This is an optimization exercise on Yosys and OpenROAD, whose aim is small area, a short achievable clock period and few clock cycles, not a production implementation.
At most, simulation tests tie the RTL to the original design; equivalence was not proved.
Some runs may be left out. An edit can pass the tests and still lose a function that they never use.
No functional check of the RTL was part of runs 2 to 5.
No activity file was given, so power comes from the tool's default toggle rates.

Fig. 1: run 1, IR drop over the die
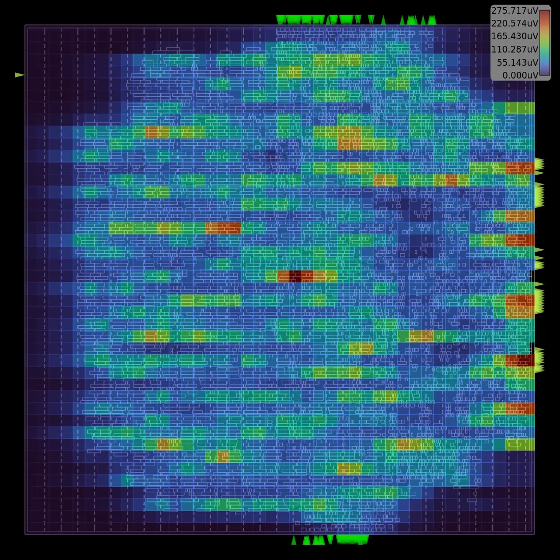
Fig. 2: run 1, clock distribution
Drawn at 1.5 px/µm.
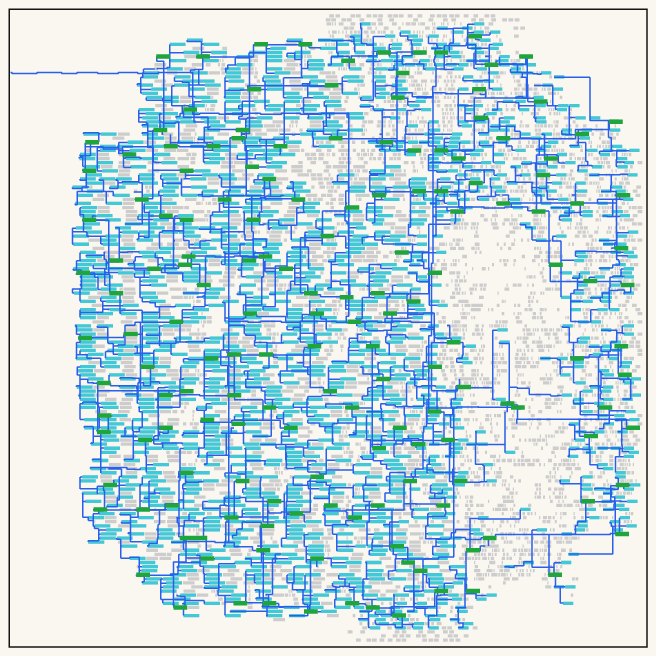
Fig. 3: run 1, a small window of the routed layout
Region (192, 192) to (232, 232) µm. Cells in grey, sequential cells in the stronger grey; small squares are vias.
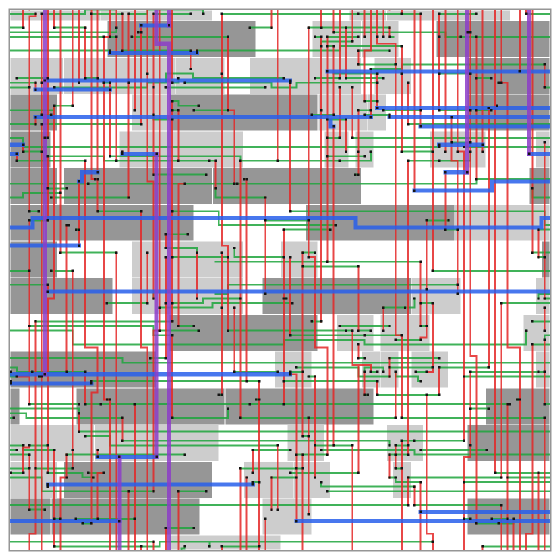
==> flow/design.v <==
`timescale 1ns / 1ps
localparam
	PC_NEXT    = 0,
	PC_JUMP    = 1,
	PC_JR      = 2,
	PC_BEQ     = 4,
	PC_BNE     = 5;
localparam
	EXE_A_RS     = 0,
	EXE_A_LINK   = 2,
	EXE_A_BRANCH = 3;
localparam
	EXE_B_RT     = 0,
	EXE_B_IMM    = 1,
	EXE_B_LINK   = 2,
	EXE_B_BRANCH = 3;
localparam
	EXE_ALU_ADD    = 0,
	EXE_ALU_SUB    = 1,
	EXE_ALU_SLT    = 2,
	EXE_ALU_AND    = 4,
	EXE_ALU_OR     = 5;
localparam
	WB_ADDR_RD    = 0,
	WB_ADDR_RT    = 1,
	WB_ADDR_LINK  = 2;
localparam
	WB_DATA_ALU   = 0,
	WB_DATA_MEM   = 1;
localparam
	PC_RESET  = 32'h0000_0000;
localparam   
	INST_R          = 6'b000000,   
	R_FUNC_JR       = 6'b001000,
	R_FUNC_ADD      = 6'b100000,
	R_FUNC_SUB      = 6'b100010,
	R_FUNC_AND      = 6'b100100,
	R_FUNC_OR       = 6'b100101,
	R_FUNC_SLT      = 6'b101010,
	INST_J          = 6'b000010,
	INST_JAL        = 6'b000011,
	INST_BEQ        = 6'b000100,
	INST_BNE        = 6'b000101,
	INST_ADDI       = 6'b001000,
	INST_ANDI       = 6'b001100,
	INST_ORI        = 6'b001101,
	INST_LW         = 6'b100011,
	INST_SW         = 6'b101011;
localparam
	GPR_ZERO = 0,
	GPR_AT = 1,
	GPR_V0 = 2,
	GPR_V1 = 3,
	GPR_A0 = 4,
	GPR_A1 = 5,
	GPR_A2 = 6,
	GPR_A3 = 7,
	GPR_T0 = 8,
	GPR_T1 = 9,
	GPR_T2 = 10,
	GPR_T3 = 11,
	GPR_T4 = 12,
	GPR_T5 = 13,
	GPR_T6 = 14,
	GPR_T7 = 15,
	GPR_S0 = 16,
	GPR_S1 = 17,
	GPR_S2 = 18,
	GPR_S3 = 19,
	GPR_S4 = 20,
	GPR_S5 = 21,
	GPR_S6 = 22,
	GPR_S7 = 23,
	GPR_T8 = 24,
	GPR_T9 = 25,
	GPR_K0 = 26,
	GPR_K1 = 27,
	GPR_GP = 28,
	GPR_SP = 29,
	GPR_FP = 30,
	GPR_RA = 31;
 `timescale 1ns / 1ps
module alu (
	input wire [31:0] a, b,   
	input wire [3:0] oper,   
	output reg [31:0] result   
	);
localparam
	PC_NEXT    = 0,
	PC_JUMP    = 1,
	PC_JR      = 2,
	PC_BEQ     = 4,
	PC_BNE     = 5;
localparam
	EXE_A_RS     = 0,
	EXE_A_LINK   = 2,
	EXE_A_BRANCH = 3;
localparam
	EXE_B_RT     = 0,
	EXE_B_IMM    = 1,
	EXE_B_LINK   = 2,
	EXE_B_BRANCH = 3;
localparam
	EXE_ALU_ADD    = 0,
	EXE_ALU_SUB    = 1,
	EXE_ALU_SLT    = 2,
	EXE_ALU_AND    = 4,
	EXE_ALU_OR     = 5;
localparam
	WB_ADDR_RD    = 0,
	WB_ADDR_RT    = 1,
	WB_ADDR_LINK  = 2;
localparam
	WB_DATA_ALU   = 0,
	WB_DATA_MEM   = 1;
localparam
	PC_RESET  = 32'h0000_0000;
localparam   
	INST_R          = 6'b000000,   
	R_FUNC_JR       = 6'b001000,
	R_FUNC_ADD      = 6'b100000,
	R_FUNC_SUB      = 6'b100010,
	R_FUNC_AND      = 6'b100100,
	R_FUNC_OR       = 6'b100101,
	R_FUNC_SLT      = 6'b101010,
	INST_J          = 6'b000010,
	INST_JAL        = 6'b000011,
	INST_BEQ        = 6'b000100,
	INST_BNE        = 6'b000101,
	INST_ADDI       = 6'b001000,
	INST_ANDI       = 6'b001100,
	INST_ORI        = 6'b001101,
	INST_LW         = 6'b100011,
	INST_SW         = 6'b101011;
localparam
	GPR_ZERO = 0,
	GPR_AT = 1,
	GPR_V0 = 2,
	GPR_V1 = 3,
	GPR_A0 = 4,
	GPR_A1 = 5,
	GPR_A2 = 6,
	GPR_A3 = 7,
	GPR_T0 = 8,
	GPR_T1 = 9,
	GPR_T2 = 10,
	GPR_T3 = 11,
	GPR_T4 = 12,
	GPR_T5 = 13,
	GPR_T6 = 14,
	GPR_T7 = 15,
	GPR_S0 = 16,
	GPR_S1 = 17,
	GPR_S2 = 18,
	GPR_S3 = 19,
	GPR_S4 = 20,
	GPR_S5 = 21,
	GPR_S6 = 22,
	GPR_S7 = 23,
	GPR_T8 = 24,
	GPR_T9 = 25,
	GPR_K0 = 26,
	GPR_K1 = 27,
	GPR_GP = 28,
	GPR_SP = 29,
	GPR_FP = 30,
	GPR_RA = 31;
	always @(*) begin
		result = 0;
		case (oper)
			EXE_ALU_ADD: begin
				result = a + b;
			end
			EXE_ALU_SUB: begin
				result = a - b;
			end
			EXE_ALU_SLT: begin
				result = $signed(a) < $signed(b);
			end
			EXE_ALU_AND: begin
				result = a & b;
			end
			EXE_ALU_OR: begin
				result = a | b;
			end
		endcase
	end
endmodule
 `timescale 1ns / 1ps
module regfile (
	input wire clk,   
	input wire [4:0] addr_a,
	output wire [31:0] data_a,
	input wire [4:0] addr_b,
	output wire [31:0] data_b,
	input wire en_w,
	input wire [4:0] addr_w,
	input wire [31:0] data_w
	);
	reg [31:0] regfile [1:31];   
	always @(posedge clk) begin
		if (en_w && addr_w != 0)
			regfile[addr_w] <= data_w;
	end
	assign data_a = (addr_a == 0) ? 0 : (en_w && addr_w == addr_a) ? data_w : regfile[addr_a];
	assign data_b = (addr_b == 0) ? 0 : (en_w && addr_w == addr_b) ? data_w : regfile[addr_b];
endmodule
 `timescale 1ns / 1ps
module controller ( 
	input wire clk,   
	input wire rst,   
	input wire [31:0] inst,   
	input wire is_branch_exe,   
	input wire [4:0] regw_addr_exe,   
	input wire wb_wen_exe,   
	input wire is_branch_mem,   
	input wire [4:0] regw_addr_mem,   
	input wire wb_wen_mem,   
	output reg [2:0] pc_src,   
	output reg imm_ext,   
	output reg [1:0] exe_a_src,   
	output reg [1:0] exe_b_src,   
	output reg [3:0] exe_alu_oper,   
	output reg mem_ren,   
	output reg mem_wen,   
	output reg [1:0] wb_addr_src,   
	output reg wb_data_src,   
	output reg wb_wen,   
	output reg unrecognized,   
	output reg if_rst,   
	output reg if_en,   
	input wire if_valid,   
	output reg id_rst,
	output reg id_en,
	input wire id_valid,
	output reg exe_rst,
	output reg exe_en,
	input wire exe_valid,
	output reg mem_rst,
	output reg mem_en,
	input wire mem_valid,
	output reg wb_rst,
	output reg wb_en,
	input wire wb_valid
	);
localparam
	PC_NEXT    = 0,
	PC_JUMP    = 1,
	PC_JR      = 2,
	PC_BEQ     = 4,
	PC_BNE     = 5;
localparam
	EXE_A_RS     = 0,
	EXE_A_LINK   = 2,
	EXE_A_BRANCH = 3;
localparam
	EXE_B_RT     = 0,
	EXE_B_IMM    = 1,
	EXE_B_LINK   = 2,
	EXE_B_BRANCH = 3;
localparam
	EXE_ALU_ADD    = 0,
	EXE_ALU_SUB    = 1,
	EXE_ALU_SLT    = 2,
	EXE_ALU_AND    = 4,
	EXE_ALU_OR     = 5;
localparam
	WB_ADDR_RD    = 0,
	WB_ADDR_RT    = 1,
	WB_ADDR_LINK  = 2;
localparam
	WB_DATA_ALU   = 0,
	WB_DATA_MEM   = 1;
localparam
	PC_RESET  = 32'h0000_0000;
localparam   
	INST_R          = 6'b000000,   
	R_FUNC_JR       = 6'b001000,
	R_FUNC_ADD      = 6'b100000,
	R_FUNC_SUB      = 6'b100010,
	R_FUNC_AND      = 6'b100100,
	R_FUNC_OR       = 6'b100101,
	R_FUNC_SLT      = 6'b101010,
	INST_J          = 6'b000010,
	INST_JAL        = 6'b000011,
	INST_BEQ        = 6'b000100,
	INST_BNE        = 6'b000101,
	INST_ADDI       = 6'b001000,
	INST_ANDI       = 6'b001100,
	INST_ORI        = 6'b001101,
	INST_LW         = 6'b100011,
	INST_SW         = 6'b101011;
localparam
	GPR_ZERO = 0,
	GPR_AT = 1,
	GPR_V0 = 2,
	GPR_V1 = 3,
	GPR_A0 = 4,
	GPR_A1 = 5,
	GPR_A2 = 6,
	GPR_A3 = 7,
	GPR_T0 = 8,
	GPR_T1 = 9,
	GPR_T2 = 10,
	GPR_T3 = 11,
	GPR_T4 = 12,
	GPR_T5 = 13,
	GPR_T6 = 14,
	GPR_T7 = 15,
	GPR_S0 = 16,
	GPR_S1 = 17,
	GPR_S2 = 18,
	GPR_S3 = 19,
	GPR_S4 = 20,
	GPR_S5 = 21,
	GPR_S6 = 22,
	GPR_S7 = 23,
	GPR_T8 = 24,
	GPR_T9 = 25,
	GPR_K0 = 26,
	GPR_K1 = 27,
	GPR_GP = 28,
	GPR_SP = 29,
	GPR_FP = 30,
	GPR_RA = 31;
	reg rs_used, rt_used;
	always @(*) begin
		pc_src = PC_NEXT;
		imm_ext = 0;
		exe_a_src = EXE_A_RS;
		exe_b_src = EXE_B_RT;
		exe_alu_oper = EXE_ALU_ADD;
		mem_ren = 0;
		mem_wen = 0;
		wb_addr_src = WB_ADDR_RD;
		wb_data_src = WB_DATA_ALU;
		wb_wen = 0;
		rs_used = 0;
		rt_used = 0;
		unrecognized = 0;
		case (inst[31:26])
			INST_R: begin
				case (inst[5:0])
					R_FUNC_JR: begin
						pc_src = PC_JR;
						rs_used = 1;
					end
					R_FUNC_ADD: begin
						exe_alu_oper = EXE_ALU_ADD;
						wb_addr_src = WB_ADDR_RD;
						wb_data_src = WB_DATA_ALU;
						wb_wen = 1;
						rs_used = 1;
						rt_used = 1;
					end
					R_FUNC_SUB: begin
						exe_alu_oper = EXE_ALU_SUB;
						wb_addr_src = WB_ADDR_RD;
						wb_data_src = WB_DATA_ALU;
						wb_wen = 1;
						rs_used = 1;
						rt_used = 1;
					end
					R_FUNC_AND: begin
						exe_alu_oper = EXE_ALU_AND;
						wb_addr_src = WB_ADDR_RD;
						wb_data_src = WB_DATA_ALU;
						wb_wen = 1;
						rs_used = 1;
						rt_used = 1;
					end
					R_FUNC_OR: begin
						exe_alu_oper = EXE_ALU_OR;
						wb_addr_src = WB_ADDR_RD;
						wb_data_src = WB_DATA_ALU;
						wb_wen = 1;
						rs_used = 1;
						rt_used = 1;
					end
					R_FUNC_SLT: begin
						exe_alu_oper = EXE_ALU_SLT;
						wb_addr_src = WB_ADDR_RD;
						wb_data_src = WB_DATA_ALU;
						wb_wen = 1;
						rs_used = 1;
						rt_used = 1;
					end
					default: begin
						unrecognized = 1;
					end
				endcase
			end
			INST_J: begin
				pc_src = PC_JUMP;
			end
			INST_JAL: begin
				pc_src = PC_JUMP;
				exe_a_src = EXE_A_LINK;
				exe_b_src = EXE_B_LINK;
				exe_alu_oper = EXE_ALU_ADD;
				wb_addr_src = WB_ADDR_LINK;
				wb_data_src = WB_DATA_ALU;
				wb_wen = 1;
			end
			INST_BEQ: begin  
				pc_src = PC_BEQ;
				exe_a_src = EXE_A_BRANCH;
				exe_b_src = EXE_B_BRANCH;
				exe_alu_oper = EXE_ALU_ADD;
				imm_ext = 1;
				rs_used = 1;
				rt_used = 1;
			end
			INST_BNE: begin
				pc_src = PC_BNE;
				exe_a_src = EXE_A_BRANCH;
				exe_b_src = EXE_B_BRANCH;
				exe_alu_oper = EXE_ALU_ADD;
				imm_ext = 1;
				rs_used = 1;
				rt_used = 1;
			end
			INST_ADDI: begin
				imm_ext = 1;
				exe_b_src = EXE_B_IMM;
				exe_alu_oper = EXE_ALU_ADD;
				wb_addr_src = WB_ADDR_RT;
				wb_data_src = WB_DATA_ALU;
				wb_wen = 1;
				rs_used = 1;
			end
			INST_ANDI: begin
				imm_ext = 0;
				exe_b_src = EXE_B_IMM;
				exe_alu_oper = EXE_ALU_AND;
				wb_addr_src = WB_ADDR_RT;
				wb_data_src = WB_DATA_ALU;
				wb_wen = 1;
				rs_used = 1;
			end
			INST_ORI: begin
				imm_ext = 0;
				exe_b_src = EXE_B_IMM;
				exe_alu_oper = EXE_ALU_OR;
				wb_addr_src = WB_ADDR_RT;
				wb_data_src = WB_DATA_ALU;
				wb_wen = 1;
				rs_used = 1;
			end
			INST_LW: begin
				imm_ext = 1;
				exe_b_src = EXE_B_IMM;
				exe_alu_oper = EXE_ALU_ADD;
				mem_ren = 1;
				wb_addr_src = WB_ADDR_RT;
				wb_data_src = WB_DATA_MEM;
				wb_wen = 1;
				rs_used = 1;
			end
			INST_SW: begin
				imm_ext = 1;
				exe_b_src = EXE_B_IMM;
				exe_alu_oper = EXE_ALU_ADD;
				mem_wen = 1;
				rs_used = 1;
				rt_used = 1;
			end
			default: begin
				unrecognized = 1;
			end
		endcase
	end
	reg reg_stall;
	reg branch_stall;
	wire [4:0] addr_rs, addr_rt;
	assign
		addr_rs = inst[25:21],
		addr_rt = inst[20:16];
	always @(*) begin
		reg_stall = 0;
		if (rs_used && addr_rs != 0) begin
			if (regw_addr_exe == addr_rs && wb_wen_exe) begin
				reg_stall = 1;
			end
			else if (regw_addr_mem == addr_rs && wb_wen_mem) begin
				reg_stall = 1;
			end
		end
		if (rt_used && addr_rt != 0) begin
			if (regw_addr_exe == addr_rt && wb_wen_exe) begin
				reg_stall = 1;
			end
			else if (regw_addr_mem == addr_rt && wb_wen_mem) begin
				reg_stall = 1;
			end
		end
	end
	always @(*) begin
		branch_stall = 0;
		if (pc_src != PC_NEXT || is_branch_exe || is_branch_mem)
			branch_stall = 1;
	end
	always @(*) begin
		if_rst = 0;
		if_en = 1;
		id_rst = 0;
		id_en = 1;
		exe_rst = 0;
		exe_en = 1;
		mem_rst = 0;
		mem_en = 1;
		wb_rst = 0;
		wb_en = 1;
		if (rst) begin
			if_rst = 1;
			id_rst = 1;
			exe_rst = 1;
			mem_rst = 1;
			wb_rst = 1;
		end
		else if (reg_stall) begin
			if_en = 0;
			id_en = 0;
			exe_rst = 1;
		end
		else if (branch_stall) begin
			id_rst = 1;
		end
	end
endmodule
 `timescale 1ns / 1ps
module datapath (
	input wire clk,   
	output reg [31:0] inst_data_id,   
	output reg is_branch_exe,   
	output reg [4:0] regw_addr_exe,   
	output reg wb_wen_exe,   
	output reg is_branch_mem,   
	output reg [4:0] regw_addr_mem,   
	output reg wb_wen_mem,   
	input wire [2:0] pc_src_ctrl,   
	input wire imm_ext_ctrl,   
	input wire [1:0] exe_a_src_ctrl,   
	input wire [1:0] exe_b_src_ctrl,   
	input wire [3:0] exe_alu_oper_ctrl,   
	input wire mem_ren_ctrl,   
	input wire mem_wen_ctrl,   
	input wire [1:0] wb_addr_src_ctrl,   
	input wire wb_data_src_ctrl,   
	input wire wb_wen_ctrl,   
	input wire if_rst,   
	input wire if_en,   
	output reg if_valid,   
	output reg inst_ren,   
	output reg [31:0] inst_addr,   
	input wire [31:0] inst_data,   
	input wire id_rst,
	input wire id_en,
	output reg id_valid,
	input wire exe_rst,
	input wire exe_en,
	output reg exe_valid,
	input wire mem_rst,
	input wire mem_en,
	output reg mem_valid,
	output wire mem_ren,   
	output wire mem_wen,   
	output wire [31:0] mem_addr,   
	output wire [31:0] mem_dout,   
	input wire [31:0] mem_din,   
	input wire wb_rst,
	input wire wb_en,
	output reg wb_valid
	);
localparam
	PC_NEXT    = 0,
	PC_JUMP    = 1,
	PC_JR      = 2,
	PC_BEQ     = 4,
	PC_BNE     = 5;
localparam
	EXE_A_RS     = 0,
	EXE_A_LINK   = 2,
	EXE_A_BRANCH = 3;
localparam
	EXE_B_RT     = 0,
	EXE_B_IMM    = 1,
	EXE_B_LINK   = 2,
	EXE_B_BRANCH = 3;
localparam
	EXE_ALU_ADD    = 0,
	EXE_ALU_SUB    = 1,
	EXE_ALU_SLT    = 2,
	EXE_ALU_AND    = 4,
	EXE_ALU_OR     = 5;
localparam
	WB_ADDR_RD    = 0,
	WB_ADDR_RT    = 1,
	WB_ADDR_LINK  = 2;
localparam
	WB_DATA_ALU   = 0,
	WB_DATA_MEM   = 1;
localparam
	PC_RESET  = 32'h0000_0000;
localparam   
	INST_R          = 6'b000000,   
	R_FUNC_JR       = 6'b001000,
	R_FUNC_ADD      = 6'b100000,
	R_FUNC_SUB      = 6'b100010,
	R_FUNC_AND      = 6'b100100,
	R_FUNC_OR       = 6'b100101,
	R_FUNC_SLT      = 6'b101010,
	INST_J          = 6'b000010,
	INST_JAL        = 6'b000011,
	INST_BEQ        = 6'b000100,
	INST_BNE        = 6'b000101,
	INST_ADDI       = 6'b001000,
	INST_ANDI       = 6'b001100,
	INST_ORI        = 6'b001101,
	INST_LW         = 6'b100011,
	INST_SW         = 6'b101011;
localparam
	GPR_ZERO = 0,
	GPR_AT = 1,
	GPR_V0 = 2,
	GPR_V1 = 3,
	GPR_A0 = 4,
	GPR_A1 = 5,
	GPR_A2 = 6,
	GPR_A3 = 7,
	GPR_T0 = 8,
	GPR_T1 = 9,
	GPR_T2 = 10,
	GPR_T3 = 11,
	GPR_T4 = 12,
	GPR_T5 = 13,
	GPR_T6 = 14,
	GPR_T7 = 15,
	GPR_S0 = 16,
	GPR_S1 = 17,
	GPR_S2 = 18,
	GPR_S3 = 19,
	GPR_S4 = 20,
	GPR_S5 = 21,
	GPR_S6 = 22,
	GPR_S7 = 23,
	GPR_T8 = 24,
	GPR_T9 = 25,
	GPR_K0 = 26,
	GPR_K1 = 27,
	GPR_GP = 28,
	GPR_SP = 29,
	GPR_FP = 30,
	GPR_RA = 31;
	reg [2:0] pc_src_exe, pc_src_mem;
	reg [1:0] exe_a_src_exe, exe_b_src_exe;
	reg [3:0] exe_alu_oper_exe;
	reg mem_ren_exe, mem_ren_mem;
	reg mem_wen_exe, mem_wen_mem;
	reg wb_data_src_exe, wb_data_src_mem, wb_data_src_wb;
	wire [31:0] inst_addr_next;
	reg [31:0] inst_addr_id;
	reg [31:0] inst_addr_next_id;
	reg [4:0] regw_addr_id;
	wire [4:0] addr_rs, addr_rt, addr_rd;
	wire [31:0] data_rs, data_rt, data_imm;
	reg [31:0] inst_addr_exe;
	reg [31:0] inst_addr_next_exe;
	reg [31:0] inst_data_exe;
	reg [31:0] data_rs_exe, data_rt_exe, data_imm_exe;
	reg [31:0] opa_exe, opb_exe;
	wire [31:0] alu_out_exe;
	wire rs_rt_equal_exe;
	reg [31:0] inst_addr_mem;
	reg [31:0] inst_addr_next_mem;
	reg [31:0] inst_data_mem;
	reg [31:0] data_rs_mem;
	reg [31:0] data_rt_mem;
	reg [31:0] alu_out_mem;
	reg [31:0] branch_target_mem;
	reg rs_rt_equal_mem;
	reg wb_wen_wb;
	reg [31:0] alu_out_wb;
	reg [31:0] mem_din_wb;
	reg [4:0] regw_addr_wb;
	reg [31:0] regw_data_wb;
	assign
		inst_addr_next = inst_addr + 4;
	always @(*) begin
		if_valid = ~if_rst & if_en;
		inst_ren = ~if_rst;
	end
	always @(posedge clk) begin
		if (if_rst) begin
			inst_addr <= 0;
		end
		else if (if_en) begin
			if (is_branch_mem)
				inst_addr <= branch_target_mem;
			else
				inst_addr <= inst_addr_next;
		end
	end
	always @(posedge clk) begin
		if (id_rst) begin
			id_valid <= 0;
			inst_addr_id <= 0;
			inst_data_id <= 0;
			inst_addr_next_id <= 0;
		end
		else if (id_en) begin
			id_valid <= if_valid;
			inst_addr_id <= inst_addr;
			inst_data_id <= inst_data;
			inst_addr_next_id <= inst_addr_next;
		end
	end
	assign
		addr_rs = inst_data_id[25:21],
		addr_rt = inst_data_id[20:16],
		addr_rd = inst_data_id[15:11],
		data_imm = imm_ext_ctrl ? {{16{inst_data_id[15]}}, inst_data_id[15:0]} : {16'b0, inst_data_id[15:0]};
	always @(*) begin
		regw_addr_id = inst_data_id[15:11];  
		case (wb_addr_src_ctrl)
			WB_ADDR_RD: regw_addr_id = inst_data_id[15:11];
			WB_ADDR_RT: regw_addr_id = inst_data_id[20:16];
			WB_ADDR_LINK: regw_addr_id = GPR_RA;
		endcase
	end
	regfile REGFILE (
		.clk(clk),
		.addr_a(addr_rs),
		.data_a(data_rs),
		.addr_b(addr_rt),
		.data_b(data_rt),
		.en_w(wb_wen_wb),
		.addr_w(regw_addr_wb),
		.data_w(regw_data_wb)
		);
	always @(posedge clk) begin
		if (exe_rst) begin
			exe_valid <= 0;
			inst_addr_exe <= 0;
			inst_data_exe <= 0;
			inst_addr_next_exe <= 0;
			regw_addr_exe <= 0;
			pc_src_exe <= 0;
			exe_a_src_exe <= 0;
			exe_b_src_exe <= 0;
			data_rs_exe <= 0;
			data_rt_exe <= 0;
			data_imm_exe <= 0;
			exe_alu_oper_exe <= 0;
			mem_ren_exe <= 0;
			mem_wen_exe <= 0;
			wb_data_src_exe <= 0;
			wb_wen_exe <= 0;
		end
		else if (exe_en) begin
			exe_valid <= id_valid;
			inst_addr_exe <= inst_addr_id;
			inst_data_exe <= inst_data_id;
			inst_addr_next_exe <= inst_addr_next_id;
			regw_addr_exe <= regw_addr_id;
			pc_src_exe <= pc_src_ctrl;
			exe_a_src_exe <= exe_a_src_ctrl;
			exe_b_src_exe <= exe_b_src_ctrl;
			data_rs_exe <= data_rs;
			data_rt_exe <= data_rt;
			data_imm_exe <= data_imm;
			exe_alu_oper_exe <= exe_alu_oper_ctrl;
			mem_ren_exe <= mem_ren_ctrl;
			mem_wen_exe <= mem_wen_ctrl;
			wb_data_src_exe <= wb_data_src_ctrl;
			wb_wen_exe <= wb_wen_ctrl;
		end
	end
	always @(*) begin
		is_branch_exe <= (pc_src_exe != PC_NEXT);
	end
	assign
		rs_rt_equal_exe = (data_rs_exe == data_rt_exe);
	always @(*) begin
		opa_exe = data_rs_exe;
		opb_exe = data_rt_exe;
		case (exe_a_src_exe)
			EXE_A_RS: opa_exe = data_rs_exe;
			EXE_A_LINK: opa_exe = inst_addr_exe;
			EXE_A_BRANCH: opa_exe = inst_addr_next_exe;
		endcase
		case (exe_b_src_exe)
			EXE_B_RT: opb_exe = data_rt_exe;
			EXE_B_IMM: opb_exe = data_imm_exe;
			EXE_B_LINK: opb_exe = 4;   
			EXE_B_BRANCH: opb_exe = {data_imm_exe[29:0], 2'b0};
		endcase
	end
	alu ALU (
		.a(opa_exe),
		.b(opb_exe),
		.oper(exe_alu_oper_exe),
		.result(alu_out_exe)
		);
	always @(posedge clk) begin
		if (mem_rst) begin
			mem_valid <= 0;
			pc_src_mem <= 0;
			inst_addr_mem <= 0;
			inst_data_mem <= 0;
			inst_addr_next_mem <= 0;
			regw_addr_mem <= 0;
			data_rs_mem <= 0;
			data_rt_mem <= 0;
			alu_out_mem <= 0;
			mem_ren_mem <= 0;
			mem_wen_mem <= 0;
			wb_data_src_mem <= 0;
			wb_wen_mem <= 0;
			rs_rt_equal_mem <= 0;
		end
		else if (mem_en) begin
			mem_valid <= exe_valid;
			pc_src_mem <= pc_src_exe;
			inst_addr_mem <= inst_addr_exe;
			inst_data_mem <= inst_data_exe;
			inst_addr_next_mem <= inst_addr_next_exe;
			regw_addr_mem <= regw_addr_exe;
			data_rs_mem <= data_rs_exe;
			data_rt_mem <= data_rt_exe;
			alu_out_mem <= alu_out_exe;
			mem_ren_mem <= mem_ren_exe;
			mem_wen_mem <= mem_wen_exe;
			wb_data_src_mem <= wb_data_src_exe;
			wb_wen_mem <= wb_wen_exe;
			rs_rt_equal_mem <= rs_rt_equal_exe;
		end
	end
	always @(*) begin
		is_branch_mem <= (pc_src_mem != PC_NEXT);
	end
	always @(*) begin
		case (pc_src_mem)
			PC_JUMP: branch_target_mem <= {inst_addr_mem[31:28], inst_data_mem[25:0], 2'b0};
			PC_JR: branch_target_mem <= data_rs_mem;
			PC_BEQ: branch_target_mem <= rs_rt_equal_mem ? alu_out_mem : inst_addr_next_mem;
			PC_BNE: branch_target_mem <= rs_rt_equal_mem ? inst_addr_next_mem : alu_out_mem;
			default: branch_target_mem <= inst_addr_next_mem;
		endcase
	end
	assign
		mem_ren = mem_ren_mem,
		mem_wen = mem_wen_mem,
		mem_addr = alu_out_mem,
		mem_dout = data_rt_mem;
	always @(posedge clk) begin
		if (wb_rst) begin
			wb_valid <= 0;
			wb_wen_wb <= 0;
			wb_data_src_wb <= 0;
			regw_addr_wb <= 0;
			alu_out_wb <= 0;
			mem_din_wb <= 0;
		end
		else if (wb_en) begin
			wb_valid <= mem_valid;
			wb_wen_wb <= wb_wen_mem;
			wb_data_src_wb <= wb_data_src_mem;
			regw_addr_wb <= regw_addr_mem;
			alu_out_wb <= alu_out_mem;
			mem_din_wb <= mem_din;
		end
	end
	always @(*) begin
		regw_data_wb = alu_out_wb;
		case (wb_data_src_wb)
			WB_DATA_ALU: regw_data_wb = alu_out_wb;
			WB_DATA_MEM: regw_data_wb = mem_din_wb;
		endcase
	end
endmodule
 `timescale 1ns / 1ps
module mips_core (
	input wire clk,   
	input wire rst,   
	output wire [31:0] inst_addr,   
	input wire [31:0] inst_data,   
	output wire mem_wen,   
	output wire [31:0] mem_addr,   
	output wire [31:0] mem_dout,   
	input wire [31:0] mem_din   
	);
	wire [31:0] inst_data_ctrl;
	wire [2:0] pc_src_ctrl;
	wire imm_ext_ctrl;
	wire [1:0] exe_a_src_ctrl, exe_b_src_ctrl;
	wire [3:0] exe_alu_oper_ctrl;
	wire mem_ren_ctrl;
	wire mem_wen_ctrl;
	wire [1:0] wb_addr_src_ctrl;
	wire wb_data_src_ctrl;
	wire wb_wen_ctrl;
	wire is_branch_exe, is_branch_mem;
	wire [4:0] regw_addr_exe, regw_addr_mem;
	wire wb_wen_exe, wb_wen_mem;
	wire if_rst, if_en, if_valid;
	wire id_rst, id_en, id_valid;
	wire exe_rst, exe_en, exe_valid;
	wire mem_rst, mem_en, mem_valid;
	wire wb_rst, wb_en, wb_valid;
	controller CONTROLLER (
		.clk(clk),
		.rst(rst),
		.inst(inst_data_ctrl),
		.is_branch_exe(is_branch_exe),
		.regw_addr_exe(regw_addr_exe),
		.wb_wen_exe(wb_wen_exe),
		.is_branch_mem(is_branch_mem),
		.regw_addr_mem(regw_addr_mem),
		.wb_wen_mem(wb_wen_mem),
		.pc_src(pc_src_ctrl),
		.imm_ext(imm_ext_ctrl),
		.exe_a_src(exe_a_src_ctrl),
		.exe_b_src(exe_b_src_ctrl),
		.exe_alu_oper(exe_alu_oper_ctrl),
		.mem_ren(mem_ren_ctrl),
		.mem_wen(mem_wen_ctrl),
		.wb_addr_src(wb_addr_src_ctrl),
		.wb_data_src(wb_data_src_ctrl),
		.wb_wen(wb_wen_ctrl),
		.unrecognized(),
		.if_rst(if_rst),
		.if_en(if_en),
		.if_valid(if_valid),
		.id_rst(id_rst),
		.id_en(id_en),
		.id_valid(id_valid),
		.exe_rst(exe_rst),
		.exe_en(exe_en),
		.exe_valid(exe_valid),
		.mem_rst(mem_rst),
		.mem_en(mem_en),
		.mem_valid(mem_valid),
		.wb_rst(wb_rst),
		.wb_en(wb_en),
		.wb_valid(wb_valid)
	);
	datapath DATAPATH (
		.clk(clk),
		.inst_data_id(inst_data_ctrl),
		.is_branch_exe(is_branch_exe),
		.regw_addr_exe(regw_addr_exe),
		.wb_wen_exe(wb_wen_exe),
		.is_branch_mem(is_branch_mem),
		.regw_addr_mem(regw_addr_mem),
		.wb_wen_mem(wb_wen_mem),
		.pc_src_ctrl(pc_src_ctrl),
		.imm_ext_ctrl(imm_ext_ctrl),
		.exe_a_src_ctrl(exe_a_src_ctrl),
		.exe_b_src_ctrl(exe_b_src_ctrl),
		.exe_alu_oper_ctrl(exe_alu_oper_ctrl),
		.mem_ren_ctrl(mem_ren_ctrl),
		.mem_wen_ctrl(mem_wen_ctrl),
		.wb_addr_src_ctrl(wb_addr_src_ctrl),
		.wb_data_src_ctrl(wb_data_src_ctrl),
		.wb_wen_ctrl(wb_wen_ctrl),
		.if_rst(if_rst),
		.if_en(if_en),
		.if_valid(if_valid),
		.inst_ren(),
		.inst_addr(inst_addr),
		.inst_data(inst_data),
		.id_rst(id_rst),
		.id_en(id_en),
		.id_valid(id_valid),
		.exe_rst(exe_rst),
		.exe_en(exe_en),
		.exe_valid(exe_valid),
		.mem_rst(mem_rst),
		.mem_en(mem_en),
		.mem_valid(mem_valid),
		.mem_ren(),
		.mem_wen(mem_wen),
		.mem_addr(mem_addr),
		.mem_dout(mem_dout),
		.mem_din(mem_din),
		.wb_rst(wb_rst),
		.wb_en(wb_en),
		.wb_valid(wb_valid)
	);
endmodule
==> flow/run.sh <==
#!/bin/bash
# synth_recipe.tcl (not shown) runs the flow's synth.tcl, then flattens the netlist and writes it again
# the make line also repeats each setting of config.mk as NAME=value (left out here)
make -C /OpenROAD-flow-scripts/flow DESIGN_CONFIG=/design/flow/config.mk WORK_HOME=/design/flow/orfs CLKGATE_MAP_FILE= SYNTH_SCRIPT=/design/flow/synth_recipe.tcl finish
==> flow/config.mk <==
export PLATFORM = sky130hd
export DESIGN_NAME = mips_core
export DESIGN_NICKNAME = mips_core
export VERILOG_FILES = /design/flow/design.v
export SDC_FILE = /design/flow/constraint.sdc
export NUM_CORES = 4
export LEC_CHECK = 0
export CAP_MARGIN = 20
export CORE_MARGIN = 2
export CORE_UTILIZATION = 40
export SLEW_MARGIN = 20
==> flow/constraint.sdc <==
create_clock -name core_clock -period 6.0 [get_ports {clk}]
set_input_delay 1.2000 -clock core_clock [delete_from_list [all_inputs] [get_ports {clk}]]
set_output_delay 1.2000 -clock core_clock [all_outputs]
set_load 0.01 [all_outputs]
==> impl_metrics.env, run 1 <==
export IMPL_core_area_mm2=0.176
export IMPL_floorplan_initialDensity_pct=40.2
export IMPL_most_frequent_cells_in_the_layout="992 x edfxtp_1, 550 x mux4_2, 522 x dfxtp_1"
export IMPL_synthCells=5036
export IMPL_numCtsBuffers=164
export IMPL_postSynth_asyncResetShare_pct=0
export IMPL_global_route_overflow_total=0
export IMPL_routed_wire_length_per_instance_um=30.5
export IMPL_syn_num_nets=5210
export IMPL_hpwlAfterDp_um=150000
export IMPL_floorplan_die_height_um=424
export IMPL_max_slew_margin_rel_pct=24.2
export IMPL_drt_first_pass_iters=7
export IMPL_totalNegativeSetupSlack_ns=0
export IMPL_setup_crit_end_kind="flop"
export IMPL_post_cts_repair_setup_buffers=0
export IMPL_yosys_cell_types_count=78
export IMPL_route_detailed_vias_per_inst=5.95
export IMPL_worstHoldPathType="reg -> reg"
export IMPL_slew_viol_final=0
export IMPL_die_area_mm2=0.180
export IMPL_largest_register_ffs=992
export IMPL_combinational_share_of_power_pct=21.3
export IMPL_layout_worst_path_cycle_share_pct=81.1
export IMPL_number_of_antenna_violations_at_the_first_check_in_global_routing=10
export IMPL_final_layout_size_suffix_gt1_share_pct=19.4
export IMPL_seq_area_frac_synth_pct=57.4
export IMPL_timing_hold_violations_final=0
export IMPL_die_w_um=424
export IMPL_drt_total_wl_um=230000
export IMPL_grt_use_total_pct=25.3
export IMPL_tightest_slew_ns=1.13
export IMPL_cts_sinks=1529
export IMPL_clock_latency_ns=0.83
export IMPL_drt_antenna_violating_nets=0
export IMPL_ys_warnings_count=4
export IMPL_largest_net_degree_at_the_start_of_global_routing=136
export IMPL_fin_util_pct=45.7
export IMPL_clock_power_share_pct=34.5
export IMPL_crit_chain="buf_4 > mux2i_1 > nor2_1 > ha_1 > fa_1 > or2_1 > a221oi_1 > nor2_1 > o31a_1 > o31a_1 > o31ai_2 > a21oi_1 > xor2_1 > a221oi_1 > nor2_1"
export IMPL_startpoint_type="flop"
export IMPL_biggest_register="DATAPATH.REGFILE.regfile"
export IMPL_crit_path_max_incr_delay_ns=0.77
export IMPL_ys_seq_elements=1529
export IMPL_syn_area_mm2=0.0706
export IMPL_result_of_the_run="timing/DRC/antenna clean"
export IMPL_cp_data_arrival_time_ns=5.51
export IMPL_synth_ff_type="edfxtp_1"
Testbench counts for the RTL of run 1, summed over its fixed seeds: cycles 46,787.
Notes on Fig. 1 above:
power dissipated by switching net loads: 8.82 mW
design internal power: 20.1 mW

Notes on Fig. 2 above:
[cells driving clock nets] green | count: 164
[flip-flops] cyan | count: 1529
[clock wires] blue | length: 19000 µm
flops lie: all over the die
routed clock nets: 165

Notes on Fig. 3 above:
[met1] green
[met2] red
[met3] blue
[met4] purple
cells with their middle in the window: 55
most frequent: edfxtp_1 (18), a211oi_1 (11)
netlist names of flops here include: DATAPATH.REGFILE.regfile (18), DATAPATH.data_rt_exe (1)
sequential cells in the window: 19

[run 1: metal layers]
| metal | track usage (%) | vias up | routed length, µm |
|---|---|---|---|
| met2 | 43.1 | 1872 | 115000 |
| met3 | 3.84 | 454 | 15300 |
| li1 | - | 19399 | - |
| met1 | 31.7 | 23279 | 88000 |
| met4 | 11.9 | 2 | 11600 |
| met5 | 0 | - | 13 |
[run 1: cell families after synthesis]
group                      synth area share [%]
AOI/OAI and AO/OA                          7.57
xor gates and xnor gates                   1.45
adders and majority gates                  1.94
buffers and inverters                      2.85
DFF                                        57.4
muxes                                      20.8
and+or+nand+nor                            7.92
[run 1: final timing paths]
path | start | cells past startpoint | slack (ns) | to
worst max-delay path | DATAPATH.exe_b_src_exe[0]$_SDFF_PP0_ | 15 | 1.13 | DATAPATH.alu_out_mem[16]$_SDFF_PP0_
worst min-delay path | DATAPATH.inst_addr_id[28]$_SDFFE_PP0P_ | 1 | 0.43 | DATAPATH.inst_addr_exe[28]$_SDFF_PP0_
worst max register to register | DATAPATH.exe_b_src_exe[0]$_SDFF_PP0_ | 15 | 1.13 | DATAPATH.alu_out_mem[16]$_SDFF_PP0_
worst min register to register | DATAPATH.inst_addr_id[28]$_SDFFE_PP0P_ | 1 | 0.43 | DATAPATH.inst_addr_exe[28]$_SDFF_PP0_
[run 1: power by group through the flow]
stage	registers, mW	logic, mW	clock network [mW]
2_1_floorplan	12.3	4.26	0
3_3_place_gp	13.0	6.10	0
3_5_place_dp	13.0	6.11	0
4_1_cts	12.8	6.14	10.1
5_1_grt	12.8	6.58	10.5
6_report	12.8	6.16	9.97
[run 1: metrics by stage]
step | total power [mW] | cells | area, µm² | hold slack, ns | setup WS [ns]
final | 28.9 | 7559 | 80200 | 0.433 | 1.13
after global routing | 29.9 | 7556 | 80200 | 0.451 | 0.913
after CTS | 29.0 | 7556 | 80200 | 0.427 | 1.20
after detailed placement | 19.1 | 7260 | 75000 | 0.422 | 1.22
after global placement | 19.1 | 7256 | 74900 | 0.417 | 1.22
after floorplan | 16.6 | 5036 | 70600 | 0.414 | 2.12
[run 1: layout make-up]
class	instances	area, µm²
sequential	1529	40600
antenna	3	7.51
fill	15552	95500
clock inverter	70	694
inverter	128	480
timing repair buffer	265	2640
multi-input combinational	2998	28300
clock buffer	226	4570
tap	2340	2930
[run 1: synth_stat cells, types with 12 or more instances]
master	n	share of area, %
or3_1	12	0.11
nand2b_1	15	0.13
mux2i_1	190	2.7
a21o_1	33	0.35
nand4_1	14	0.12
nand3_1	49	0.35
o21bai_1	12	0.13
mux4_2	550	18
a211oi_1	157	1.7
clkbuf_1	256	1.4
xnor2_1	58	0.72
buf_2	64	0.45
o31ai_1	40	0.43
edfxtp_1	992	42
a21oi_1	266	1.9
dfxtp_1	537	15
nor3_1	50	0.35
a31oi_1	13	0.12
o21ai_0	127	0.90
o21ai_1	18	0.13
o22ai_1	17	0.15
nor4_1	16	0.14
nand2_1	266	1.4
inv_1	126	0.67
nor2b_1	224	2.0
nor2_1	389	2.1
ha_1	106	1.9
a221oi_1	46	0.57
mux2_2	38	0.61
buf_1	56	0.30
a22oi_1	12	0.13
xor2_1	59	0.73
and2_1	87	0.77
## Run 2: files that changed since run 1, shown whole
==> flow/design.v <==
`timescale 1ns / 1ps
localparam
	PC_NEXT    = 0,
	PC_JUMP    = 1,
	PC_JR      = 2,
	PC_BEQ     = 4,
	PC_BNE     = 5;
localparam
	EXE_A_RS     = 0,
	EXE_A_LINK   = 2,
	EXE_A_BRANCH = 3;
localparam
	EXE_B_RT     = 0,
	EXE_B_IMM    = 1,
	EXE_B_LINK   = 2,
	EXE_B_BRANCH = 3;
localparam
	EXE_ALU_ADD    = 0,
	EXE_ALU_SUB    = 1,
	EXE_ALU_SLT    = 2,
	EXE_ALU_AND    = 4,
	EXE_ALU_OR     = 5;
localparam
	WB_ADDR_RD    = 0,
	WB_ADDR_RT    = 1,
	WB_ADDR_LINK  = 2;
localparam
	WB_DATA_ALU   = 0,
	WB_DATA_MEM   = 1;
localparam
	PC_RESET  = 32'h0000_0000;
localparam   
	INST_R          = 6'b000000,   
	R_FUNC_JR       = 6'b001000,
	R_FUNC_ADD      = 6'b100000,
	R_FUNC_SUB      = 6'b100010,
	R_FUNC_AND      = 6'b100100,
	R_FUNC_OR       = 6'b100101,
	R_FUNC_SLT      = 6'b101010,
	INST_J          = 6'b000010,
	INST_JAL        = 6'b000011,
	INST_BEQ        = 6'b000100,
	INST_BNE        = 6'b000101,
	INST_ADDI       = 6'b001000,
	INST_ANDI       = 6'b001100,
	INST_ORI        = 6'b001101,
	INST_LW         = 6'b100011,
	INST_SW         = 6'b101011;
localparam
	GPR_ZERO = 0,
	GPR_AT = 1,
	GPR_V0 = 2,
	GPR_V1 = 3,
	GPR_A0 = 4,
	GPR_A1 = 5,
	GPR_A2 = 6,
	GPR_A3 = 7,
	GPR_T0 = 8,
	GPR_T1 = 9,
	GPR_T2 = 10,
	GPR_T3 = 11,
	GPR_T4 = 12,
	GPR_T5 = 13,
	GPR_T6 = 14,
	GPR_T7 = 15,
	GPR_S0 = 16,
	GPR_S1 = 17,
	GPR_S2 = 18,
	GPR_S3 = 19,
	GPR_S4 = 20,
	GPR_S5 = 21,
	GPR_S6 = 22,
	GPR_S7 = 23,
	GPR_T8 = 24,
	GPR_T9 = 25,
	GPR_K0 = 26,
	GPR_K1 = 27,
	GPR_GP = 28,
	GPR_SP = 29,
	GPR_FP = 30,
	GPR_RA = 31;
 `timescale 1ns / 1ps
module alu (
	input wire [31:0] a, b,   
	input wire sub,   
	input wire op_and,   
	input wire op_or,   
	input wire op_slt,   
	output wire [31:0] result   
	);
	wire [31:0] sum = a + (sub ? ~b : b) + {31'b0, sub};
	wire lt = (a[31] != b[31]) ? a[31] : sum[31];
	assign result = op_and ? (a & b) : op_or ? (a | b) : op_slt ? {31'b0, lt} : sum;
endmodule
 `timescale 1ns / 1ps
module regfile (
	input wire clk,   
	input wire [4:0] addr_a,
	output wire [31:0] data_a,
	input wire [4:0] addr_b,
	output wire [31:0] data_b,
	input wire en_w,
	input wire [4:0] addr_w,
	input wire [31:0] data_w
	);
	reg [31:0] regfile [1:31];   
	always @(posedge clk) begin
		if (en_w && addr_w != 0)
			regfile[addr_w] <= data_w;
	end
	assign data_a = (addr_a == 0) ? 32'b0 : regfile[addr_a];
	assign data_b = (addr_b == 0) ? 32'b0 : regfile[addr_b];
endmodule
 `timescale 1ns / 1ps
module mips_core (
	input wire clk,   
	input wire rst,   
	output wire [31:0] inst_addr,   
	input wire [31:0] inst_data,   
	output wire mem_wen,   
	output wire [31:0] mem_addr,   
	output wire [31:0] mem_dout,   
	input wire [31:0] mem_din   
	);
localparam
	PC_NEXT    = 0,
	PC_JUMP    = 1,
	PC_JR      = 2,
	PC_BEQ     = 4,
	PC_BNE     = 5;
localparam
	EXE_A_RS     = 0,
	EXE_A_LINK   = 2,
	EXE_A_BRANCH = 3;
localparam
	EXE_B_RT     = 0,
	EXE_B_IMM    = 1,
	EXE_B_LINK   = 2,
	EXE_B_BRANCH = 3;
localparam
	EXE_ALU_ADD    = 0,
	EXE_ALU_SUB    = 1,
	EXE_ALU_SLT    = 2,
	EXE_ALU_AND    = 4,
	EXE_ALU_OR     = 5;
localparam
	WB_ADDR_RD    = 0,
	WB_ADDR_RT    = 1,
	WB_ADDR_LINK  = 2;
localparam
	WB_DATA_ALU   = 0,
	WB_DATA_MEM   = 1;
localparam
	PC_RESET  = 32'h0000_0000;
localparam   
	INST_R          = 6'b000000,   
	R_FUNC_JR       = 6'b001000,
	R_FUNC_ADD      = 6'b100000,
	R_FUNC_SUB      = 6'b100010,
	R_FUNC_AND      = 6'b100100,
	R_FUNC_OR       = 6'b100101,
	R_FUNC_SLT      = 6'b101010,
	INST_J          = 6'b000010,
	INST_JAL        = 6'b000011,
	INST_BEQ        = 6'b000100,
	INST_BNE        = 6'b000101,
	INST_ADDI       = 6'b001000,
	INST_ANDI       = 6'b001100,
	INST_ORI        = 6'b001101,
	INST_LW         = 6'b100011,
	INST_SW         = 6'b101011;
localparam
	GPR_ZERO = 0,
	GPR_AT = 1,
	GPR_V0 = 2,
	GPR_V1 = 3,
	GPR_A0 = 4,
	GPR_A1 = 5,
	GPR_A2 = 6,
	GPR_A3 = 7,
	GPR_T0 = 8,
	GPR_T1 = 9,
	GPR_T2 = 10,
	GPR_T3 = 11,
	GPR_T4 = 12,
	GPR_T5 = 13,
	GPR_T6 = 14,
	GPR_T7 = 15,
	GPR_S0 = 16,
	GPR_S1 = 17,
	GPR_S2 = 18,
	GPR_S3 = 19,
	GPR_S4 = 20,
	GPR_S5 = 21,
	GPR_S6 = 22,
	GPR_S7 = 23,
	GPR_T8 = 24,
	GPR_T9 = 25,
	GPR_K0 = 26,
	GPR_K1 = 27,
	GPR_GP = 28,
	GPR_SP = 29,
	GPR_FP = 30,
	GPR_RA = 31;
	reg [31:0] pc;
	wire [31:0] inst = inst_data;
	wire [5:0] op = inst[31:26];
	wire [5:0] fn = inst[5:0];
	wire [4:0] rs = inst[25:21];
	wire [4:0] rt = inst[20:16];
	wire [4:0] rd = inst[15:11];
	wire [15:0] imm = inst[15:0];
	wire f_rtype = (op == INST_R);
	wire f_alur = f_rtype & ((fn == R_FUNC_ADD) | (fn == R_FUNC_SUB) | (fn == R_FUNC_AND) | (fn == R_FUNC_OR) | (fn == R_FUNC_SLT));
	wire f_jr = f_rtype & (fn == R_FUNC_JR);
	wire f_j = (op == INST_J);
	wire f_jal = (op == INST_JAL);
	wire f_beq = (op == INST_BEQ);
	wire f_bne = (op == INST_BNE);
	wire f_addi = (op == INST_ADDI);
	wire f_andi = (op == INST_ANDI);
	wire f_ori = (op == INST_ORI);
	wire f_lw = (op == INST_LW);
	wire f_sw = (op == INST_SW);
	wire f_use_rs = f_alur | f_jr | f_beq | f_bne | f_addi | f_andi | f_ori | f_lw | f_sw;
	wire f_use_rt = f_alur | f_beq | f_bne | f_sw;
	wire f_imm = f_addi | f_andi | f_ori | f_lw | f_sw;
	wire f_sext = f_addi | f_lw | f_sw;
	wire [4:0] f_dest = f_alur ? rd : f_jal ? 5'd31 : rt;
	wire f_wen = (f_alur | f_jal | f_addi | f_andi | f_ori | f_lw) & (f_dest != 5'd0);
	wire f_sub = f_alur & ((fn == R_FUNC_SUB) | (fn == R_FUNC_SLT));
	wire f_and = (f_alur & (fn == R_FUNC_AND)) | f_andi;
	wire f_or = (f_alur & (fn == R_FUNC_OR)) | f_ori;
	wire f_slt = f_alur & (fn == R_FUNC_SLT);
	wire [31:0] pc4 = pc + 32'd4;
	wire [31:0] f_target = pc4 + {{14{imm[15]}}, imm, 2'b00};
	reg [31:0] x_a, x_b, x_t;
	reg [4:0] x_dest;
	reg x_wen, x_lw, x_sw, x_beq, x_bne, x_jr;
	reg x_sub, x_and, x_or, x_slt;
	wire [31:0] x_result;
	wire x_redirect;
	wire [31:0] x_redirect_pc;
	reg [31:0] m_result, m_dout;
	reg [4:0] m_dest;
	reg m_wen, m_lw, m_sw;
	wire [31:0] m_value = m_lw ? mem_din : m_result;
	wire [31:0] rf_a, rf_b;
	regfile REGFILE (
		.clk(clk),
		.addr_a(rs),
		.data_a(rf_a),
		.addr_b(rt),
		.data_b(rf_b),
		.en_w(m_wen),
		.addr_w(m_dest),
		.data_w(m_value)
	);
	wire a_hit_x = x_wen & (x_dest == rs);
	wire a_hit_m = m_wen & (m_dest == rs);
	wire b_hit_x = x_wen & (x_dest == rt);
	wire b_hit_m = m_wen & (m_dest == rt);
	wire [31:0] a_old = f_jal ? pc4 : a_hit_m ? m_value : rf_a;
	wire [31:0] b_old = b_hit_m ? m_value : rf_b;
	wire [31:0] rs_val = (a_hit_x & ~f_jal) ? x_result : a_old;
	wire [31:0] rt_val = b_hit_x ? x_result : b_old;
	wire [31:0] imm_val = {{16{f_sext & imm[15]}}, imm};
	wire stall = x_lw & ((f_use_rs & a_hit_x) | (f_use_rt & b_hit_x));
	wire kill = rst | x_redirect | stall;
	always @(posedge clk) begin
		if (rst)
			pc <= PC_RESET;
		else if (x_redirect)
			pc <= x_redirect_pc;
		else if (stall)
			pc <= pc;
		else if (f_j | f_jal)
			pc <= {pc[31:28], inst[25:0], 2'b00};
		else
			pc <= pc4;
	end
	assign inst_addr = pc;
	always @(posedge clk) begin
		x_a <= rs_val;
		x_b <= f_imm ? imm_val : rt_val;
		x_t <= (f_beq | f_bne) ? f_target : rt_val;
		x_dest <= f_dest;
		x_sub <= f_sub;
		x_and <= f_and;
		x_or <= f_or;
		x_slt <= f_slt;
		if (kill) begin
			x_wen <= 0;
			x_lw <= 0;
			x_sw <= 0;
			x_beq <= 0;
			x_bne <= 0;
			x_jr <= 0;
		end
		else begin
			x_wen <= f_wen;
			x_lw <= f_lw;
			x_sw <= f_sw;
			x_beq <= f_beq;
			x_bne <= f_bne;
			x_jr <= f_jr;
		end
	end
	alu ALU (
		.a(x_a),
		.b(x_b),
		.sub(x_sub),
		.op_and(x_and),
		.op_or(x_or),
		.op_slt(x_slt),
		.result(x_result)
	);
	wire x_eq = (x_a == x_b);
	assign x_redirect = x_jr | (x_beq & x_eq) | (x_bne & ~x_eq);
	assign x_redirect_pc = x_jr ? x_a : x_t;
	always @(posedge clk) begin
		m_result <= x_result;
		m_dout <= x_t;
		m_dest <= x_dest;
		if (rst) begin
			m_wen <= 0;
			m_lw <= 0;
			m_sw <= 0;
		end
		else begin
			m_wen <= x_wen;
			m_lw <= x_lw;
			m_sw <= x_sw;
		end
	end
	assign mem_wen = m_sw;
	assign mem_addr = m_result;
	assign mem_dout = m_dout;
endmodule
==> flow/config.mk <==
export PLATFORM = sky130hd
export DESIGN_NAME = mips_core
export DESIGN_NICKNAME = mips_core
export VERILOG_FILES = /design/flow/design.v
export SDC_FILE = /design/flow/constraint.sdc
export NUM_CORES = 4
export LEC_CHECK = 0
export ABC_CLOCK_PERIOD_IN_PS = 2500
export CAP_MARGIN = 20
export CORE_MARGIN = 2
export CORE_UTILIZATION = 40
export SETUP_SLACK_MARGIN = 3.5
export SLEW_MARGIN = 20
Fig. 4: run 2, met2 routing
Drawn at 2 px/µm.
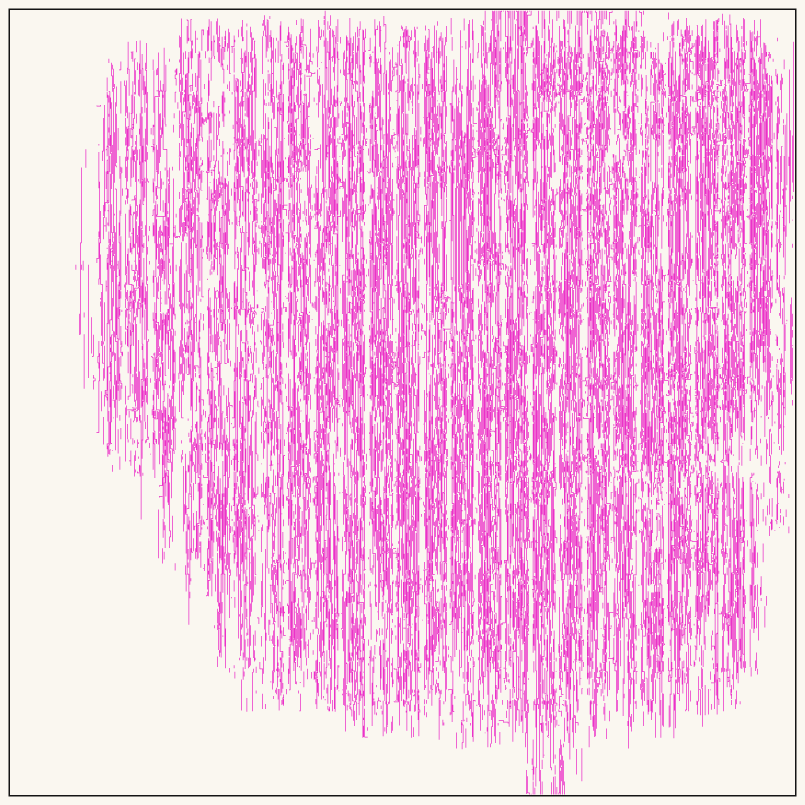
wire length on this layer: 111 mm
share of all routed wire: 46%
longest straight run: 134 µm

Fig. 5: run 2, clock distribution
Drawn at 1.5 px/µm.
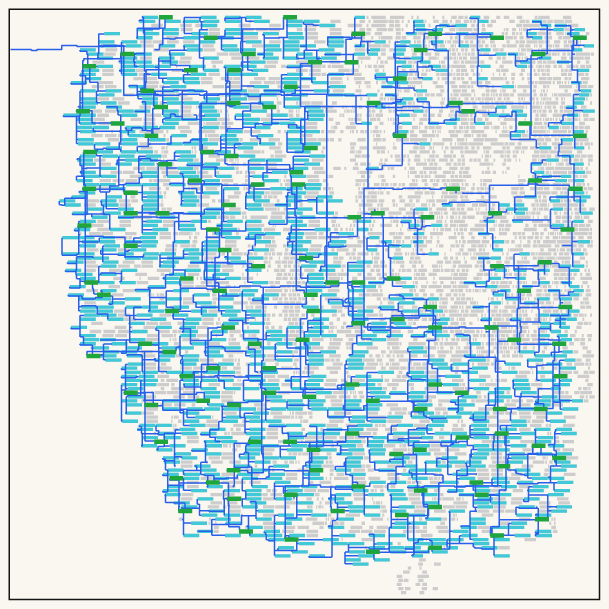
[cells driving clock nets] green | count: 135
[clock wires] blue | length: 15700 µm
[flip-flops] cyan | count: 1207
routed clock nets: 136

==> run 2 against run 1 <==
  * Largest power group unchanged
  * Register-to-register slack improved by 1.3 ns
  * Still clean
  * Wire length rose by 5.2%
  * Core utilization rose by 6.7 points
  * Via count fell by 2.7%
  * Critical endpoint is now x_t[31]$_DFF_P_
  * Highest routed layer unchanged
  * Total power fell by 13%
  * Fmax rose by 37%
  * Clock skew rose by 0.0049 ns
  * Area after synthesis fell by 14%
  * Clock-buffer cell count fell by 48
  * Combinational power fell by 3.6%
  * Synthesized cell count fell by 20%
==> impl_metrics.env, run 2 <==
export IMPL_result_of_the_run="timing/DRC/antenna clean"
export IMPL_syn_num_nets=4221
export IMPL_r2r_setup_slack_ns=2.46
export IMPL_synth_area_leader_cell="edfxtp_1"
export IMPL_grt_setup_unrepaired="true"
export IMPL_totalNegativeSetupSlack_ns=0
export IMPL_clock_latency_ns=0.81
export IMPL_slowest_stage="xor2_1"
export IMPL_clkTransAtPathRegs_ns=0.06
export IMPL_numCtsBuffers=135
export IMPL_global_route_usage_met3_pct=7.75
export IMPL_slew_viol_final=0
export IMPL_core_area_mm2=0.150
export IMPL_largest_register_ffs=992
export IMPL_clock_power_share_pct=33.8
export IMPL_cts_htree_levels=4
export IMPL_layout_area_overhead_vs_synth_pct=30.0
export IMPL_syn_area_mm2=0.0604
export IMPL_fin_util_pct=52.4
export IMPL_cp_data_arrival_time_ns=4.21
export IMPL_r2r_start="pc[2]$_SDFFE_PP0P_"
export IMPL_gpl_final_weighted_congestion=0.973
export IMPL_yosys_cell_types_count=77
export IMPL_seq_area_frac_synth_pct=56.5
export IMPL_worst_hold_path_endpoint="m_dout[3]$_DFF_P_"
export IMPL_synth_top_cells_by_area="edfxtp_1 49%, mux4_2 19%, dfxtp_1 7.1%"
export IMPL_p_sw_share_pct=29.7
export IMPL_vias_in_the_first_global_route=42445
export IMPL_drt_antenna_violating_nets=0
export IMPL_yosys_area_top_type_share_pct=49.3
export IMPL_grt_pass1_wl_um=332000
export IMPL_final_layout_size_suffix_gt1_share_pct=44.7
export IMPL_minimum_period_implied_by_the_final_worst_setup_slack_ns=3.54
export IMPL_globalRouteMet1Util_pct=40.1
export IMPL_yosys_cell_count_top_type="edfxtp_1"
export IMPL_startpoint_type="flop"
export IMPL_synth_edff_count=992
export IMPL_setup_viol=0
export IMPL_synthCells=4029
export IMPL_grt_use_total_pct=31.0
export IMPL_crit_type="reg -> reg"
export IMPL_die_w_um=392
export IMPL_max_slew_margin_rel_pct=34.9
export IMPL_die_area_mm2=0.154
export IMPL_cts_tree="yes"
export IMPL_row_count=142
export IMPL_drc=0
export IMPL_timing_hold_violations_final=0
export IMPL_place_port_buffers=162
export IMPL_cts_hold_repair_buffers=0
export IMPL_drt_total_wl_um=242000
export IMPL_synth_commonest_cells="992 x edfxtp_1, 502 x mux4_2, 246 x nor2_1"
export IMPL_seq_power_share_pct=42.4
export IMPL_hpwlAfterDp_um=141000
export IMPL_maximum_achievable_frequency_mhz=282
export IMPL_setup_crit_end_kind="flop"
export IMPL_drt_first_pass_iters=5
export IMPL_worstPathRequired_ns=6.67
export IMPL_grt_busiest_layer="met2"
export IMPL_ys_seq_elements=1207
export IMPL_biggest_register="REGFILE.regfile"
export IMPL_vdd_ir_drop_worst_mv=0.281
export IMPL_most_frequent_cells_in_the_layout="992 x edfxtp_1, 502 x mux4_2, 349 x buf_4"
export IMPL_timing_max_cap_violations=0
export IMPL_hold_depth=0
export IMPL_route_detailed_vias_per_inst=6.51
export IMPL_final_common_cell="edfxtp_1"
export IMPL_clockBufferDepth=3
export IMPL_ys_warnings_count=2
export IMPL_crit_path_max_incr_delay_ns=0.80
export IMPL_floorplan_initialDensity_pct=40.3
export IMPL_combinational_share_of_power_pct=23.7
export IMPL_drt_first_iter_violations=6173
export IMPL_largest_net_degree_at_the_start_of_global_routing=53
export IMPL_num_vias=43777
export IMPL_floorplan_die_height_um=392
export IMPL_global_route_overflow_total=0
export IMPL_met2_usage_pct=48.0
export IMPL_syn_avg_cell_area_um2=15.0
export IMPL_routed_wire_length_per_instance_um=36.0
export IMPL_layout_worst_path_cycle_share_pct=59.0
export IMPL_fillers=11990
export IMPL_cts_root_buf="clkbuf_16"
export IMPL_postSynth_asyncResetShare_pct=0
export IMPL_synth_ff_type="edfxtp_1"
export IMPL_worstHoldPathType="reg -> reg"
export IMPL_crit_chain="ha_4 > and4_4 > nand2_8 > buf_4 > nor4_1 > xor2_1 > ha_1 > nand2_1 > o31ai_2 > a21oi_1 > xnor2_1 > mux2i_1"
export IMPL_boundaryPins=163
export IMPL_number_of_antenna_violations_at_the_first_check_in_global_routing=10
export IMPL_worst_r2r_endpoint="x_t[31]$_DFF_P_"
export IMPL_tightest_slew_ns=0.975
export IMPL_r2r_cells=12
export IMPL_worstPathMaxFanout=5
export IMPL_design_final_nets=4786
export IMPL_hp_start="x_t[3]$_DFF_P_"
export IMPL_leakage_nw=27.3
export IMPL_fin_worst_skew_ns=0.0521
export IMPL_cts_sinks=1207
Fig. 6: run 2, a small window of the routed layout
Region (176, 176) to (216, 216) µm. Cells in grey, sequential cells in the stronger grey; small squares are vias.
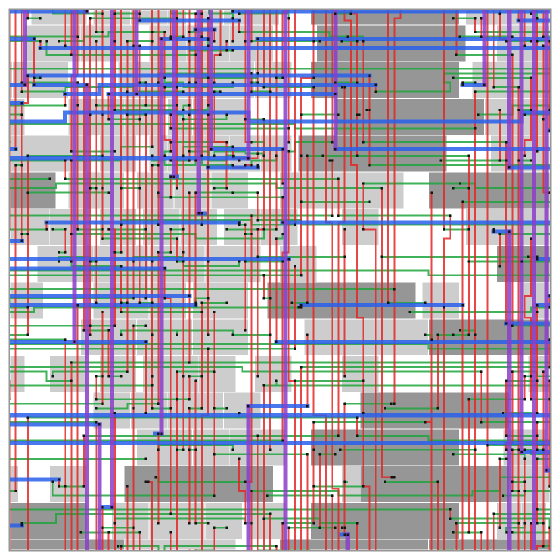
[met4] purple
[met1] green
[met3] blue
[met2] red
cells with their middle in the window: 89
netlist names of flops here include: REGFILE.regfile (13)
most frequent: buf_4 (31), nor2_4 (21), edfxtp_1 (13)
sequential cells in the window: 13

Fig. 7: run 2, IR drop over the die
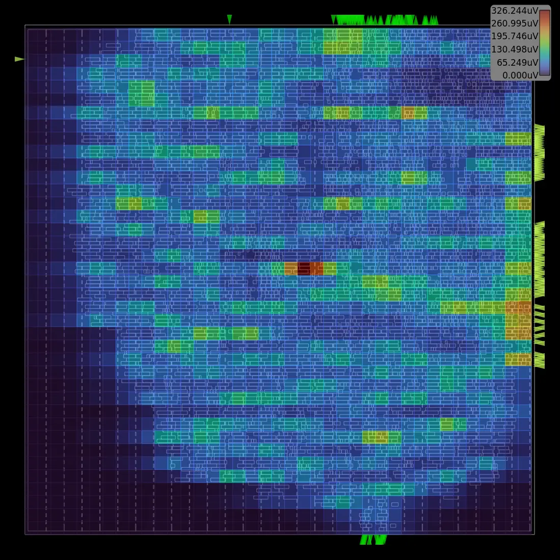
pwr dens: 319 mW/mm²
power consumption: 25.0 mW
design internal power: 17.6 mW
power dissipated by switching net loads: 7.42 mW

run 2: cell count changes after synthesis, sizes merged, moves of 15 or more:
cell / change
a211oi: -75
a21oi: -45
a221oi: -37
and2: -77
clkbuf: -104
dfxtp: -322
ha: +18
mux4: -48
nand2: -76
nor2: -143
nor2b: -206
o221ai: +33
o22ai: +15
o31ai: -32
run 2: repair_timing:
item / in CTS / in global routing
setup endpoints to repair: 1378 / 531
pin swaps: 177 / 152
resized for setup: 1248 / 264
setup buffers: 230 / 137
cloned: 49 / 5
run 2: routing by layer:
layer | up-vias | routed length, µm | part of all wire (%)
met3 | 714 | 27900 | 12
li1 | 17378 | - | -
met1 | 22750 | 87800 | 36
met4 | 4 | 15500 | 6.4
met5 | - | 24 | 0.0099
met2 | 2931 | 111000 | 46
run 2: worst max-delay path: cells and delay by family (launching register included):
family	cells	cell delay, ns
and+or+nand+nor	4	0.84
buffers and inverters	1	0.16
AOI/OAI and AO/OA	2	0.43
adders and majority gates	2	0.52
DFF	1	0.38
muxes	1	0.09
xor gates and xnor gates	2	0.96
run 2: worst max-delay path by stage:
stage,slack (ns),startpoint,end,cells past startpoint
after detailed placement,1.02,inst_data[25],x_a[24]$_DFF_P_,10
after global routing,2.39,pc[2]$_SDFFE_PP0P_,x_t[31]$_DFF_P_,16
after global placement,0.82,inst_data[25],x_a[24]$_DFF_P_,10
final,2.46,pc[2]$_SDFFE_PP0P_,x_t[31]$_DFF_P_,12
after CTS,2.61,x_sub$_DFF_P_,x_t[24]$_DFF_P_,13
after floorplan,2.56,inst_data[0],x_t[30]$_DFF_P_,11
run 2: per-stage QoR:
step           hold slack [ns]  cell area (µm²)  setup slack, ns  std cells
2_1_floorplan            0.331            61800             2.56       4029
3_3_place_gp             0.338            65100            0.819       6052
3_5_place_dp             0.344            65100             1.02       6052
4_1_cts                  0.347            76000             2.61       6575
5_1_grt                  0.359            78500             2.39       6719
6_report                 0.346            78500             2.46       6724
run 2: cell families after synthesis:
logic type / after synthesis / share of synthesized area, %
AOI/OAI and AO/OA: 758 / 8.20
xor gates and xnor gates: 127 / 1.84
adders and majority gates: 126 / 2.64
buffers and inverters: 403 / 3.04
DFF: 1207 / 56.5
muxes: 744 / 22.8
and+or+nand+nor: 664 / 4.96
run 2: layout make-up:
type | count | area (µm²) | share of cell area (%)
Multi-Input combinational cell | 2424 | 28900 | 36.8
Clock buffer | 178 | 3660 | 4.66
Clock inverter | 66 | 757 | 0.964
Timing Repair inverter | 6 | 45.0 | 0.0574
Sequential cell | 1207 | 34300 | 43.7
Tap cell | 2016 | 2520 | 3.21
Antenna cell | 7 | 17.5 | 0.0223
Timing Repair Buffer | 704 | 7820 | 9.96
Inverter | 116 | 467 | 0.595
run 2: power groups by stage:
stage,Sequential (mW),Clock (mW),Combinational [mW]
floorplan,10.7,0,2.42
CTS,10.6,8.50,5.37
detailed placement,10.7,0,4.27
global route,10.6,8.83,6.20
global placement,10.7,0,4.25
finish,10.6,8.46,5.94
## Run 3: what changed since run 2
--- a/flow/design.v
+++ b/flow/design.v
@@ -234,12 +234,11 @@
 	wire f_slt = f_alur & (fn == R_FUNC_SLT);
 	wire [31:0] pc4 = pc + 32'd4;
-	wire [31:0] f_target = pc4 + {{14{imm[15]}}, imm, 2'b00};
 	reg [31:0] x_a, x_b, x_t;
+	reg [15:0] x_off;
 	reg [4:0] x_dest;
-	reg x_wen, x_lw, x_sw, x_beq, x_bne, x_jr;
+	reg x_wen, x_lw, x_sw, x_beq, x_bne;
 	reg x_sub, x_and, x_or, x_slt;
 	wire [31:0] x_result;
 	wire x_redirect;
-	wire [31:0] x_redirect_pc;
 	reg [31:0] m_result, m_dout;
 	reg [4:0] m_dest;
@@ -272,9 +271,11 @@
 			pc <= PC_RESET;
 		else if (x_redirect)
-			pc <= x_redirect_pc;
+			pc <= x_target;
 		else if (stall)
 			pc <= pc;
 		else if (f_j | f_jal)
 			pc <= {pc[31:28], inst[25:0], 2'b00};
+		else if (f_jr)
+			pc <= rs_val;
 		else
 			pc <= pc4;
@@ -284,5 +285,6 @@
 		x_a <= rs_val;
 		x_b <= f_imm ? imm_val : rt_val;
-		x_t <= (f_beq | f_bne) ? f_target : rt_val;
+		x_t <= (f_beq | f_bne) ? pc4 : rt_val;
+		x_off <= imm;
 		x_dest <= f_dest;
 		x_sub <= f_sub;
@@ -296,5 +298,4 @@
 			x_beq <= 0;
 			x_bne <= 0;
-			x_jr <= 0;
 		end
 		else begin
@@ -304,5 +305,4 @@
 			x_beq <= f_beq;
 			x_bne <= f_bne;
-			x_jr <= f_jr;
 		end
 	end
@@ -317,6 +317,6 @@
 	);
 	wire x_eq = (x_a == x_b);
-	assign x_redirect = x_jr | (x_beq & x_eq) | (x_bne & ~x_eq);
-	assign x_redirect_pc = x_jr ? x_a : x_t;
+	wire [31:0] x_target = x_t + {{14{x_off[15]}}, x_off, 2'b00};
+	assign x_redirect = (x_beq & x_eq) | (x_bne & ~x_eq);
 	always @(posedge clk) begin
 		m_result <= x_result;
Fig. 8: run 3, a small window of the routed layout
Region (178, 178) to (218, 218) µm. Cells in grey, sequential cells in the stronger grey; small squares are vias.
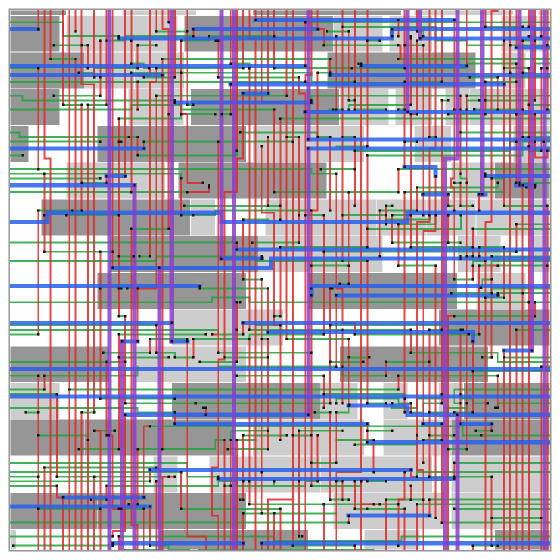
[met4] purple
[met3] blue
[met2] red
[met1] green
netlist names of flops here include: REGFILE.regfile (21)
cells with their middle in the window: 61
most frequent: edfxtp_1 (21), mux4_2 (9), mux2i_1 (7)
sequential cells in the window: 21

Fig. 9: run 3, cell area per tile
Drawn at 1 px/µm. 40 x 40 tiles, from dark blue (low) to red (high), 0 to 100% covered.
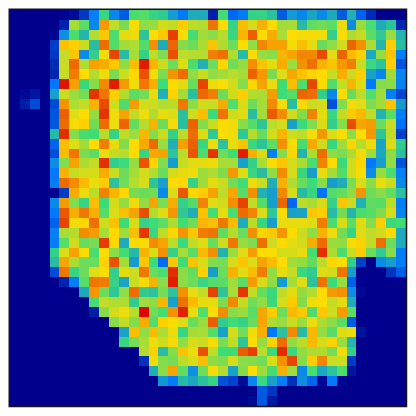
emptiest ninth of the die: bottom left
tiles over 75% full: 20%
mean over tiles: 48%
nearly empty tiles: 23%
fullest tile: 99%

==> run 3 against run 2 <==
  * Largest cell class unchanged
  * Critical endpoint is now x_t[18]$_DFF_P_
  * Clock-buffer cell count decreased by 9
  * Synthesized cell count is 4.0% higher
  * Still clean
  * Clock skew is 0.0023 ns lower
==> impl_metrics.env, run 3 <==
export IMPL_fillers=12481
export IMPL_largest_net_degree_at_the_start_of_global_routing=54
export IMPL_grt_busiest_layer="met2"
export IMPL_crit_chain="buf_6 > mux2i_4 > inv_2 > fa_2 > a21o_1 > nand4_1 > buf_6 > buf_6 > a21oi_4 > or3_4 > nand2_4 > xnor2_4 > o221ai_4 > a21oi_2 > mux2i_2"
export IMPL_timing_hold_violations_final=0
export IMPL_boundaryPins=163
export IMPL_place_inst=6228
export IMPL_synth_area_leader_cell="edfxtp_1"
export IMPL_hpwlAfterDp_um=146000
export IMPL_clockBufferDepth=3
export IMPL_route_detailed_vias_per_inst=6.61
export IMPL_vias_in_the_first_global_route=42686
export IMPL_syn_num_nets=4382
export IMPL_leakage_nw=26.9
export IMPL_setup_viol=0
export IMPL_yosys_area_top_type_share_pct=48.5
export IMPL_drt_first_iter_violations=6734
export IMPL_final_layout_size_suffix_gt1_share_pct=39.5
export IMPL_cts_sinks=1222
export IMPL_ys_warnings_count=2
export IMPL_routed_wire_length_per_instance_um=36.2
export IMPL_synth_commonest_cells="992 x edfxtp_1, 420 x mux4_2, 247 x mux2i_1"
export IMPL_drt_total_wl_um=247000
export IMPL_slew_viol_final=0
export IMPL_result_of_the_run="timing/DRC/antenna clean"
export IMPL_cp_data_arrival_time_ns=4.07
export IMPL_worstHoldPathType="reg -> reg"
export IMPL_tightest_slew_ns=1.20
export IMPL_synth_adder_area_share_pct=2.59
export IMPL_place_port_buffers=162
export IMPL_totalNegativeSetupSlack_ns=0
export IMPL_clock_latency_ns=0.81
export IMPL_layout_worst_path_cycle_share_pct=56.8
export IMPL_numCtsBuffers=135
export IMPL_cts_hold_repair_buffers=0
export IMPL_design_final_nets=4871
export IMPL_layout_area_overhead_vs_synth_pct=26.5
export IMPL_worstPathRequired_ns=6.66
export IMPL_global_route_overflow_total=0
export IMPL_core_area_mm2=0.152
export IMPL_path_delay_family="compound AO/OA/AOI/OAI gates"
export IMPL_global_route_usage_met3_pct=7.85
export IMPL_timing_max_cap_violations=0
export IMPL_ys_seq_elements=1222
export IMPL_final_instance_count_excl_fill=6818
Fig. 10: run 3, IR drop over the die
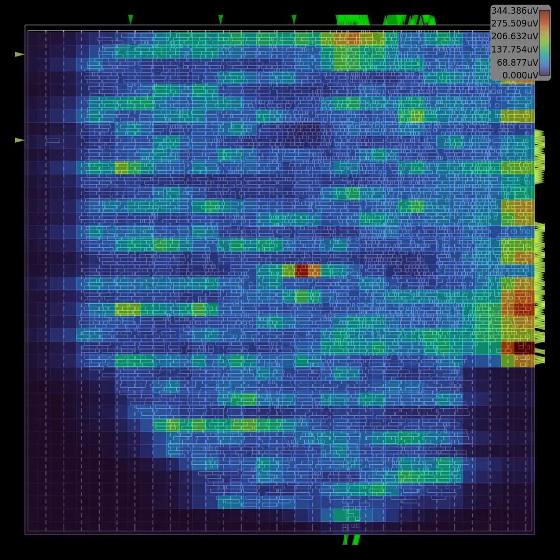
pwr dens: 331 mW/mm²
design internal power: 17.8 mW
power consumption: 25.8 mW
power dissipated by switching net loads: 7.91 mW

Fig. 11: run 3, clock distribution
Drawn at 1.5 px/µm.
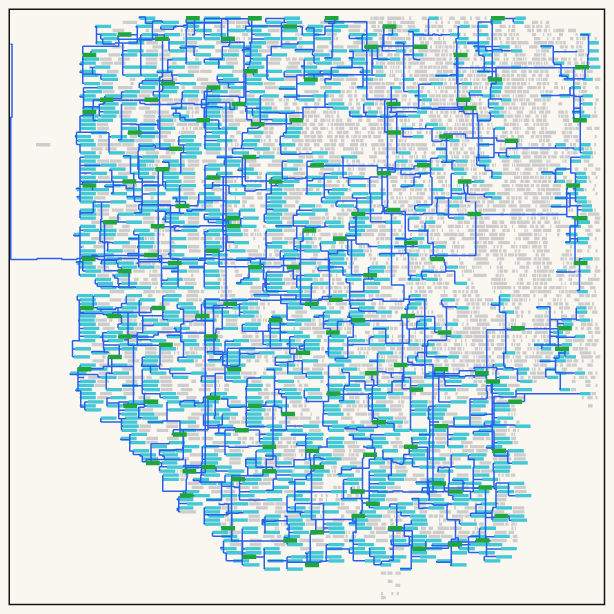
[flip-flops] cyan | count: 1222
[cells driving clock nets] green | count: 135
[clock wires] blue | length: 15600 µm
flops lie: all over the die
routed clock nets: 136

run 3: cell count changes after synthesis, sizes merged, moves of 14 or more:
cell    previous run  this run
a211oi            83        65
mux4             502       458
a22oi              9        28
mux2              49        35
dfxtp            215       230
nor2             246       230
o211ai            20        38
o21ai            151       198
mux2i            193       247
a221oi             9        39
run 3: area by class of cell:
class | count | area, µm² | share of cell area, %
Clock buffer | 169 | 3680 | 4.74
Inverter | 111 | 483 | 0.621
Antenna cell | 3 | 7.51 | 0.00966
Timing Repair Buffer | 635 | 6860 | 8.83
Tap cell | 2030 | 2540 | 3.27
Sequential cell | 1222 | 34700 | 44.6
Timing Repair inverter | 10 | 66.3 | 0.0853
Multi-Input combinational cell | 2564 | 28600 | 36.8
Clock inverter | 74 | 843 | 1.09
run 3: power breakdown:
group	switching [mW]	internal [mW]
clock	3.57	5.06
combinational	4.04	2.36
sequential	0.295	10.4
total	7.91	17.8
run 3: metrics by stage:
stage	hold slack [ns]	setup WS, ns	power, mW	instance area (µm²)	util [%]
after floorplan	0.331	2.58	13.4	62400	-
after CTS	0.359	2.73	25.1	75600	49.7
final	0.358	2.59	25.8	77700	51.0
after global routing	0.369	2.58	26.4	77700	51.0
after detailed placement	0.349	1.15	15.5	65700	43.1
after global placement	0.344	1.11	15.5	65700	43.1
run 3: per-layer routing:
metal  share of wire, %  up-vias
met3                 12      811
met5                  0        -
met1                 36    23007
met4                6.8        0
met2                 45     3353
li1                   -    17869
run 3: path summary, 6_finish.rpt:
check | start | cells after the start | endpoint | slack [ns]
setup / recovery | x_sub$_DFF_P_ | 15 | x_t[18]$_DFF_P_ | 2.59
hold / removal | x_t[20]$_DFF_P_ | 0 | m_dout[20]$_DFF_P_ | 0.36
setup reg to reg | x_sub$_DFF_P_ | 15 | x_t[18]$_DFF_P_ | 2.59
hold reg to reg | x_t[20]$_DFF_P_ | 0 | m_dout[20]$_DFF_P_ | 0.36
run 3: cells by family (layout without fill, tap and decap cells):
family	count (synthesis)	in the layout
AO/OA/AOI/OAI	865	865
XOR/XNOR	119	119
adder cells (fa/ha/maj)	126	126
buffers and inverters	407	999
flip-flops	1222	1222
multiplexers	740	740
other	0	3
AND/OR/NAND/NOR	711	714
run 3: repair_timing:
item / CTS / global route
pin swaps: 157 / 102
cloned: 35 / 10
gates resized for setup: 1126 / 328
setup endpoints to repair: 919 / 530
setup buffers: 210 / 89
## Run 4: what changed since run 3
--- a/flow/design.v
+++ b/flow/design.v
@@ -89,6 +89,6 @@
 	output wire [31:0] result   
 	);
-	wire [31:0] sum = a + (sub ? ~b : b) + {31'b0, sub};
-	wire lt = (a[31] != b[31]) ? a[31] : sum[31];
+	wire [31:0] sum = a + b + {31'b0, sub};
+	wire lt = (a[31] == b[31]) ? a[31] : sum[31];   
 	assign result = op_and ? (a & b) : op_or ? (a | b) : op_slt ? {31'b0, lt} : sum;
 endmodule
@@ -104,11 +104,30 @@
 	input wire [31:0] data_w
 	);
-	reg [31:0] regfile [1:31];   
-	always @(posedge clk) begin
-		if (en_w && addr_w != 0)
-			regfile[addr_w] <= data_w;
-	end
-	assign data_a = (addr_a == 0) ? 32'b0 : regfile[addr_a];
-	assign data_b = (addr_b == 0) ? 32'b0 : regfile[addr_b];
+	wire [31:0] sel_a = 32'b1 << addr_a;
+	wire [31:0] sel_b = 32'b1 << addr_b;
+	wire [31:0] and_a [0:31];
+	wire [31:0] and_b [0:31];
+	wire [31:0] or_a [0:31];
+	wire [31:0] or_b [0:31];
+	assign and_a[0] = 32'b0;
+	assign and_b[0] = 32'b0;
+	assign or_a[0] = 32'b0;
+	assign or_b[0] = 32'b0;
+	genvar i;
+	generate
+		for (i = 1; i < 32; i = i + 1) begin : r
+			reg [31:0] q;   
+			always @(posedge clk) begin
+				if (en_w && addr_w == i)
+					q <= data_w;
+			end
+			assign and_a[i] = {32{sel_a[i]}} & q;
+			assign and_b[i] = {32{sel_b[i]}} & q;
+			assign or_a[i] = or_a[i - 1] | and_a[i];
+			assign or_b[i] = or_b[i - 1] | and_b[i];
+		end
+	endgenerate
+	assign data_a = or_a[31];
+	assign data_b = or_b[31];
 endmodule
  `timescale 1ns / 1ps
@@ -284,5 +303,5 @@
 	always @(posedge clk) begin
 		x_a <= rs_val;
-		x_b <= f_imm ? imm_val : rt_val;
+		x_b <= f_imm ? imm_val : f_sub ? ~rt_val : rt_val;   
 		x_t <= (f_beq | f_bne) ? pc4 : rt_val;
 		x_off <= imm;
Fig. 12: run 4, cell area per tile
Drawn at 1 px/µm. 38 x 38 tiles, from dark blue (low) to red (high), 0 to 100% covered.
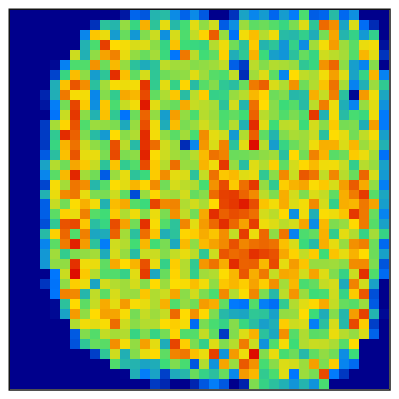
final core utilization: 55.1%
initial core utilization: 40.3%
core area: 0.140 mm²

Fig. 13: run 4, IR drop over the die
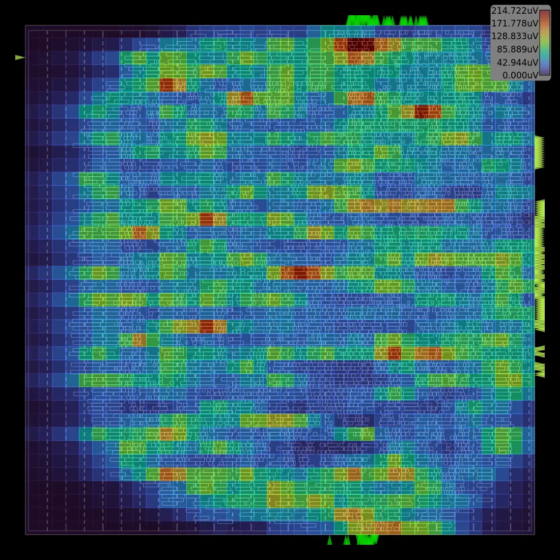
pwr dens: 329 mW/mm²
power dissipated by switching net loads: 7.94 mW
power consumption: 25.3 mW

==> run 4 against run 3 <==
  * Largest power group unchanged
  * Cell count grew 11%
  * Clock power is 2.8% lower
  * Synthesized cell count rose by 12%
  * Sequential share of layout area grew 0.33 points
  * First-iteration DRC count increased by 88%
  * Critical path type is now in -> reg
  * Die area shrank 8.3%
  * Clock-buffer cell count increased by 3
  * Sequential power about the same
  * Fmax fell by 3.9%
  * Critical path depth is the same
  * Flip-flop and latch count stayed put
  * Worst hold slack worse by 0.0031 ns
==> impl_metrics.env, run 4 <==
export IMPL_final_common_cell="edfxtp_1"
export IMPL_worstPathMaxFanout=5
export IMPL_timing_max_cap_violations=0
export IMPL_clkTransAtPathRegs_ns=0.06
export IMPL_ys_seq_elements=1222
export IMPL_startpoint_type="primary input"
export IMPL_numCtsBuffers=133
export IMPL_syn_num_nets=4858
export IMPL_clock_latency_ns=0.83
export IMPL_leakage_nw=28.0
export IMPL_hold_depth=0
export IMPL_slew_viol_final=0
export IMPL_max_slew_margin_rel_pct=25.6
export IMPL_synth_top_cells_by_area="edfxtp_1 53%, a22oi_1 10%, dfxtp_1 8.2%"
export IMPL_layout_worst_path_cycle_share_pct=59.1
export IMPL_path_common_cell="buf_12"
export IMPL_worstPathRequired_ns=6.66
export IMPL_vdd_ir_drop_worst_mv=0.367
export IMPL_cts_hold_repair_buffers=0
export IMPL_compound_cell_area_share_of_the_yosys_netlist_pct=19.7
export IMPL_hpwlAfterDp_um=200000
export IMPL_p_sw_share_pct=31.3
export IMPL_worstHoldPathType="reg -> reg"
export IMPL_crit_cells=15
export IMPL_routed_wire_length_per_instance_um=43.9
export IMPL_cts_tree="yes"
export IMPL_die_area_mm2=0.144
export IMPL_biggest_register="REGFILE.r.q"
export IMPL_route_detailed_vias_per_inst=7.37
export IMPL_grt_pass1_wl_um=436000
export IMPL_global_route_overflow_total=0
export IMPL_final_instance_count_excl_fill=7548
export IMPL_synth_edff_count=992
export IMPL_crit_chain="buf_12 > buf_12 > buf_6 > nand2b_4 > nor2_4 > buf_12 > a22oi_1 > nand2_1 > or3_4 > nor3_4 > buf_4 > o22a_4 > o221ai_2 > a31oi_2 > o32ai_1"
export IMPL_largest_net_degree_at_the_start_of_global_routing=42
export IMPL_drc=0
export IMPL_internal_power_mw=17.4
export IMPL_drt_antenna_violating_nets=0
export IMPL_synth_xor_xnor_area_share_pct=1.52
export IMPL_cp_data_arrival_time_ns=4.21
export IMPL_yosys_cell_count_top_type="edfxtp_1"
export IMPL_maximum_achievable_frequency_mhz=282
export IMPL_synth_commonest_cells="992 x edfxtp_1, 787 x a22oi_1, 348 x nand2_1"
export IMPL_synthCells=4695
export IMPL_seq_power_share_pct=42.3
export IMPL_place_inst=6708
export IMPL_drt_first_pass_iters=13
export IMPL_crit_type="in -> reg"
export IMPL_synth_ff_type="edfxtp_1"
export IMPL_synth_area_leader_cell="edfxtp_1"
export IMPL_final_layout_size_suffix_gt1_share_pct=33.2
export IMPL_clockBufferDepth=3
export IMPL_combinational_share_of_power_pct=24.6
export IMPL_totalNegativeSetupSlack_ns=0
export IMPL_syn_avg_cell_area_um2=12.0
export IMPL_largest_register_ffs=992
export IMPL_minimum_period_implied_by_the_final_worst_setup_slack_ns=3.55
export IMPL_synthSimpleGateAreaFrac_pct=11.0
export IMPL_most_frequent_cells_in_the_layout="992 x edfxtp_1, 735 x a22oi_1, 516 x buf_4"
export IMPL_tightest_slew_ns=1.12
export IMPL_worst_path_bufs_invs=5
export IMPL_path_delay_family="simple AND/OR/NAND/NOR gates"
export IMPL_num_vias=55644
export IMPL_synth_adder_area_share_pct=2.20
export IMPL_yosys_area_top_type_share_pct=52.9
export IMPL_number_of_antenna_violations_at_the_first_check_in_global_routing=26
export IMPL_cts_htree_levels=4
export IMPL_seq_area_frac_synth_pct=61.1
export IMPL_grt_setup_unrepaired="true"
export IMPL_setup_viol=0
export IMPL_clock_power_share_pct=33.1
export IMPL_design_final_nets=5707
export IMPL_grt_use_total_pct=44.9
export IMPL_setup_crit_end_kind="flop"
export IMPL_yosys_cell_types_count=93
export IMPL_r2r_cells=13
export IMPL_cts_sinks=1222
export IMPL_postSynth_asyncResetShare_pct=0
export IMPL_ys_warnings_count=2
export IMPL_syn_area_mm2=0.0563
export IMPL_result_of_the_run="timing/DRC/antenna clean"
export IMPL_drt_first_iter_violations=12665
export IMPL_vias_in_the_first_global_route=51114
export IMPL_fin_worst_skew_ns=0.0346
export IMPL_fillers=11484
export IMPL_place_port_buffers=162
export IMPL_largest_family_of_logic_cells_by_synthesized_area="compound AO/OA/AOI/OAI gates"
export IMPL_crit_path_max_incr_delay_ns=0.64
export IMPL_gpl_final_weighted_congestion=1.13
export IMPL_post_dp_cell_area_mm2=0.0627
export IMPL_timing_hold_violations_final=0
export IMPL_slowest_stage="nor3_4"
export IMPL_layout_area_overhead_vs_synth_pct=36.7
export IMPL_cts_root_buf="clkbuf_16"
export IMPL_post_synth_mux_area_share_pct=1.30
Fig. 14: run 4, the whole layout, all layers
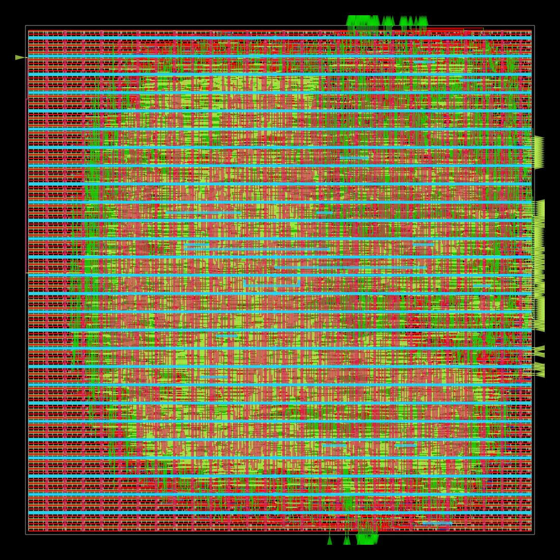
final cell area excluding filler cells: 0.0769 mm²
row count: 137
IO Pins: 163
width of the die: 379 µm
detailed-route wire length: 331000 µm

Fig. 15: run 4, a small window of the routed layout
Region (170, 170) to (210, 210) µm. Cells in grey, sequential cells in the stronger grey; small squares are vias.
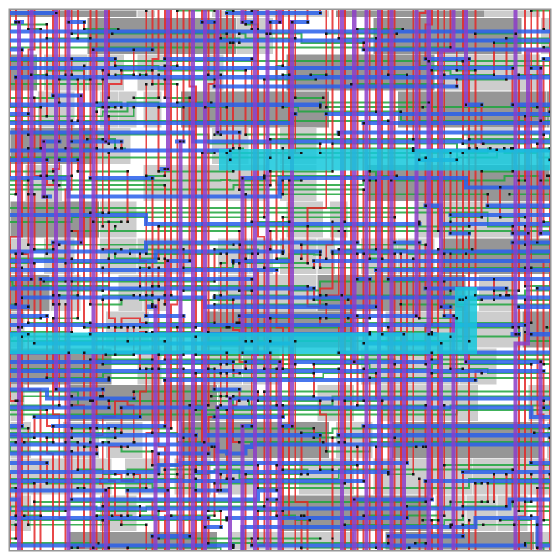
[met5] cyan
[met2] red
[met3] blue
[met4] purple
[met1] green
netlist names of flops here include: REGFILE.r.q (18)
cells with their middle in the window: 81
most frequent: edfxtp_1 (18), a22oi_1 (15), buf_4 (13)
sequential cells in the window: 18

[run 4: kinds of logic after synthesis]
logic type / count (synthesis)
AOI/OAI and AO/OA: 1516
xor gates and xnor gates: 98
adders and majority gates: 97
buffers and inverters: 432
DFF: 1222
muxes: 69
and+or+nand+nor: 1261
[run 4: cell type report]
| cell class | count | area, µm² | area share (%) |
|---|---|---|---|
| multi-input combinational | 3044 | 24200 | 31.5 |
| clock inverter | 68 | 698 | 0.908 |
| sequential | 1222 | 34600 | 44.9 |
| clock buffer | 172 | 3630 | 4.72 |
| inverter | 105 | 414 | 0.538 |
| tap | 1876 | 2350 | 3.05 |
| antenna | 23 | 57.6 | 0.0748 |
| timing repair inverter | 2 | 15.0 | 0.0195 |
| timing repair buffer | 1036 | 11000 | 14.2 |
[run 4: power by group through the flow]
stage | sequential (mW) | clock [mW] | combinational (mW)
2_1_floorplan | 10.8 | 0 | 2.19
3_3_place_gp | 10.9 | 0 | 4.48
3_5_place_dp | 10.9 | 0 | 4.49
4_1_cts | 10.7 | 8.34 | 5.55
5_1_grt | 10.7 | 8.67 | 6.37
6_report | 10.7 | 8.39 | 6.24
[run 4: routing by layer]
layer  up-vias  part of all wire, %  global-route usage, %
li1      20443                    -                      -
met1     26431                   32                   51.9
met3      2288                   18                   23.5
met2      6450                   38                   60.7
met4        32                   12                   37.6
met5         -                 0.15                   1.03
[run 4: final timing paths]
kind | startpoint | end | slack [ns]
setup reg to reg | x_sub$_DFF_P_ | pc[12]$_SDFFE_PP0P_ | 2.47
hold reg to reg | x_t[18]$_DFF_P_ | m_dout[18]$_DFF_P_ | 0.35
hold / removal | x_t[18]$_DFF_P_ | m_dout[18]$_DFF_P_ | 0.35
setup / recovery | inst_data[21] | pc[31]$_SDFFE_PP0P_ | 2.45
[run 4: per-stage QoR]
stage	hold WS [ns]	util (%)	setup WS, ns
floorplan	0.331	-	2.64
global placement	0.345	44.9	0.0522
detailed placement	0.346	44.9	0.555
CTS	0.355	53.8	2.60
global route	0.357	55.1	2.40
finish	0.355	55.1	2.45
[run 4: timing repair]
action | in CTS | in global routing
resized for setup | 1348 | 215
gates cloned | 20 | 3
setup buffers | 462 | 92
endpoints found under the setup margin | 765 | 474
pin swaps | 307 | 145
## Run 5: what changed since run 4
--- a/flow/config.mk
+++ b/flow/config.mk
@@ -12,2 +12,3 @@
 export SETUP_SLACK_MARGIN = 3.5
 export SLEW_MARGIN = 20
+export TNS_END_PERCENT = 5
Fig. 16: run 5, clock distribution
Drawn at 1.5 px/µm.
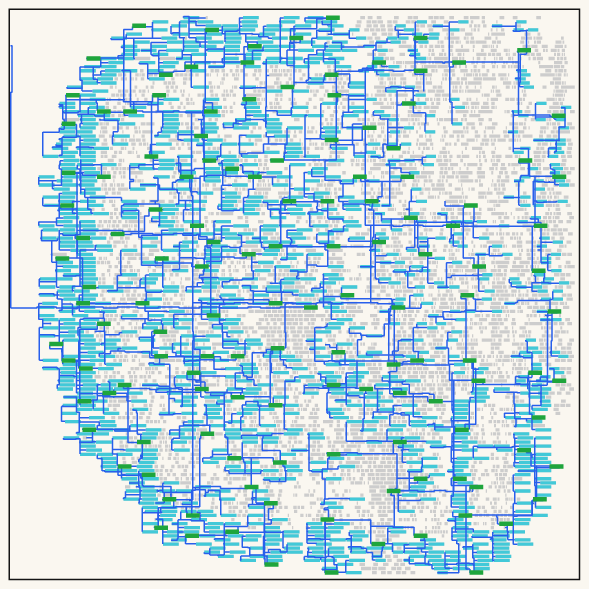
[clock wires] blue | length: 16100 µm
[cells driving clock nets] green | count: 135
[flip-flops] cyan | count: 1222
flops lie: all over the die
routed clock nets: 136

Fig. 17: run 5, met2 routing
Drawn at 2 px/µm.
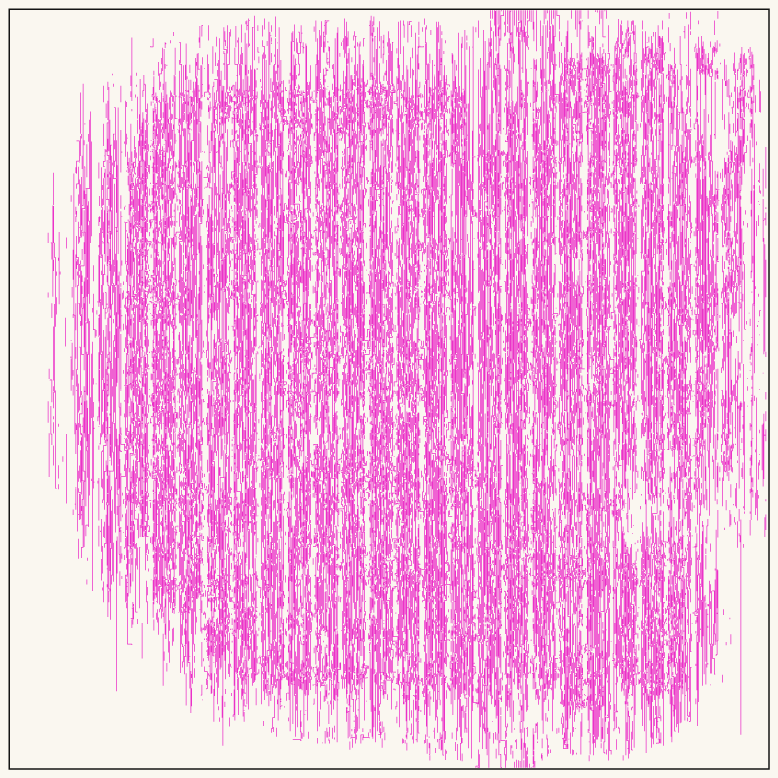
nets with wire on the layer: 4937
wire length on this layer: 130 mm
main direction: vertical
share of all routed wire: 39%
longest straight run: 125 µm

==> run 5 against run 4 <==
  * Global-route usage fell by 0.36 points
  * Synthesized cell count stayed put
  * Via count grew 0.18%
  * Clock-buffer cell count shrank 4
  * Clock skew decreased by 0.0017 ns
  * Largest power group unchanged
  * Wire length grew 1.2%
  * Area after synthesis unchanged
  * Sequential share of layout area grew 0.60 points
  * Total power increased by 0.57%
  * Cell count shrank 0.99%
  * Register-to-register slack gained 0.09 ns
==> impl_metrics.env, run 5 <==
export IMPL_result_of_the_run="timing/DRC/antenna clean"
export IMPL_core_area_mm2=0.140
export IMPL_synth_ff_type="edfxtp_1"
export IMPL_clockBufferDepth=3
export IMPL_synth_edff_count=992
export IMPL_final_common_cell="edfxtp_1"
export IMPL_yosys_cell_count_top_type="edfxtp_1"
export IMPL_setup_viol=0
export IMPL_power_dissipated_by_switching_net_loads_mw=7.95
export IMPL_global_route_overflow_total=0
export IMPL_vdd_ir_drop_worst_mv=0.315
export IMPL_route_detailed_vias_per_inst=7.46
export IMPL_cts_tree="yes"
export IMPL_clock_latency_ns=0.82
export IMPL_yosys_cell_types_count=93
export IMPL_drt_total_wl_um=335000
export IMPL_drt_antenna_violating_nets=0
export IMPL_p_sw_share_pct=31.2
export IMPL_drc=0
export IMPL_num_vias=55743
export IMPL_place_port_buffers=162
export IMPL_grt_setup_unrepaired="true"
export IMPL_routed_wire_length_per_instance_um=44.9
export IMPL_worstPathRequired_ns=6.72
export IMPL_totalNegativeSetupSlack_ns=0
export IMPL_die_area_mm2=0.144
export IMPL_vias_in_the_first_global_route=50064
export IMPL_numCtsBuffers=135
export IMPL_boundaryPins=163
export IMPL_timing_hold_violations_final=0
export IMPL_cp_data_arrival_time_ns=4.16
export IMPL_cts_hold_repair_buffers=0
export IMPL_minimum_period_implied_by_the_final_worst_setup_slack_ns=3.44
export IMPL_synthCells=4695
export IMPL_timing_max_cap_violations=0
export IMPL_grt_use_total_pct=44.5
export IMPL_drt_first_pass_iters=13
export IMPL_syn_avg_cell_area_um2=12.0
export IMPL_final_layout_size_suffix_gt1_share_pct=29.3
export IMPL_holdWs_ns=0.363
export IMPL_worstHoldPathType="reg -> reg"
export IMPL_seq_area_frac_synth_pct=61.1
export IMPL_largest_register_ffs=992
export IMPL_synth_commonest_cells="992 x edfxtp_1, 787 x a22oi_1, 348 x nand2_1"
export IMPL_row_count=137
export IMPL_seq_power_share_pct=42.1
export IMPL_syn_area_mm2=0.0563
export IMPL_worstPathMaxFanout=3
export IMPL_most_frequent_cells_in_the_layout="992 x edfxtp_1, 763 x a22oi_1, 544 x buf_4"
export IMPL_number_of_antenna_violations_at_the_first_check_in_global_routing=23
export IMPL_startpoint_type="flop"
export IMPL_grt_pass1_wl_um=432000
export IMPL_drt_first_iter_violations=11811
export IMPL_post_route_worst_setup_slack_ns=2.56
export IMPL_minimum_setup_slack_after_placement_ns=0.470
export IMPL_fin_worst_skew_ns=0.0329
export IMPL_cts_htree_levels=4
export IMPL_ys_warnings_count=2
export IMPL_largest_net_degree_at_the_start_of_global_routing=42
export IMPL_clock_power_share_pct=34.5
export IMPL_tightest_slew_ns=1.27
export IMPL_fin_util_pct=54.2
export IMPL_die_w_um=379
export IMPL_internal_power_mw=17.5
export IMPL_synth_area_leader_cell="edfxtp_1"
Fig. 18: run 5, cell area per tile
Drawn at 1 px/µm. 38 x 38 tiles, from dark blue (low) to red (high), 0 to 100% covered.
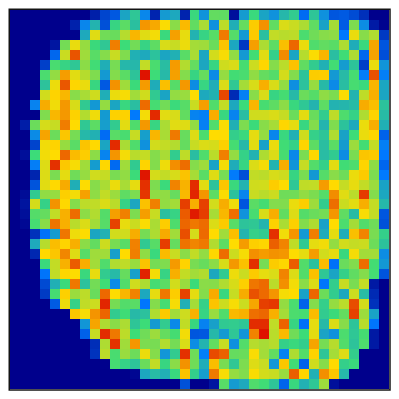
tiles over 75% full: 18%
fullest tile: 98%
nearly empty tiles: 13%

Fig. 19: run 5, a small window of the routed layout
Region (170, 170) to (210, 210) µm. Cells in grey, sequential cells in the stronger grey; small squares are vias.
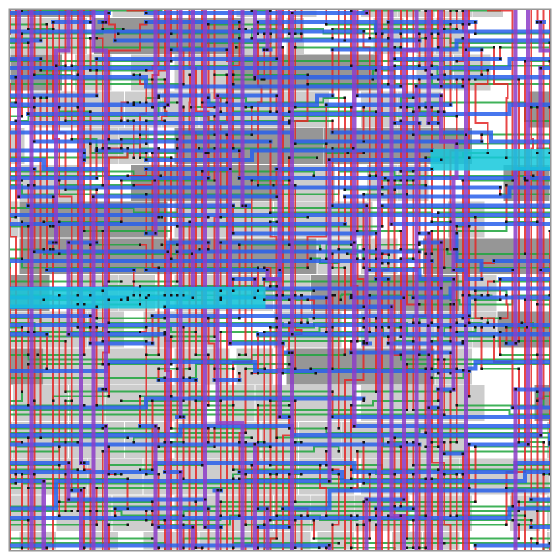
[met2] red
[met5] cyan
[met4] purple
[met3] blue
[met1] green
cells with their middle in the window: 99
netlist names of flops here include: REGFILE.r.q (11)
most frequent: buf_4 (18), a22oi_1 (16)
sequential cells in the window: 11

run 5: cell types whose count changed in the layout (fill, tap and decap cells not counted), sizes merged, moves of 3 or more:
cell and delta:
clkinv +6, clkdlybuf4s50 +96, clkbuf +3, nor2 +4, buf -181, clkinvlp -3, dlygate4sd2 -8, dlymetal6s2s +3
bufinv +3, bufbuf -4
run 5: per-layer routing:
layer / vias up / track usage (%) / share of wire [%]
met5: - / 0.480 / 0.15
met4: 28 / 34.4 / 11
met3: 2159 / 20.9 / 18
met1: 26771 / 53.4 / 33
li1: 20290 / - / -
met2: 6495 / 61.3 / 39
run 5: metrics by stage:
step	std cells	instance area (µm²)
global route	7448	75600
CTS	7237	72200
detailed placement	6689	62400
global placement	6685	62300
finish	7473	75700
floorplan	4695	57000
run 5: cells by family after synthesis:
family	share of synthesized area (%)
mux	1.30
simple gates	11.0
xor+xnor	1.52
compound gates	19.7
buf+inv	3.19
fa+ha+maj	2.20
flops	61.1
run 5: path summary, 6_finish.rpt:
path	startpoint	endpoint	slack, ns	cells after the start
worst min register to register	x_t[18]$_DFF_P_	m_dout[18]$_DFF_P_	0.36	0
worst min-delay path	x_t[18]$_DFF_P_	m_dout[18]$_DFF_P_	0.36	0
worst max-delay path	x_b[0]$_DFF_P_	x_b[12]$_DFF_P_	2.56	14
worst max register to register	x_b[0]$_DFF_P_	x_b[12]$_DFF_P_	2.56	14
run 5: area by class of cell:
class	count	area (µm²)
fillers	11647	63900
multi-input cells	3052	24000
flip-flops and latches	1222	34500
clock inverters	77	801
diodes	25	62.6
inverters	105	398
repair inverters	1	5.00
repair buffers	947	9790
clock buffers	168	3780
well taps	1876	2350
run 5: power by group through the flow:
stage,clock network [mW],registers (mW),logic [mW]
final,8.80,10.7,5.96
after floorplan,0,10.8,2.17
after global placement,0,10.9,4.45
after CTS,8.73,10.7,5.20
after detailed placement,0,10.9,4.48
after global routing,9.06,10.7,6.09
run 5: critical path, cell delays in order, from the launching register on:
cell      delay, ns
dfxtp_2        0.34
inv_2          0.05
fa_2           0.37
fa_2           0.42
nor2b_4        0.17
o31ai_4        0.12
a21o_1         0.24
a32oi_2        0.29
xnor2_1        0.18
o22ai_1        0.10
mux2_4         0.32
buf_4          0.15
buf_6          0.11
mux2_4         0.29
o311ai_2       0.21
run 5: repair_timing:
action                                 4_1_cts  5_1_grt
endpoints found under the hold margin        0        0
buffers inserted                           294      200
pin swaps                                  162      137
setup endpoints to repair                  928     1216
gates resized for setup                    564      333
cloned                                       9        9
## Run 6: what changed since run 5
--- a/flow/design.v
+++ b/flow/design.v
@@ -87,9 +87,38 @@
 	input wire op_or,   
 	input wire op_slt,   
-	output wire [31:0] result   
+	input wire inv,   
+	output wire [31:0] result,   
+	output wire [31:0] result_x   
 	);
-	wire [31:0] sum = a + b + {31'b0, sub};
-	wire lt = (a[31] == b[31]) ? a[31] : sum[31];   
-	assign result = op_and ? (a & b) : op_or ? (a | b) : op_slt ? {31'b0, lt} : sum;
+	wire [31:0] p = a ^ b;
+	wire [31:0] g = a & b;
+	wire [31:0] gg [0:5];
+	wire [31:0] pp [0:5];
+	assign gg[0] = g;
+	assign pp[0] = p;
+	genvar k, i;
+	generate
+		for (k = 0; k < 5; k = k + 1) begin : level
+			for (i = 0; i < 32; i = i + 1) begin : bits
+				if (i >= (1 << k)) begin : merge
+					assign gg[k + 1][i] = gg[k][i] | (pp[k][i] & gg[k][i - (1 << k)]);
+					assign pp[k + 1][i] = pp[k][i] & pp[k][i - (1 << k)];
+				end
+				else begin : pass
+					assign gg[k + 1][i] = gg[k][i];
+					assign pp[k + 1][i] = pp[k][i];
+				end
+			end
+		end
+	endgenerate
+	wire [31:0] c = {gg[5][30:0], 1'b0};   
+	wire [31:0] ps = p ^ {32{sub}};
+	wire [31:0] sum = ps ^ c;   
+	wire lt = (a[31] == b[31]) ? ~a[31] : sum[31];
+	wire arith = ~(op_and | op_or | op_slt);
+	wire [31:0] logic_res = op_and ? (a & b) : op_or ? (a | b) : {31'b0, lt};
+	wire [31:0] psk = ps ^ {32{inv}};
+	assign result = arith ? sum : logic_res;
+	assign result_x = arith ? (psk ^ c) : (logic_res ^ {32{inv}});
 endmodule
  `timescale 1ns / 1ps
@@ -258,5 +287,5 @@
 	reg x_wen, x_lw, x_sw, x_beq, x_bne;
 	reg x_sub, x_and, x_or, x_slt;
-	wire [31:0] x_result;
+	wire [31:0] x_result, x_result_x;
 	wire x_redirect;
 	reg [31:0] m_result, m_dout;
@@ -282,4 +311,5 @@
 	wire [31:0] b_old = b_hit_m ? m_value : rf_b;
 	wire [31:0] rs_val = (a_hit_x & ~f_jal) ? x_result : a_old;
+	wire [31:0] a_next = (a_hit_x & ~f_jal) ? x_result_x : f_sub ? ~a_old : a_old;
 	wire [31:0] rt_val = b_hit_x ? x_result : b_old;
 	wire [31:0] imm_val = {{16{f_sext & imm[15]}}, imm};
@@ -302,6 +332,6 @@
 	assign inst_addr = pc;
 	always @(posedge clk) begin
-		x_a <= rs_val;
-		x_b <= f_imm ? imm_val : f_sub ? ~rt_val : rt_val;   
+		x_a <= a_next;
+		x_b <= f_imm ? imm_val : rt_val;
 		x_t <= (f_beq | f_bne) ? pc4 : rt_val;
 		x_off <= imm;
@@ -333,5 +363,7 @@
 		.op_or(x_or),
 		.op_slt(x_slt),
-		.result(x_result)
+		.inv(f_sub),
+		.result(x_result),
+		.result_x(x_result_x)
 	);
 	wire x_eq = (x_a == x_b);
Fig. 20: run 6, a small window of the routed layout
Region (170, 170) to (210, 210) µm. Cells in grey, sequential cells in the stronger grey; small squares are vias.
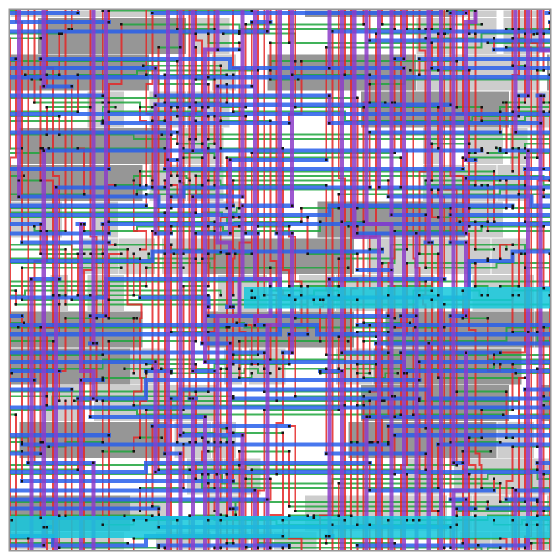
[met4] purple
[met1] green
[met3] blue
[met5] cyan
[met2] red
most frequent: edfxtp_1 (17), a22oi_1 (17), buf_4 (8)
netlist names of flops here include: REGFILE.r.q (17)
cells with their middle in the window: 79
sequential cells in the window: 17

Fig. 21: run 6, IR drop over the die
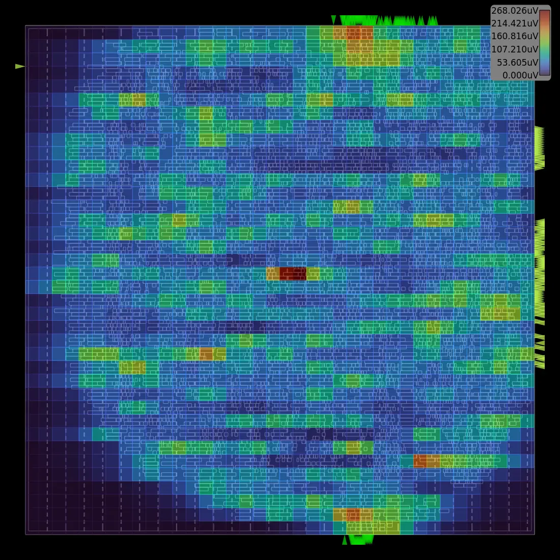
pwr dens: 334 mW/mm²
power consumption: 25.2 mW
design internal power: 17.4 mW

==> run 6 against run 5 <==
  * Still clean
  * Critical path depth is the same
  * Flip-flop and latch count is the same
  * Register-to-register slack gained 0.27 ns
  * Sequential power is essentially flat
  * Worst setup slack gained 0.15 ns
  * Largest power group unchanged
  * Die area grew 0.69%
  * Area after synthesis grew 0.70%
  * Clock skew grew 0.0089 ns
  * Cell count shrank 0.31%
  * Critical path type is now in -> reg
  * Via count shrank 0.64%
  * Combinational power shrank 5.5%
==> impl_metrics.env, run 6 <==
export IMPL_result_of_the_run="timing/DRC/antenna clean"
export IMPL_worstPathRequired_ns=6.71
export IMPL_synth_area_leader_cell="edfxtp_1"
export IMPL_hold_depth=0
export IMPL_drc=0
export IMPL_gpl_final_weighted_congestion=0.998
export IMPL_cts_hold_repair_buffers=0
export IMPL_cts_tree="yes"
export IMPL_most_frequent_cells_in_the_layout="992 x edfxtp_1, 749 x a22oi_1, 483 x buf_4"
export IMPL_global_route_overflow_total=0
export IMPL_power_dissipated_by_switching_net_loads_mw=7.80
export IMPL_vdd_ir_drop_worst_mv=0.296
export IMPL_synth_commonest_cells="992 x edfxtp_1, 815 x a22oi_1, 439 x nand2_1"
export IMPL_r2r_setup_slack_ns=2.83
export IMPL_post_dp_cell_area_mm2=0.0625
export IMPL_final_common_cell="edfxtp_1"
export IMPL_fin_worst_skew_ns=0.0417
export IMPL_synthSimpleGateAreaFrac_pct=10.6
export IMPL_grt_use_total_pct=44.7
export IMPL_stdcell_area_mm2=0.0754
export IMPL_synth_xor_xnor_area_share_pct=2.39
export IMPL_drt_first_iter_violations=11310
export IMPL_synth_ff_type="edfxtp_1"
export IMPL_compound_cell_area_share_of_the_yosys_netlist_pct=19.3
export IMPL_setup_viol=0
export IMPL_worstHoldPathType="reg -> reg"
export IMPL_drt_first_pass_iters=13
export IMPL_timing_max_cap_violations=0
export IMPL_timing_hold_violations_final=0
export IMPL_worst_hold_path_endpoint="m_dout[4]$_DFF_P_"
export IMPL_clock_latency_ns=0.84
export IMPL_final_layout_size_suffix_gt1_share_pct=28.8
export IMPL_fillers=11792
export IMPL_route_detailed_vias_per_inst=7.43
export IMPL_yosys_cell_types_count=100
export IMPL_post_synth_mux_area_share_pct=1.56
export IMPL_yosys_cell_count_top_type="edfxtp_1"
export IMPL_vias_in_the_first_global_route=50908
export IMPL_boundaryPins=163
export IMPL_num_vias=55386
export IMPL_grt_pass1_wl_um=441000
export IMPL_p_sw_share_pct=31.0
export IMPL_minimum_period_implied_by_the_final_worst_setup_slack_ns=3.29
export IMPL_cp_data_arrival_time_ns=4.00
export IMPL_grt_setup_unrepaired="true"
export IMPL_largest_register_ffs=992
export IMPL_synth_edff_count=992
export IMPL_place_port_buffers=162
export IMPL_yosys_area_top_type_share_pct=52.6
export IMPL_drt_antenna_violating_nets=0
export IMPL_ys_warnings_count=3
export IMPL_r2r_cells=11
export IMPL_crit_type="in -> reg"
export IMPL_clock_power_share_pct=35.0
export IMPL_synth_adder_area_share_pct=2.11
export IMPL_worstPathMaxFanout=8
export IMPL_largest_family_of_logic_cells_by_synthesized_area="compound AO/OA/AOI/OAI gates"
export IMPL_numCtsBuffers=137
export IMPL_die_area_mm2=0.145
export IMPL_cts_htree_levels=4
export IMPL_startpoint_type="primary input"
export IMPL_row_count=138
export IMPL_syn_avg_cell_area_um2=12.0
export IMPL_syn_area_mm2=0.0567
export IMPL_core_area_mm2=0.141
export IMPL_holdWs_ns=0.350
export IMPL_synthCells=4731
export IMPL_routed_wire_length_per_instance_um=45.0
export IMPL_tightest_slew_ns=1.25
export IMPL_seq_area_frac_synth_pct=60.7
export IMPL_totalNegativeSetupSlack_ns=0
export IMPL_die_w_um=380
export IMPL_number_of_antenna_violations_at_the_first_check_in_global_routing=22
export IMPL_worst_r2r_endpoint="pc[0]$_SDFFE_PP0P_"
export IMPL_r2r_start="x_a[12]$_DFF_P_"
export IMPL_clockBufferDepth=3
export IMPL_seq_power_share_pct=42.6
export IMPL_drt_total_wl_um=335000
Testbench counts for the RTL of run 6, summed over its fixed seeds: cycles 24,702.
Fig. 22: run 6, met2 routing
Drawn at 2 px/µm.
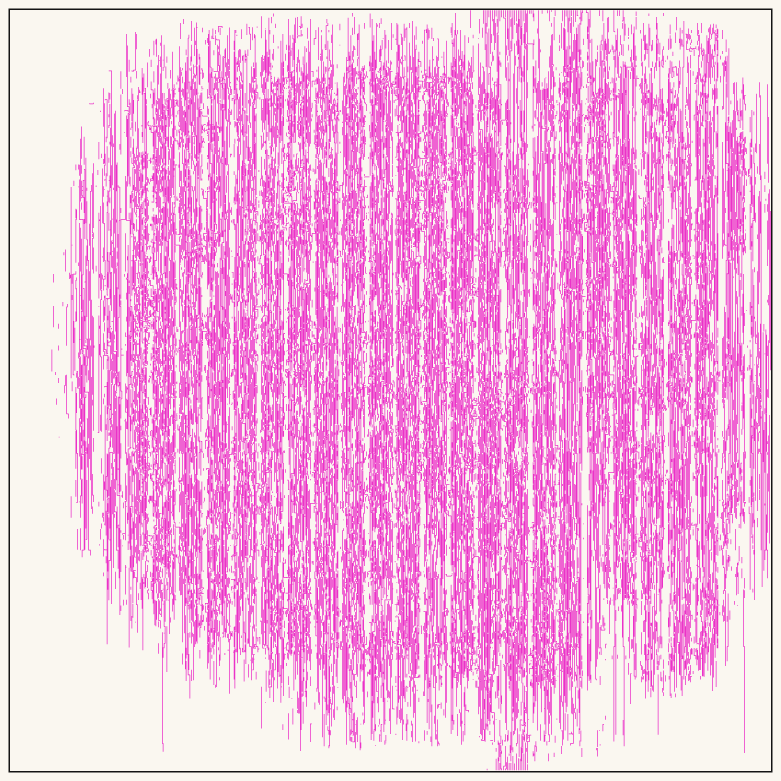
main direction: vertical
nets with wire on the layer: 4863

Fig. 23: run 6, clock distribution
Drawn at 1.5 px/µm.
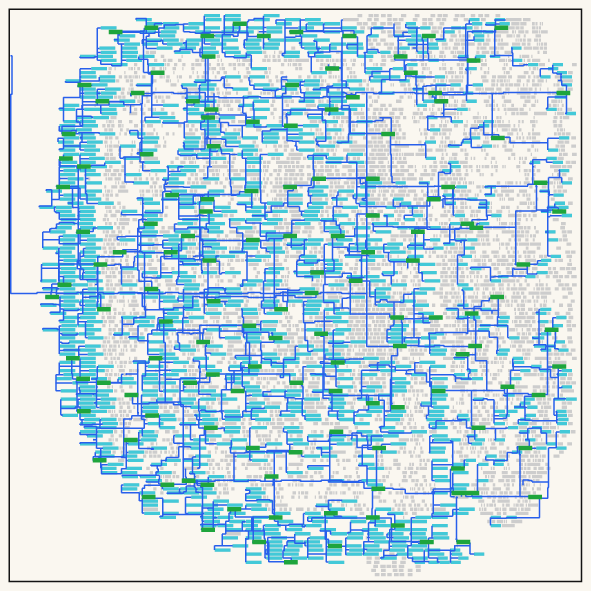
[cells driving clock nets] green | count: 137
[clock wires] blue | length: 16100 µm
[flip-flops] cyan | count: 1222
flops lie: all over the die
routed clock nets: 138

run 6: cell types whose count changed in the layout (fill, tap and decap cells not counted), moves of 27 or more:
cell | before | now
and2_4 | 18 | 45
nand4_1 | 93 | 66
dfxtp_2 | 18 | 45
xnor2_1 | 38 | 92
nand3_1 | 159 | 116
nor2_1 | 175 | 138
nor2_4 | 91 | 54
nand2_1 | 334 | 424
a22oi_2 | 24 | 66
buf_4 | 544 | 483
run 6: per-layer routing:
layer	up-vias	part of all wire [%]	GRT usage (%)
met3	2312	17	23.5
met2	6540	39	61.9
met1	26350	32	50.8
met4	39	12	36.1
met5	-	0.24	2.35
li1	20145	-	-
run 6: worst max path at each step:
stage / startpoint / endpoint / slack [ns] / cells after the start
finish: inst_data[22] / pc[19]$_SDFFE_PP0P_ / 2.71 / 14
global route: x_b[28]$_DFF_P_ / x_t[31]$_DFF_P_ / 2.78 / 12
detailed placement: inst_data[22] / pc[15]$_SDFFE_PP0P_ / 0.35 / 10
global placement: inst_data[22] / pc[15]$_SDFFE_PP0P_ / 0.52 / 10
CTS: pc[26]$_SDFFE_PP0P_ / inst_addr[26] / 2.84 / 1
floorplan: inst_data[31] / pc[25]$_SDFFE_PP0P_ / 2.77 / 11
run 6: layout make-up:
class	count	area, µm²	area share [%]
diodes	26	65.1	0.0863
multi-input cells	3089	24300	32.2
flip-flops and latches	1222	34500	45.7
clock inverters	89	997	1.32
inverters	105	400	0.531
well taps	1890	2360	3.13
clock buffers	163	3590	4.76
repair buffers	866	9230	12.2
run 6: critical path, cell delays in order:
cell and delay, ns:
buf_12 0.12, buf_12 0.12, buf_4 0.15, nand2b_4 0.14, nor2_4 0.10, buf_12 0.18, buf_4 0.20, a22oi_1 0.18
nand2_1 0.11, nor4_1 0.30, nand3_1 0.36, o211ai_1 0.38, o221ai_2 0.21, o21a_1 0.22
run 6: per-stage QoR:
step | power (mW) | util, % | std cells | worst slack [ns]
final | 25.2 | 53.5 | 7450 | 2.71
after global routing | 25.6 | 53.4 | 7429 | 2.78
after detailed placement | 15.3 | 44.3 | 6703 | 0.352
after CTS | 24.6 | 52.2 | 7332 | 2.84
after floorplan | 13.1 | - | 4731 | 2.77
after global placement | 15.3 | 44.2 | 6697 | 0.519
run 6: kinds of logic after synthesis:
| family | after synthesis |
|---|---|
| adders and majority gates | 95 |
| muxes | 83 |
| xor gates and xnor gates | 155 |
| and+or+nand+nor | 1232 |
| DFF | 1222 |
| buffers and inverters | 441 |
| AOI/OAI and AO/OA | 1503 |
run 6: power groups by stage:
stage	Combinational, mW	Clock, mW	Sequential, mW
after global placement	4.40	0	10.9
after CTS	5.14	8.75	10.7
after detailed placement	4.44	0	10.9
after floorplan	2.23	0	10.8
final	5.63	8.82	10.7
after global routing	5.77	9.09	10.7
run 6: timing repair:
action,in CTS,in global routing
setup buffers,343,89
endpoints found under the setup margin,781,1177
hold endpoints to repair,0,0
gates cloned,34,2
pin swaps,235,123
resized for setup,759,176
## Run 7: what changed since run 6
--- a/flow/config.mk
+++ b/flow/config.mk
@@ -6,8 +6,8 @@
 export NUM_CORES = 4
 export LEC_CHECK = 0
-export ABC_CLOCK_PERIOD_IN_PS = 2500
 export CAP_MARGIN = 20
 export CORE_MARGIN = 2
 export CORE_UTILIZATION = 40
+export CTS_BUF_LIST = sky130_fd_sc_hd__clkbuf_8
 export SETUP_SLACK_MARGIN = 3.5
 export SLEW_MARGIN = 20
Fig. 24: run 7, IR drop over the die
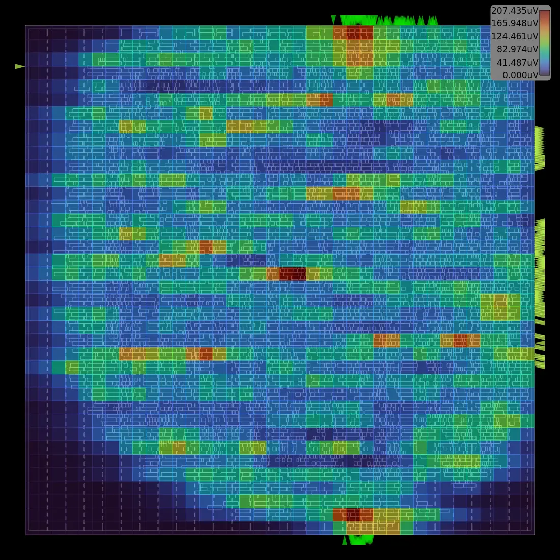
design internal power: 16.2 mW
power consumption: 24.0 mW

Fig. 25: run 7, met2 routing
Drawn at 2 px/µm.
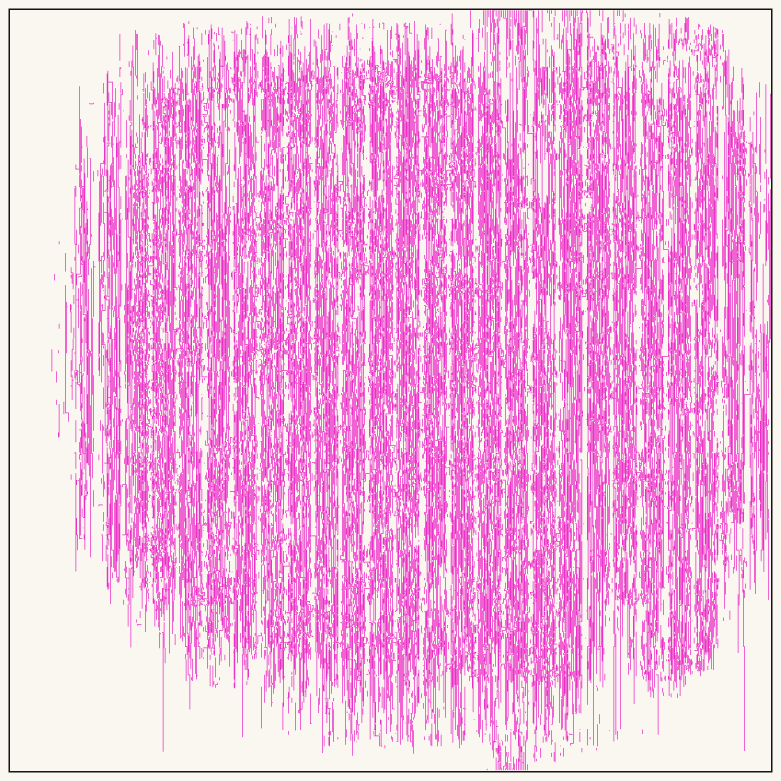
longest straight run: 143 µm
wire length on this layer: 131 mm
nets with wire on the layer: 4780
main direction: vertical

==> run 7 against run 6 <==
  * Combinational power decreased by 2%
  * Still clean on timing, DRC and antenna
  * Clock-buffer cell count increased by 51
  * Global-route usage decreased by 0.77 points
  * Wire length decreased by 2.0%
  * Area after synthesis unchanged
  * Die area unchanged
  * Flip-flop and latch count unchanged
==> impl_metrics.env, run 7 <==
export IMPL_result_of_the_run="timing/DRC/antenna clean"
export IMPL_route_detailed_vias_per_inst=7.29
export IMPL_clock_latency_ns=1.05
export IMPL_hold_depth=0
export IMPL_routed_wire_length_per_instance_um=44.0
export IMPL_minimum_setup_slack_after_placement_ns=0.352
export IMPL_row_count=138
export IMPL_path_common_cell="nor2_4"
export IMPL_grt_use_total_pct=43.9
export IMPL_yosys_cell_types_count=100
export IMPL_timing_max_cap_violations=0
export IMPL_final_common_cell="edfxtp_1"
export IMPL_largest_register_ffs=992
export IMPL_clockBufferDepth=3
export IMPL_setup_viol=0
export IMPL_number_of_antenna_violations_at_the_first_check_in_global_routing=27
export IMPL_syn_avg_cell_area_um2=12.0
export IMPL_die_area_mm2=0.145
export IMPL_worstHoldPathType="reg -> reg"
export IMPL_cts_htree_levels=4
export IMPL_fillers=12202
export IMPL_crit_type="reg -> reg"
export IMPL_die_w_um=380
export IMPL_numCtsBuffers=204
export IMPL_cts_sinks=1222
export IMPL_boundaryPins=163
export IMPL_num_vias=54500
export IMPL_grt_setup_unrepaired="true"
export IMPL_timing_hold_violations_final=0
export IMPL_final_layout_size_suffix_gt1_share_pct=27.3
export IMPL_ys_warnings_count=3
export IMPL_synth_ff_type="edfxtp_1"
export IMPL_gpl_final_weighted_congestion=0.998
export IMPL_path_delay_family="simple AND/OR/NAND/NOR gates"
export IMPL_worstPathMaxFanout=6
export IMPL_drt_antenna_violating_nets=0
export IMPL_synth_area_leader_cell="edfxtp_1"
export IMPL_floorplan_die_height_um=380
export IMPL_synthCells=4731
export IMPL_cp_data_arrival_time_ns=4.08
export IMPL_fin_worst_skew_ns=0.0898
export IMPL_leakage_nw=27.3
export IMPL_slowest_stage="mux2_4"
export IMPL_most_frequent_cells_in_the_layout="992 x edfxtp_1, 768 x a22oi_1, 443 x buf_4"
export IMPL_drt_first_pass_iters=15
export IMPL_grt_pass1_wl_um=435000
export IMPL_worstPathRequired_ns=6.87
export IMPL_vdd_ir_drop_worst_mv=0.245
export IMPL_place_port_buffers=162
export IMPL_layout_area_overhead_vs_synth_pct=29.1
export IMPL_drt_first_iter_violations=11180
export IMPL_pwr_density_cell_mw_per_mm2=328
export IMPL_worst_path_bufs_invs=3
export IMPL_post_route_worst_setup_slack_ns=2.79
export IMPL_vias_in_the_first_global_route=50785
export IMPL_r2r_cells=12
export IMPL_synth_edff_count=992
export IMPL_slew_viol_final=0
export IMPL_drt_total_wl_um=329000
export IMPL_crit_cells=12
export IMPL_global_route_overflow_total=0
export IMPL_yosys_cell_count_top_type="edfxtp_1"
export IMPL_synth_commonest_cells="992 x edfxtp_1, 815 x a22oi_1, 439 x nand2_1"
export IMPL_totalNegativeSetupSlack_ns=0
export IMPL_cts_tree="yes"
export IMPL_tightest_slew_ns=1.20
export IMPL_drc=0
export IMPL_crit_path_max_incr_delay_ns=0.44
export IMPL_ys_seq_elements=1222
export IMPL_crit_chain="inv_2 > ha_4 > nor4_4 > nand4_1 > nor2_4 > buf_6 > mux2_4 > nor2_4 > buf_12 > nand3_1 > o211ai_1 > nor4_1"
export IMPL_syn_area_mm2=0.0567
export IMPL_yosys_area_top_type_share_pct=52.6
export IMPL_seq_area_frac_synth_pct=60.7
export IMPL_startpoint_type="flop"
export IMPL_core_area_mm2=0.141
export IMPL_minimum_period_implied_by_the_final_worst_setup_slack_ns=3.21
Fig. 26: run 7, clock distribution
Drawn at 1.5 px/µm.
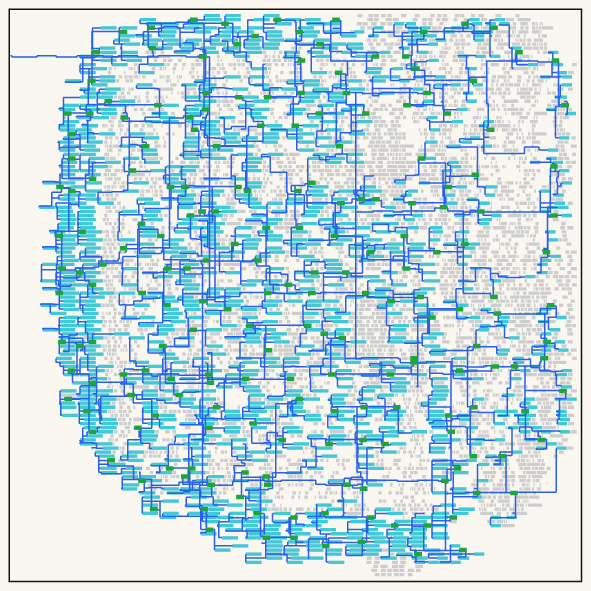
[cells driving clock nets] green | count: 204
[flip-flops] cyan | count: 1222
[clock wires] blue | length: 16900 µm
flops lie: all over the die

Fig. 27: run 7, a small window of the routed layout
Region (170, 170) to (210, 210) µm. Cells in grey, sequential cells in the stronger grey; small squares are vias.
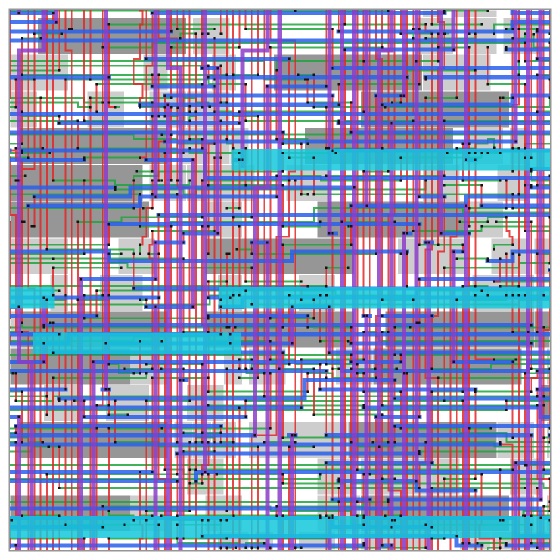

==> run 7: cell counts after synthesis <==
No cell type changed its count.
==> run 7: metal layers <==
layer / wire length, µm / share of wire [%] / GRT usage, % / up-vias
met5: 738 / 0.22 / 2.41 / -
met4: 35800 / 11 / 35.8 / 30
met3: 54500 / 17 / 21.4 / 2089
met2: 131000 / 40 / 60.9 / 6289
met1: 106000 / 32 / 50.8 / 25993
li1: - / - / - / 20099
==> run 7: report_power, final <==
group | leakage [nW] | internal, mW | switching, mW
clock | 2.35 | 3.95 | 3.80
sequential | 10.9 | 10.5 | 0.233
combinational | 14.0 | 1.80 | 3.75
total | 27.3 | 16.2 | 7.77
==> run 7: kinds of logic after synthesis <==
kind of cell / after synthesis / share of synthesized area, %
AOI/OAI and AO/OA: 1503 / 19.3
DFF: 1222 / 60.7
xor gates and xnor gates: 155 / 2.39
and+or+nand+nor: 1232 / 10.6
adders and majority gates: 95 / 2.11
buffers and inverters: 441 / 3.29
muxes: 83 / 1.56
==> run 7: area by class of cell <==
cell class	count	area, µm²	share of cell area, %
diodes	28	70.1	0.0957
clock buffers	214	2950	4.02
clock inverters	165	1180	1.61
inverters	105	398	0.544
multi-input cells	3086	23900	32.6
flip-flops and latches	1222	34500	47.2
well taps	1890	2360	3.23
repair buffers	762	7830	10.7
==> run 7: path summary, 6_finish.rpt <==
path / startpoint / end / slack [ns]
max reg2reg: x_a[10]$_DFF_P_ / pc[30]$_SDFFE_PP0P_ / 2.79
min reg2reg: x_t[29]$_DFF_P_ / m_dout[29]$_DFF_P_ / 0.36
max: x_a[10]$_DFF_P_ / pc[30]$_SDFFE_PP0P_ / 2.79
min: x_t[29]$_DFF_P_ / m_dout[29]$_DFF_P_ / 0.36
==> run 7: stage by stage <==
stage	util [%]	area, µm²	hold WS [ns]	cells	total power, mW
floorplan	-	57800	0.331	4731	13.1
global placement	44.2	62400	0.339	6697	15.3
detailed placement	44.3	62500	0.346	6703	15.3
CTS	50.9	71800	0.341	7373	23.5
global route	51.8	73100	0.364	7453	24.5
finish	51.9	73200	0.358	7472	24.0
==> run 7: worst register-to-register path, cell delays in order, from the launching register on <==
cell      delay [ns]
dfxtp_2         0.35
inv_2           0.05
ha_4            0.25
nor4_4          0.43
nand4_1         0.42
nor2_4          0.33
buf_6           0.17
mux2_4          0.45
nor2_4          0.21
buf_12          0.14
nand3_1         0.09
o211ai_1        0.11
nor4_1          0.08
==> run 7: timing repair <==
item,in CTS,in global routing
setup endpoints to repair,793,1208
gates resized for setup,684,168
pin swaps,149,58
setup buffers,266,70
hold endpoints to repair,0,0
hold buffers,0,0
gates cloned,25,1

[afterwards: timing with drivers on the ports]
No port has a modelled driver above. Below, the same layouts with a new extraction and two added sets of constraints. Step 1: set_driving_cell puts a clkbuf_16 on clk and a buf_2 on each other input, an assumption about the parent block. Step 2 also shifts input and output timing later by t, the mid clock arrival at the registers, as if the neighbouring blocks saw the same clock. a / b / c = ideal / step 1 / step 2; a / b = the first two.
run | t, ns | setup WS [ns] | hold WS [ns]
run 1 | 0.898 | 1.134 / 1.134 / 1.134 | 0.433 / 0.433 / 0.433
run 2 | 0.874 | 2.458 / 2.458 / 1.611 | 0.346 / 0.346 / 0.346
run 3 | 0.863 | 2.592 / 2.434 / 1.571 | 0.358 / 0.358 / 0.358
run 4 | 0.887 | 2.453 / 2.377 / 1.490 | 0.355 / 0.355 / 0.355
run 5 | 0.883 | 2.555 / 2.555 / 1.728 | 0.363 / 0.363 / 0.363
run 6 | 0.891 | 2.709 / 2.662 / 1.771 | 0.350 / 0.350 / 0.350
run 7 | 1.086 | 2.788 / 2.784 / 1.698 | 0.358 / 0.358 / 0.358
After both steps every run listed still meets setup and hold. The setup slack of run 7, which loses most, moves by -0.004 ns with the drivers and by -1.090 ns with both steps.
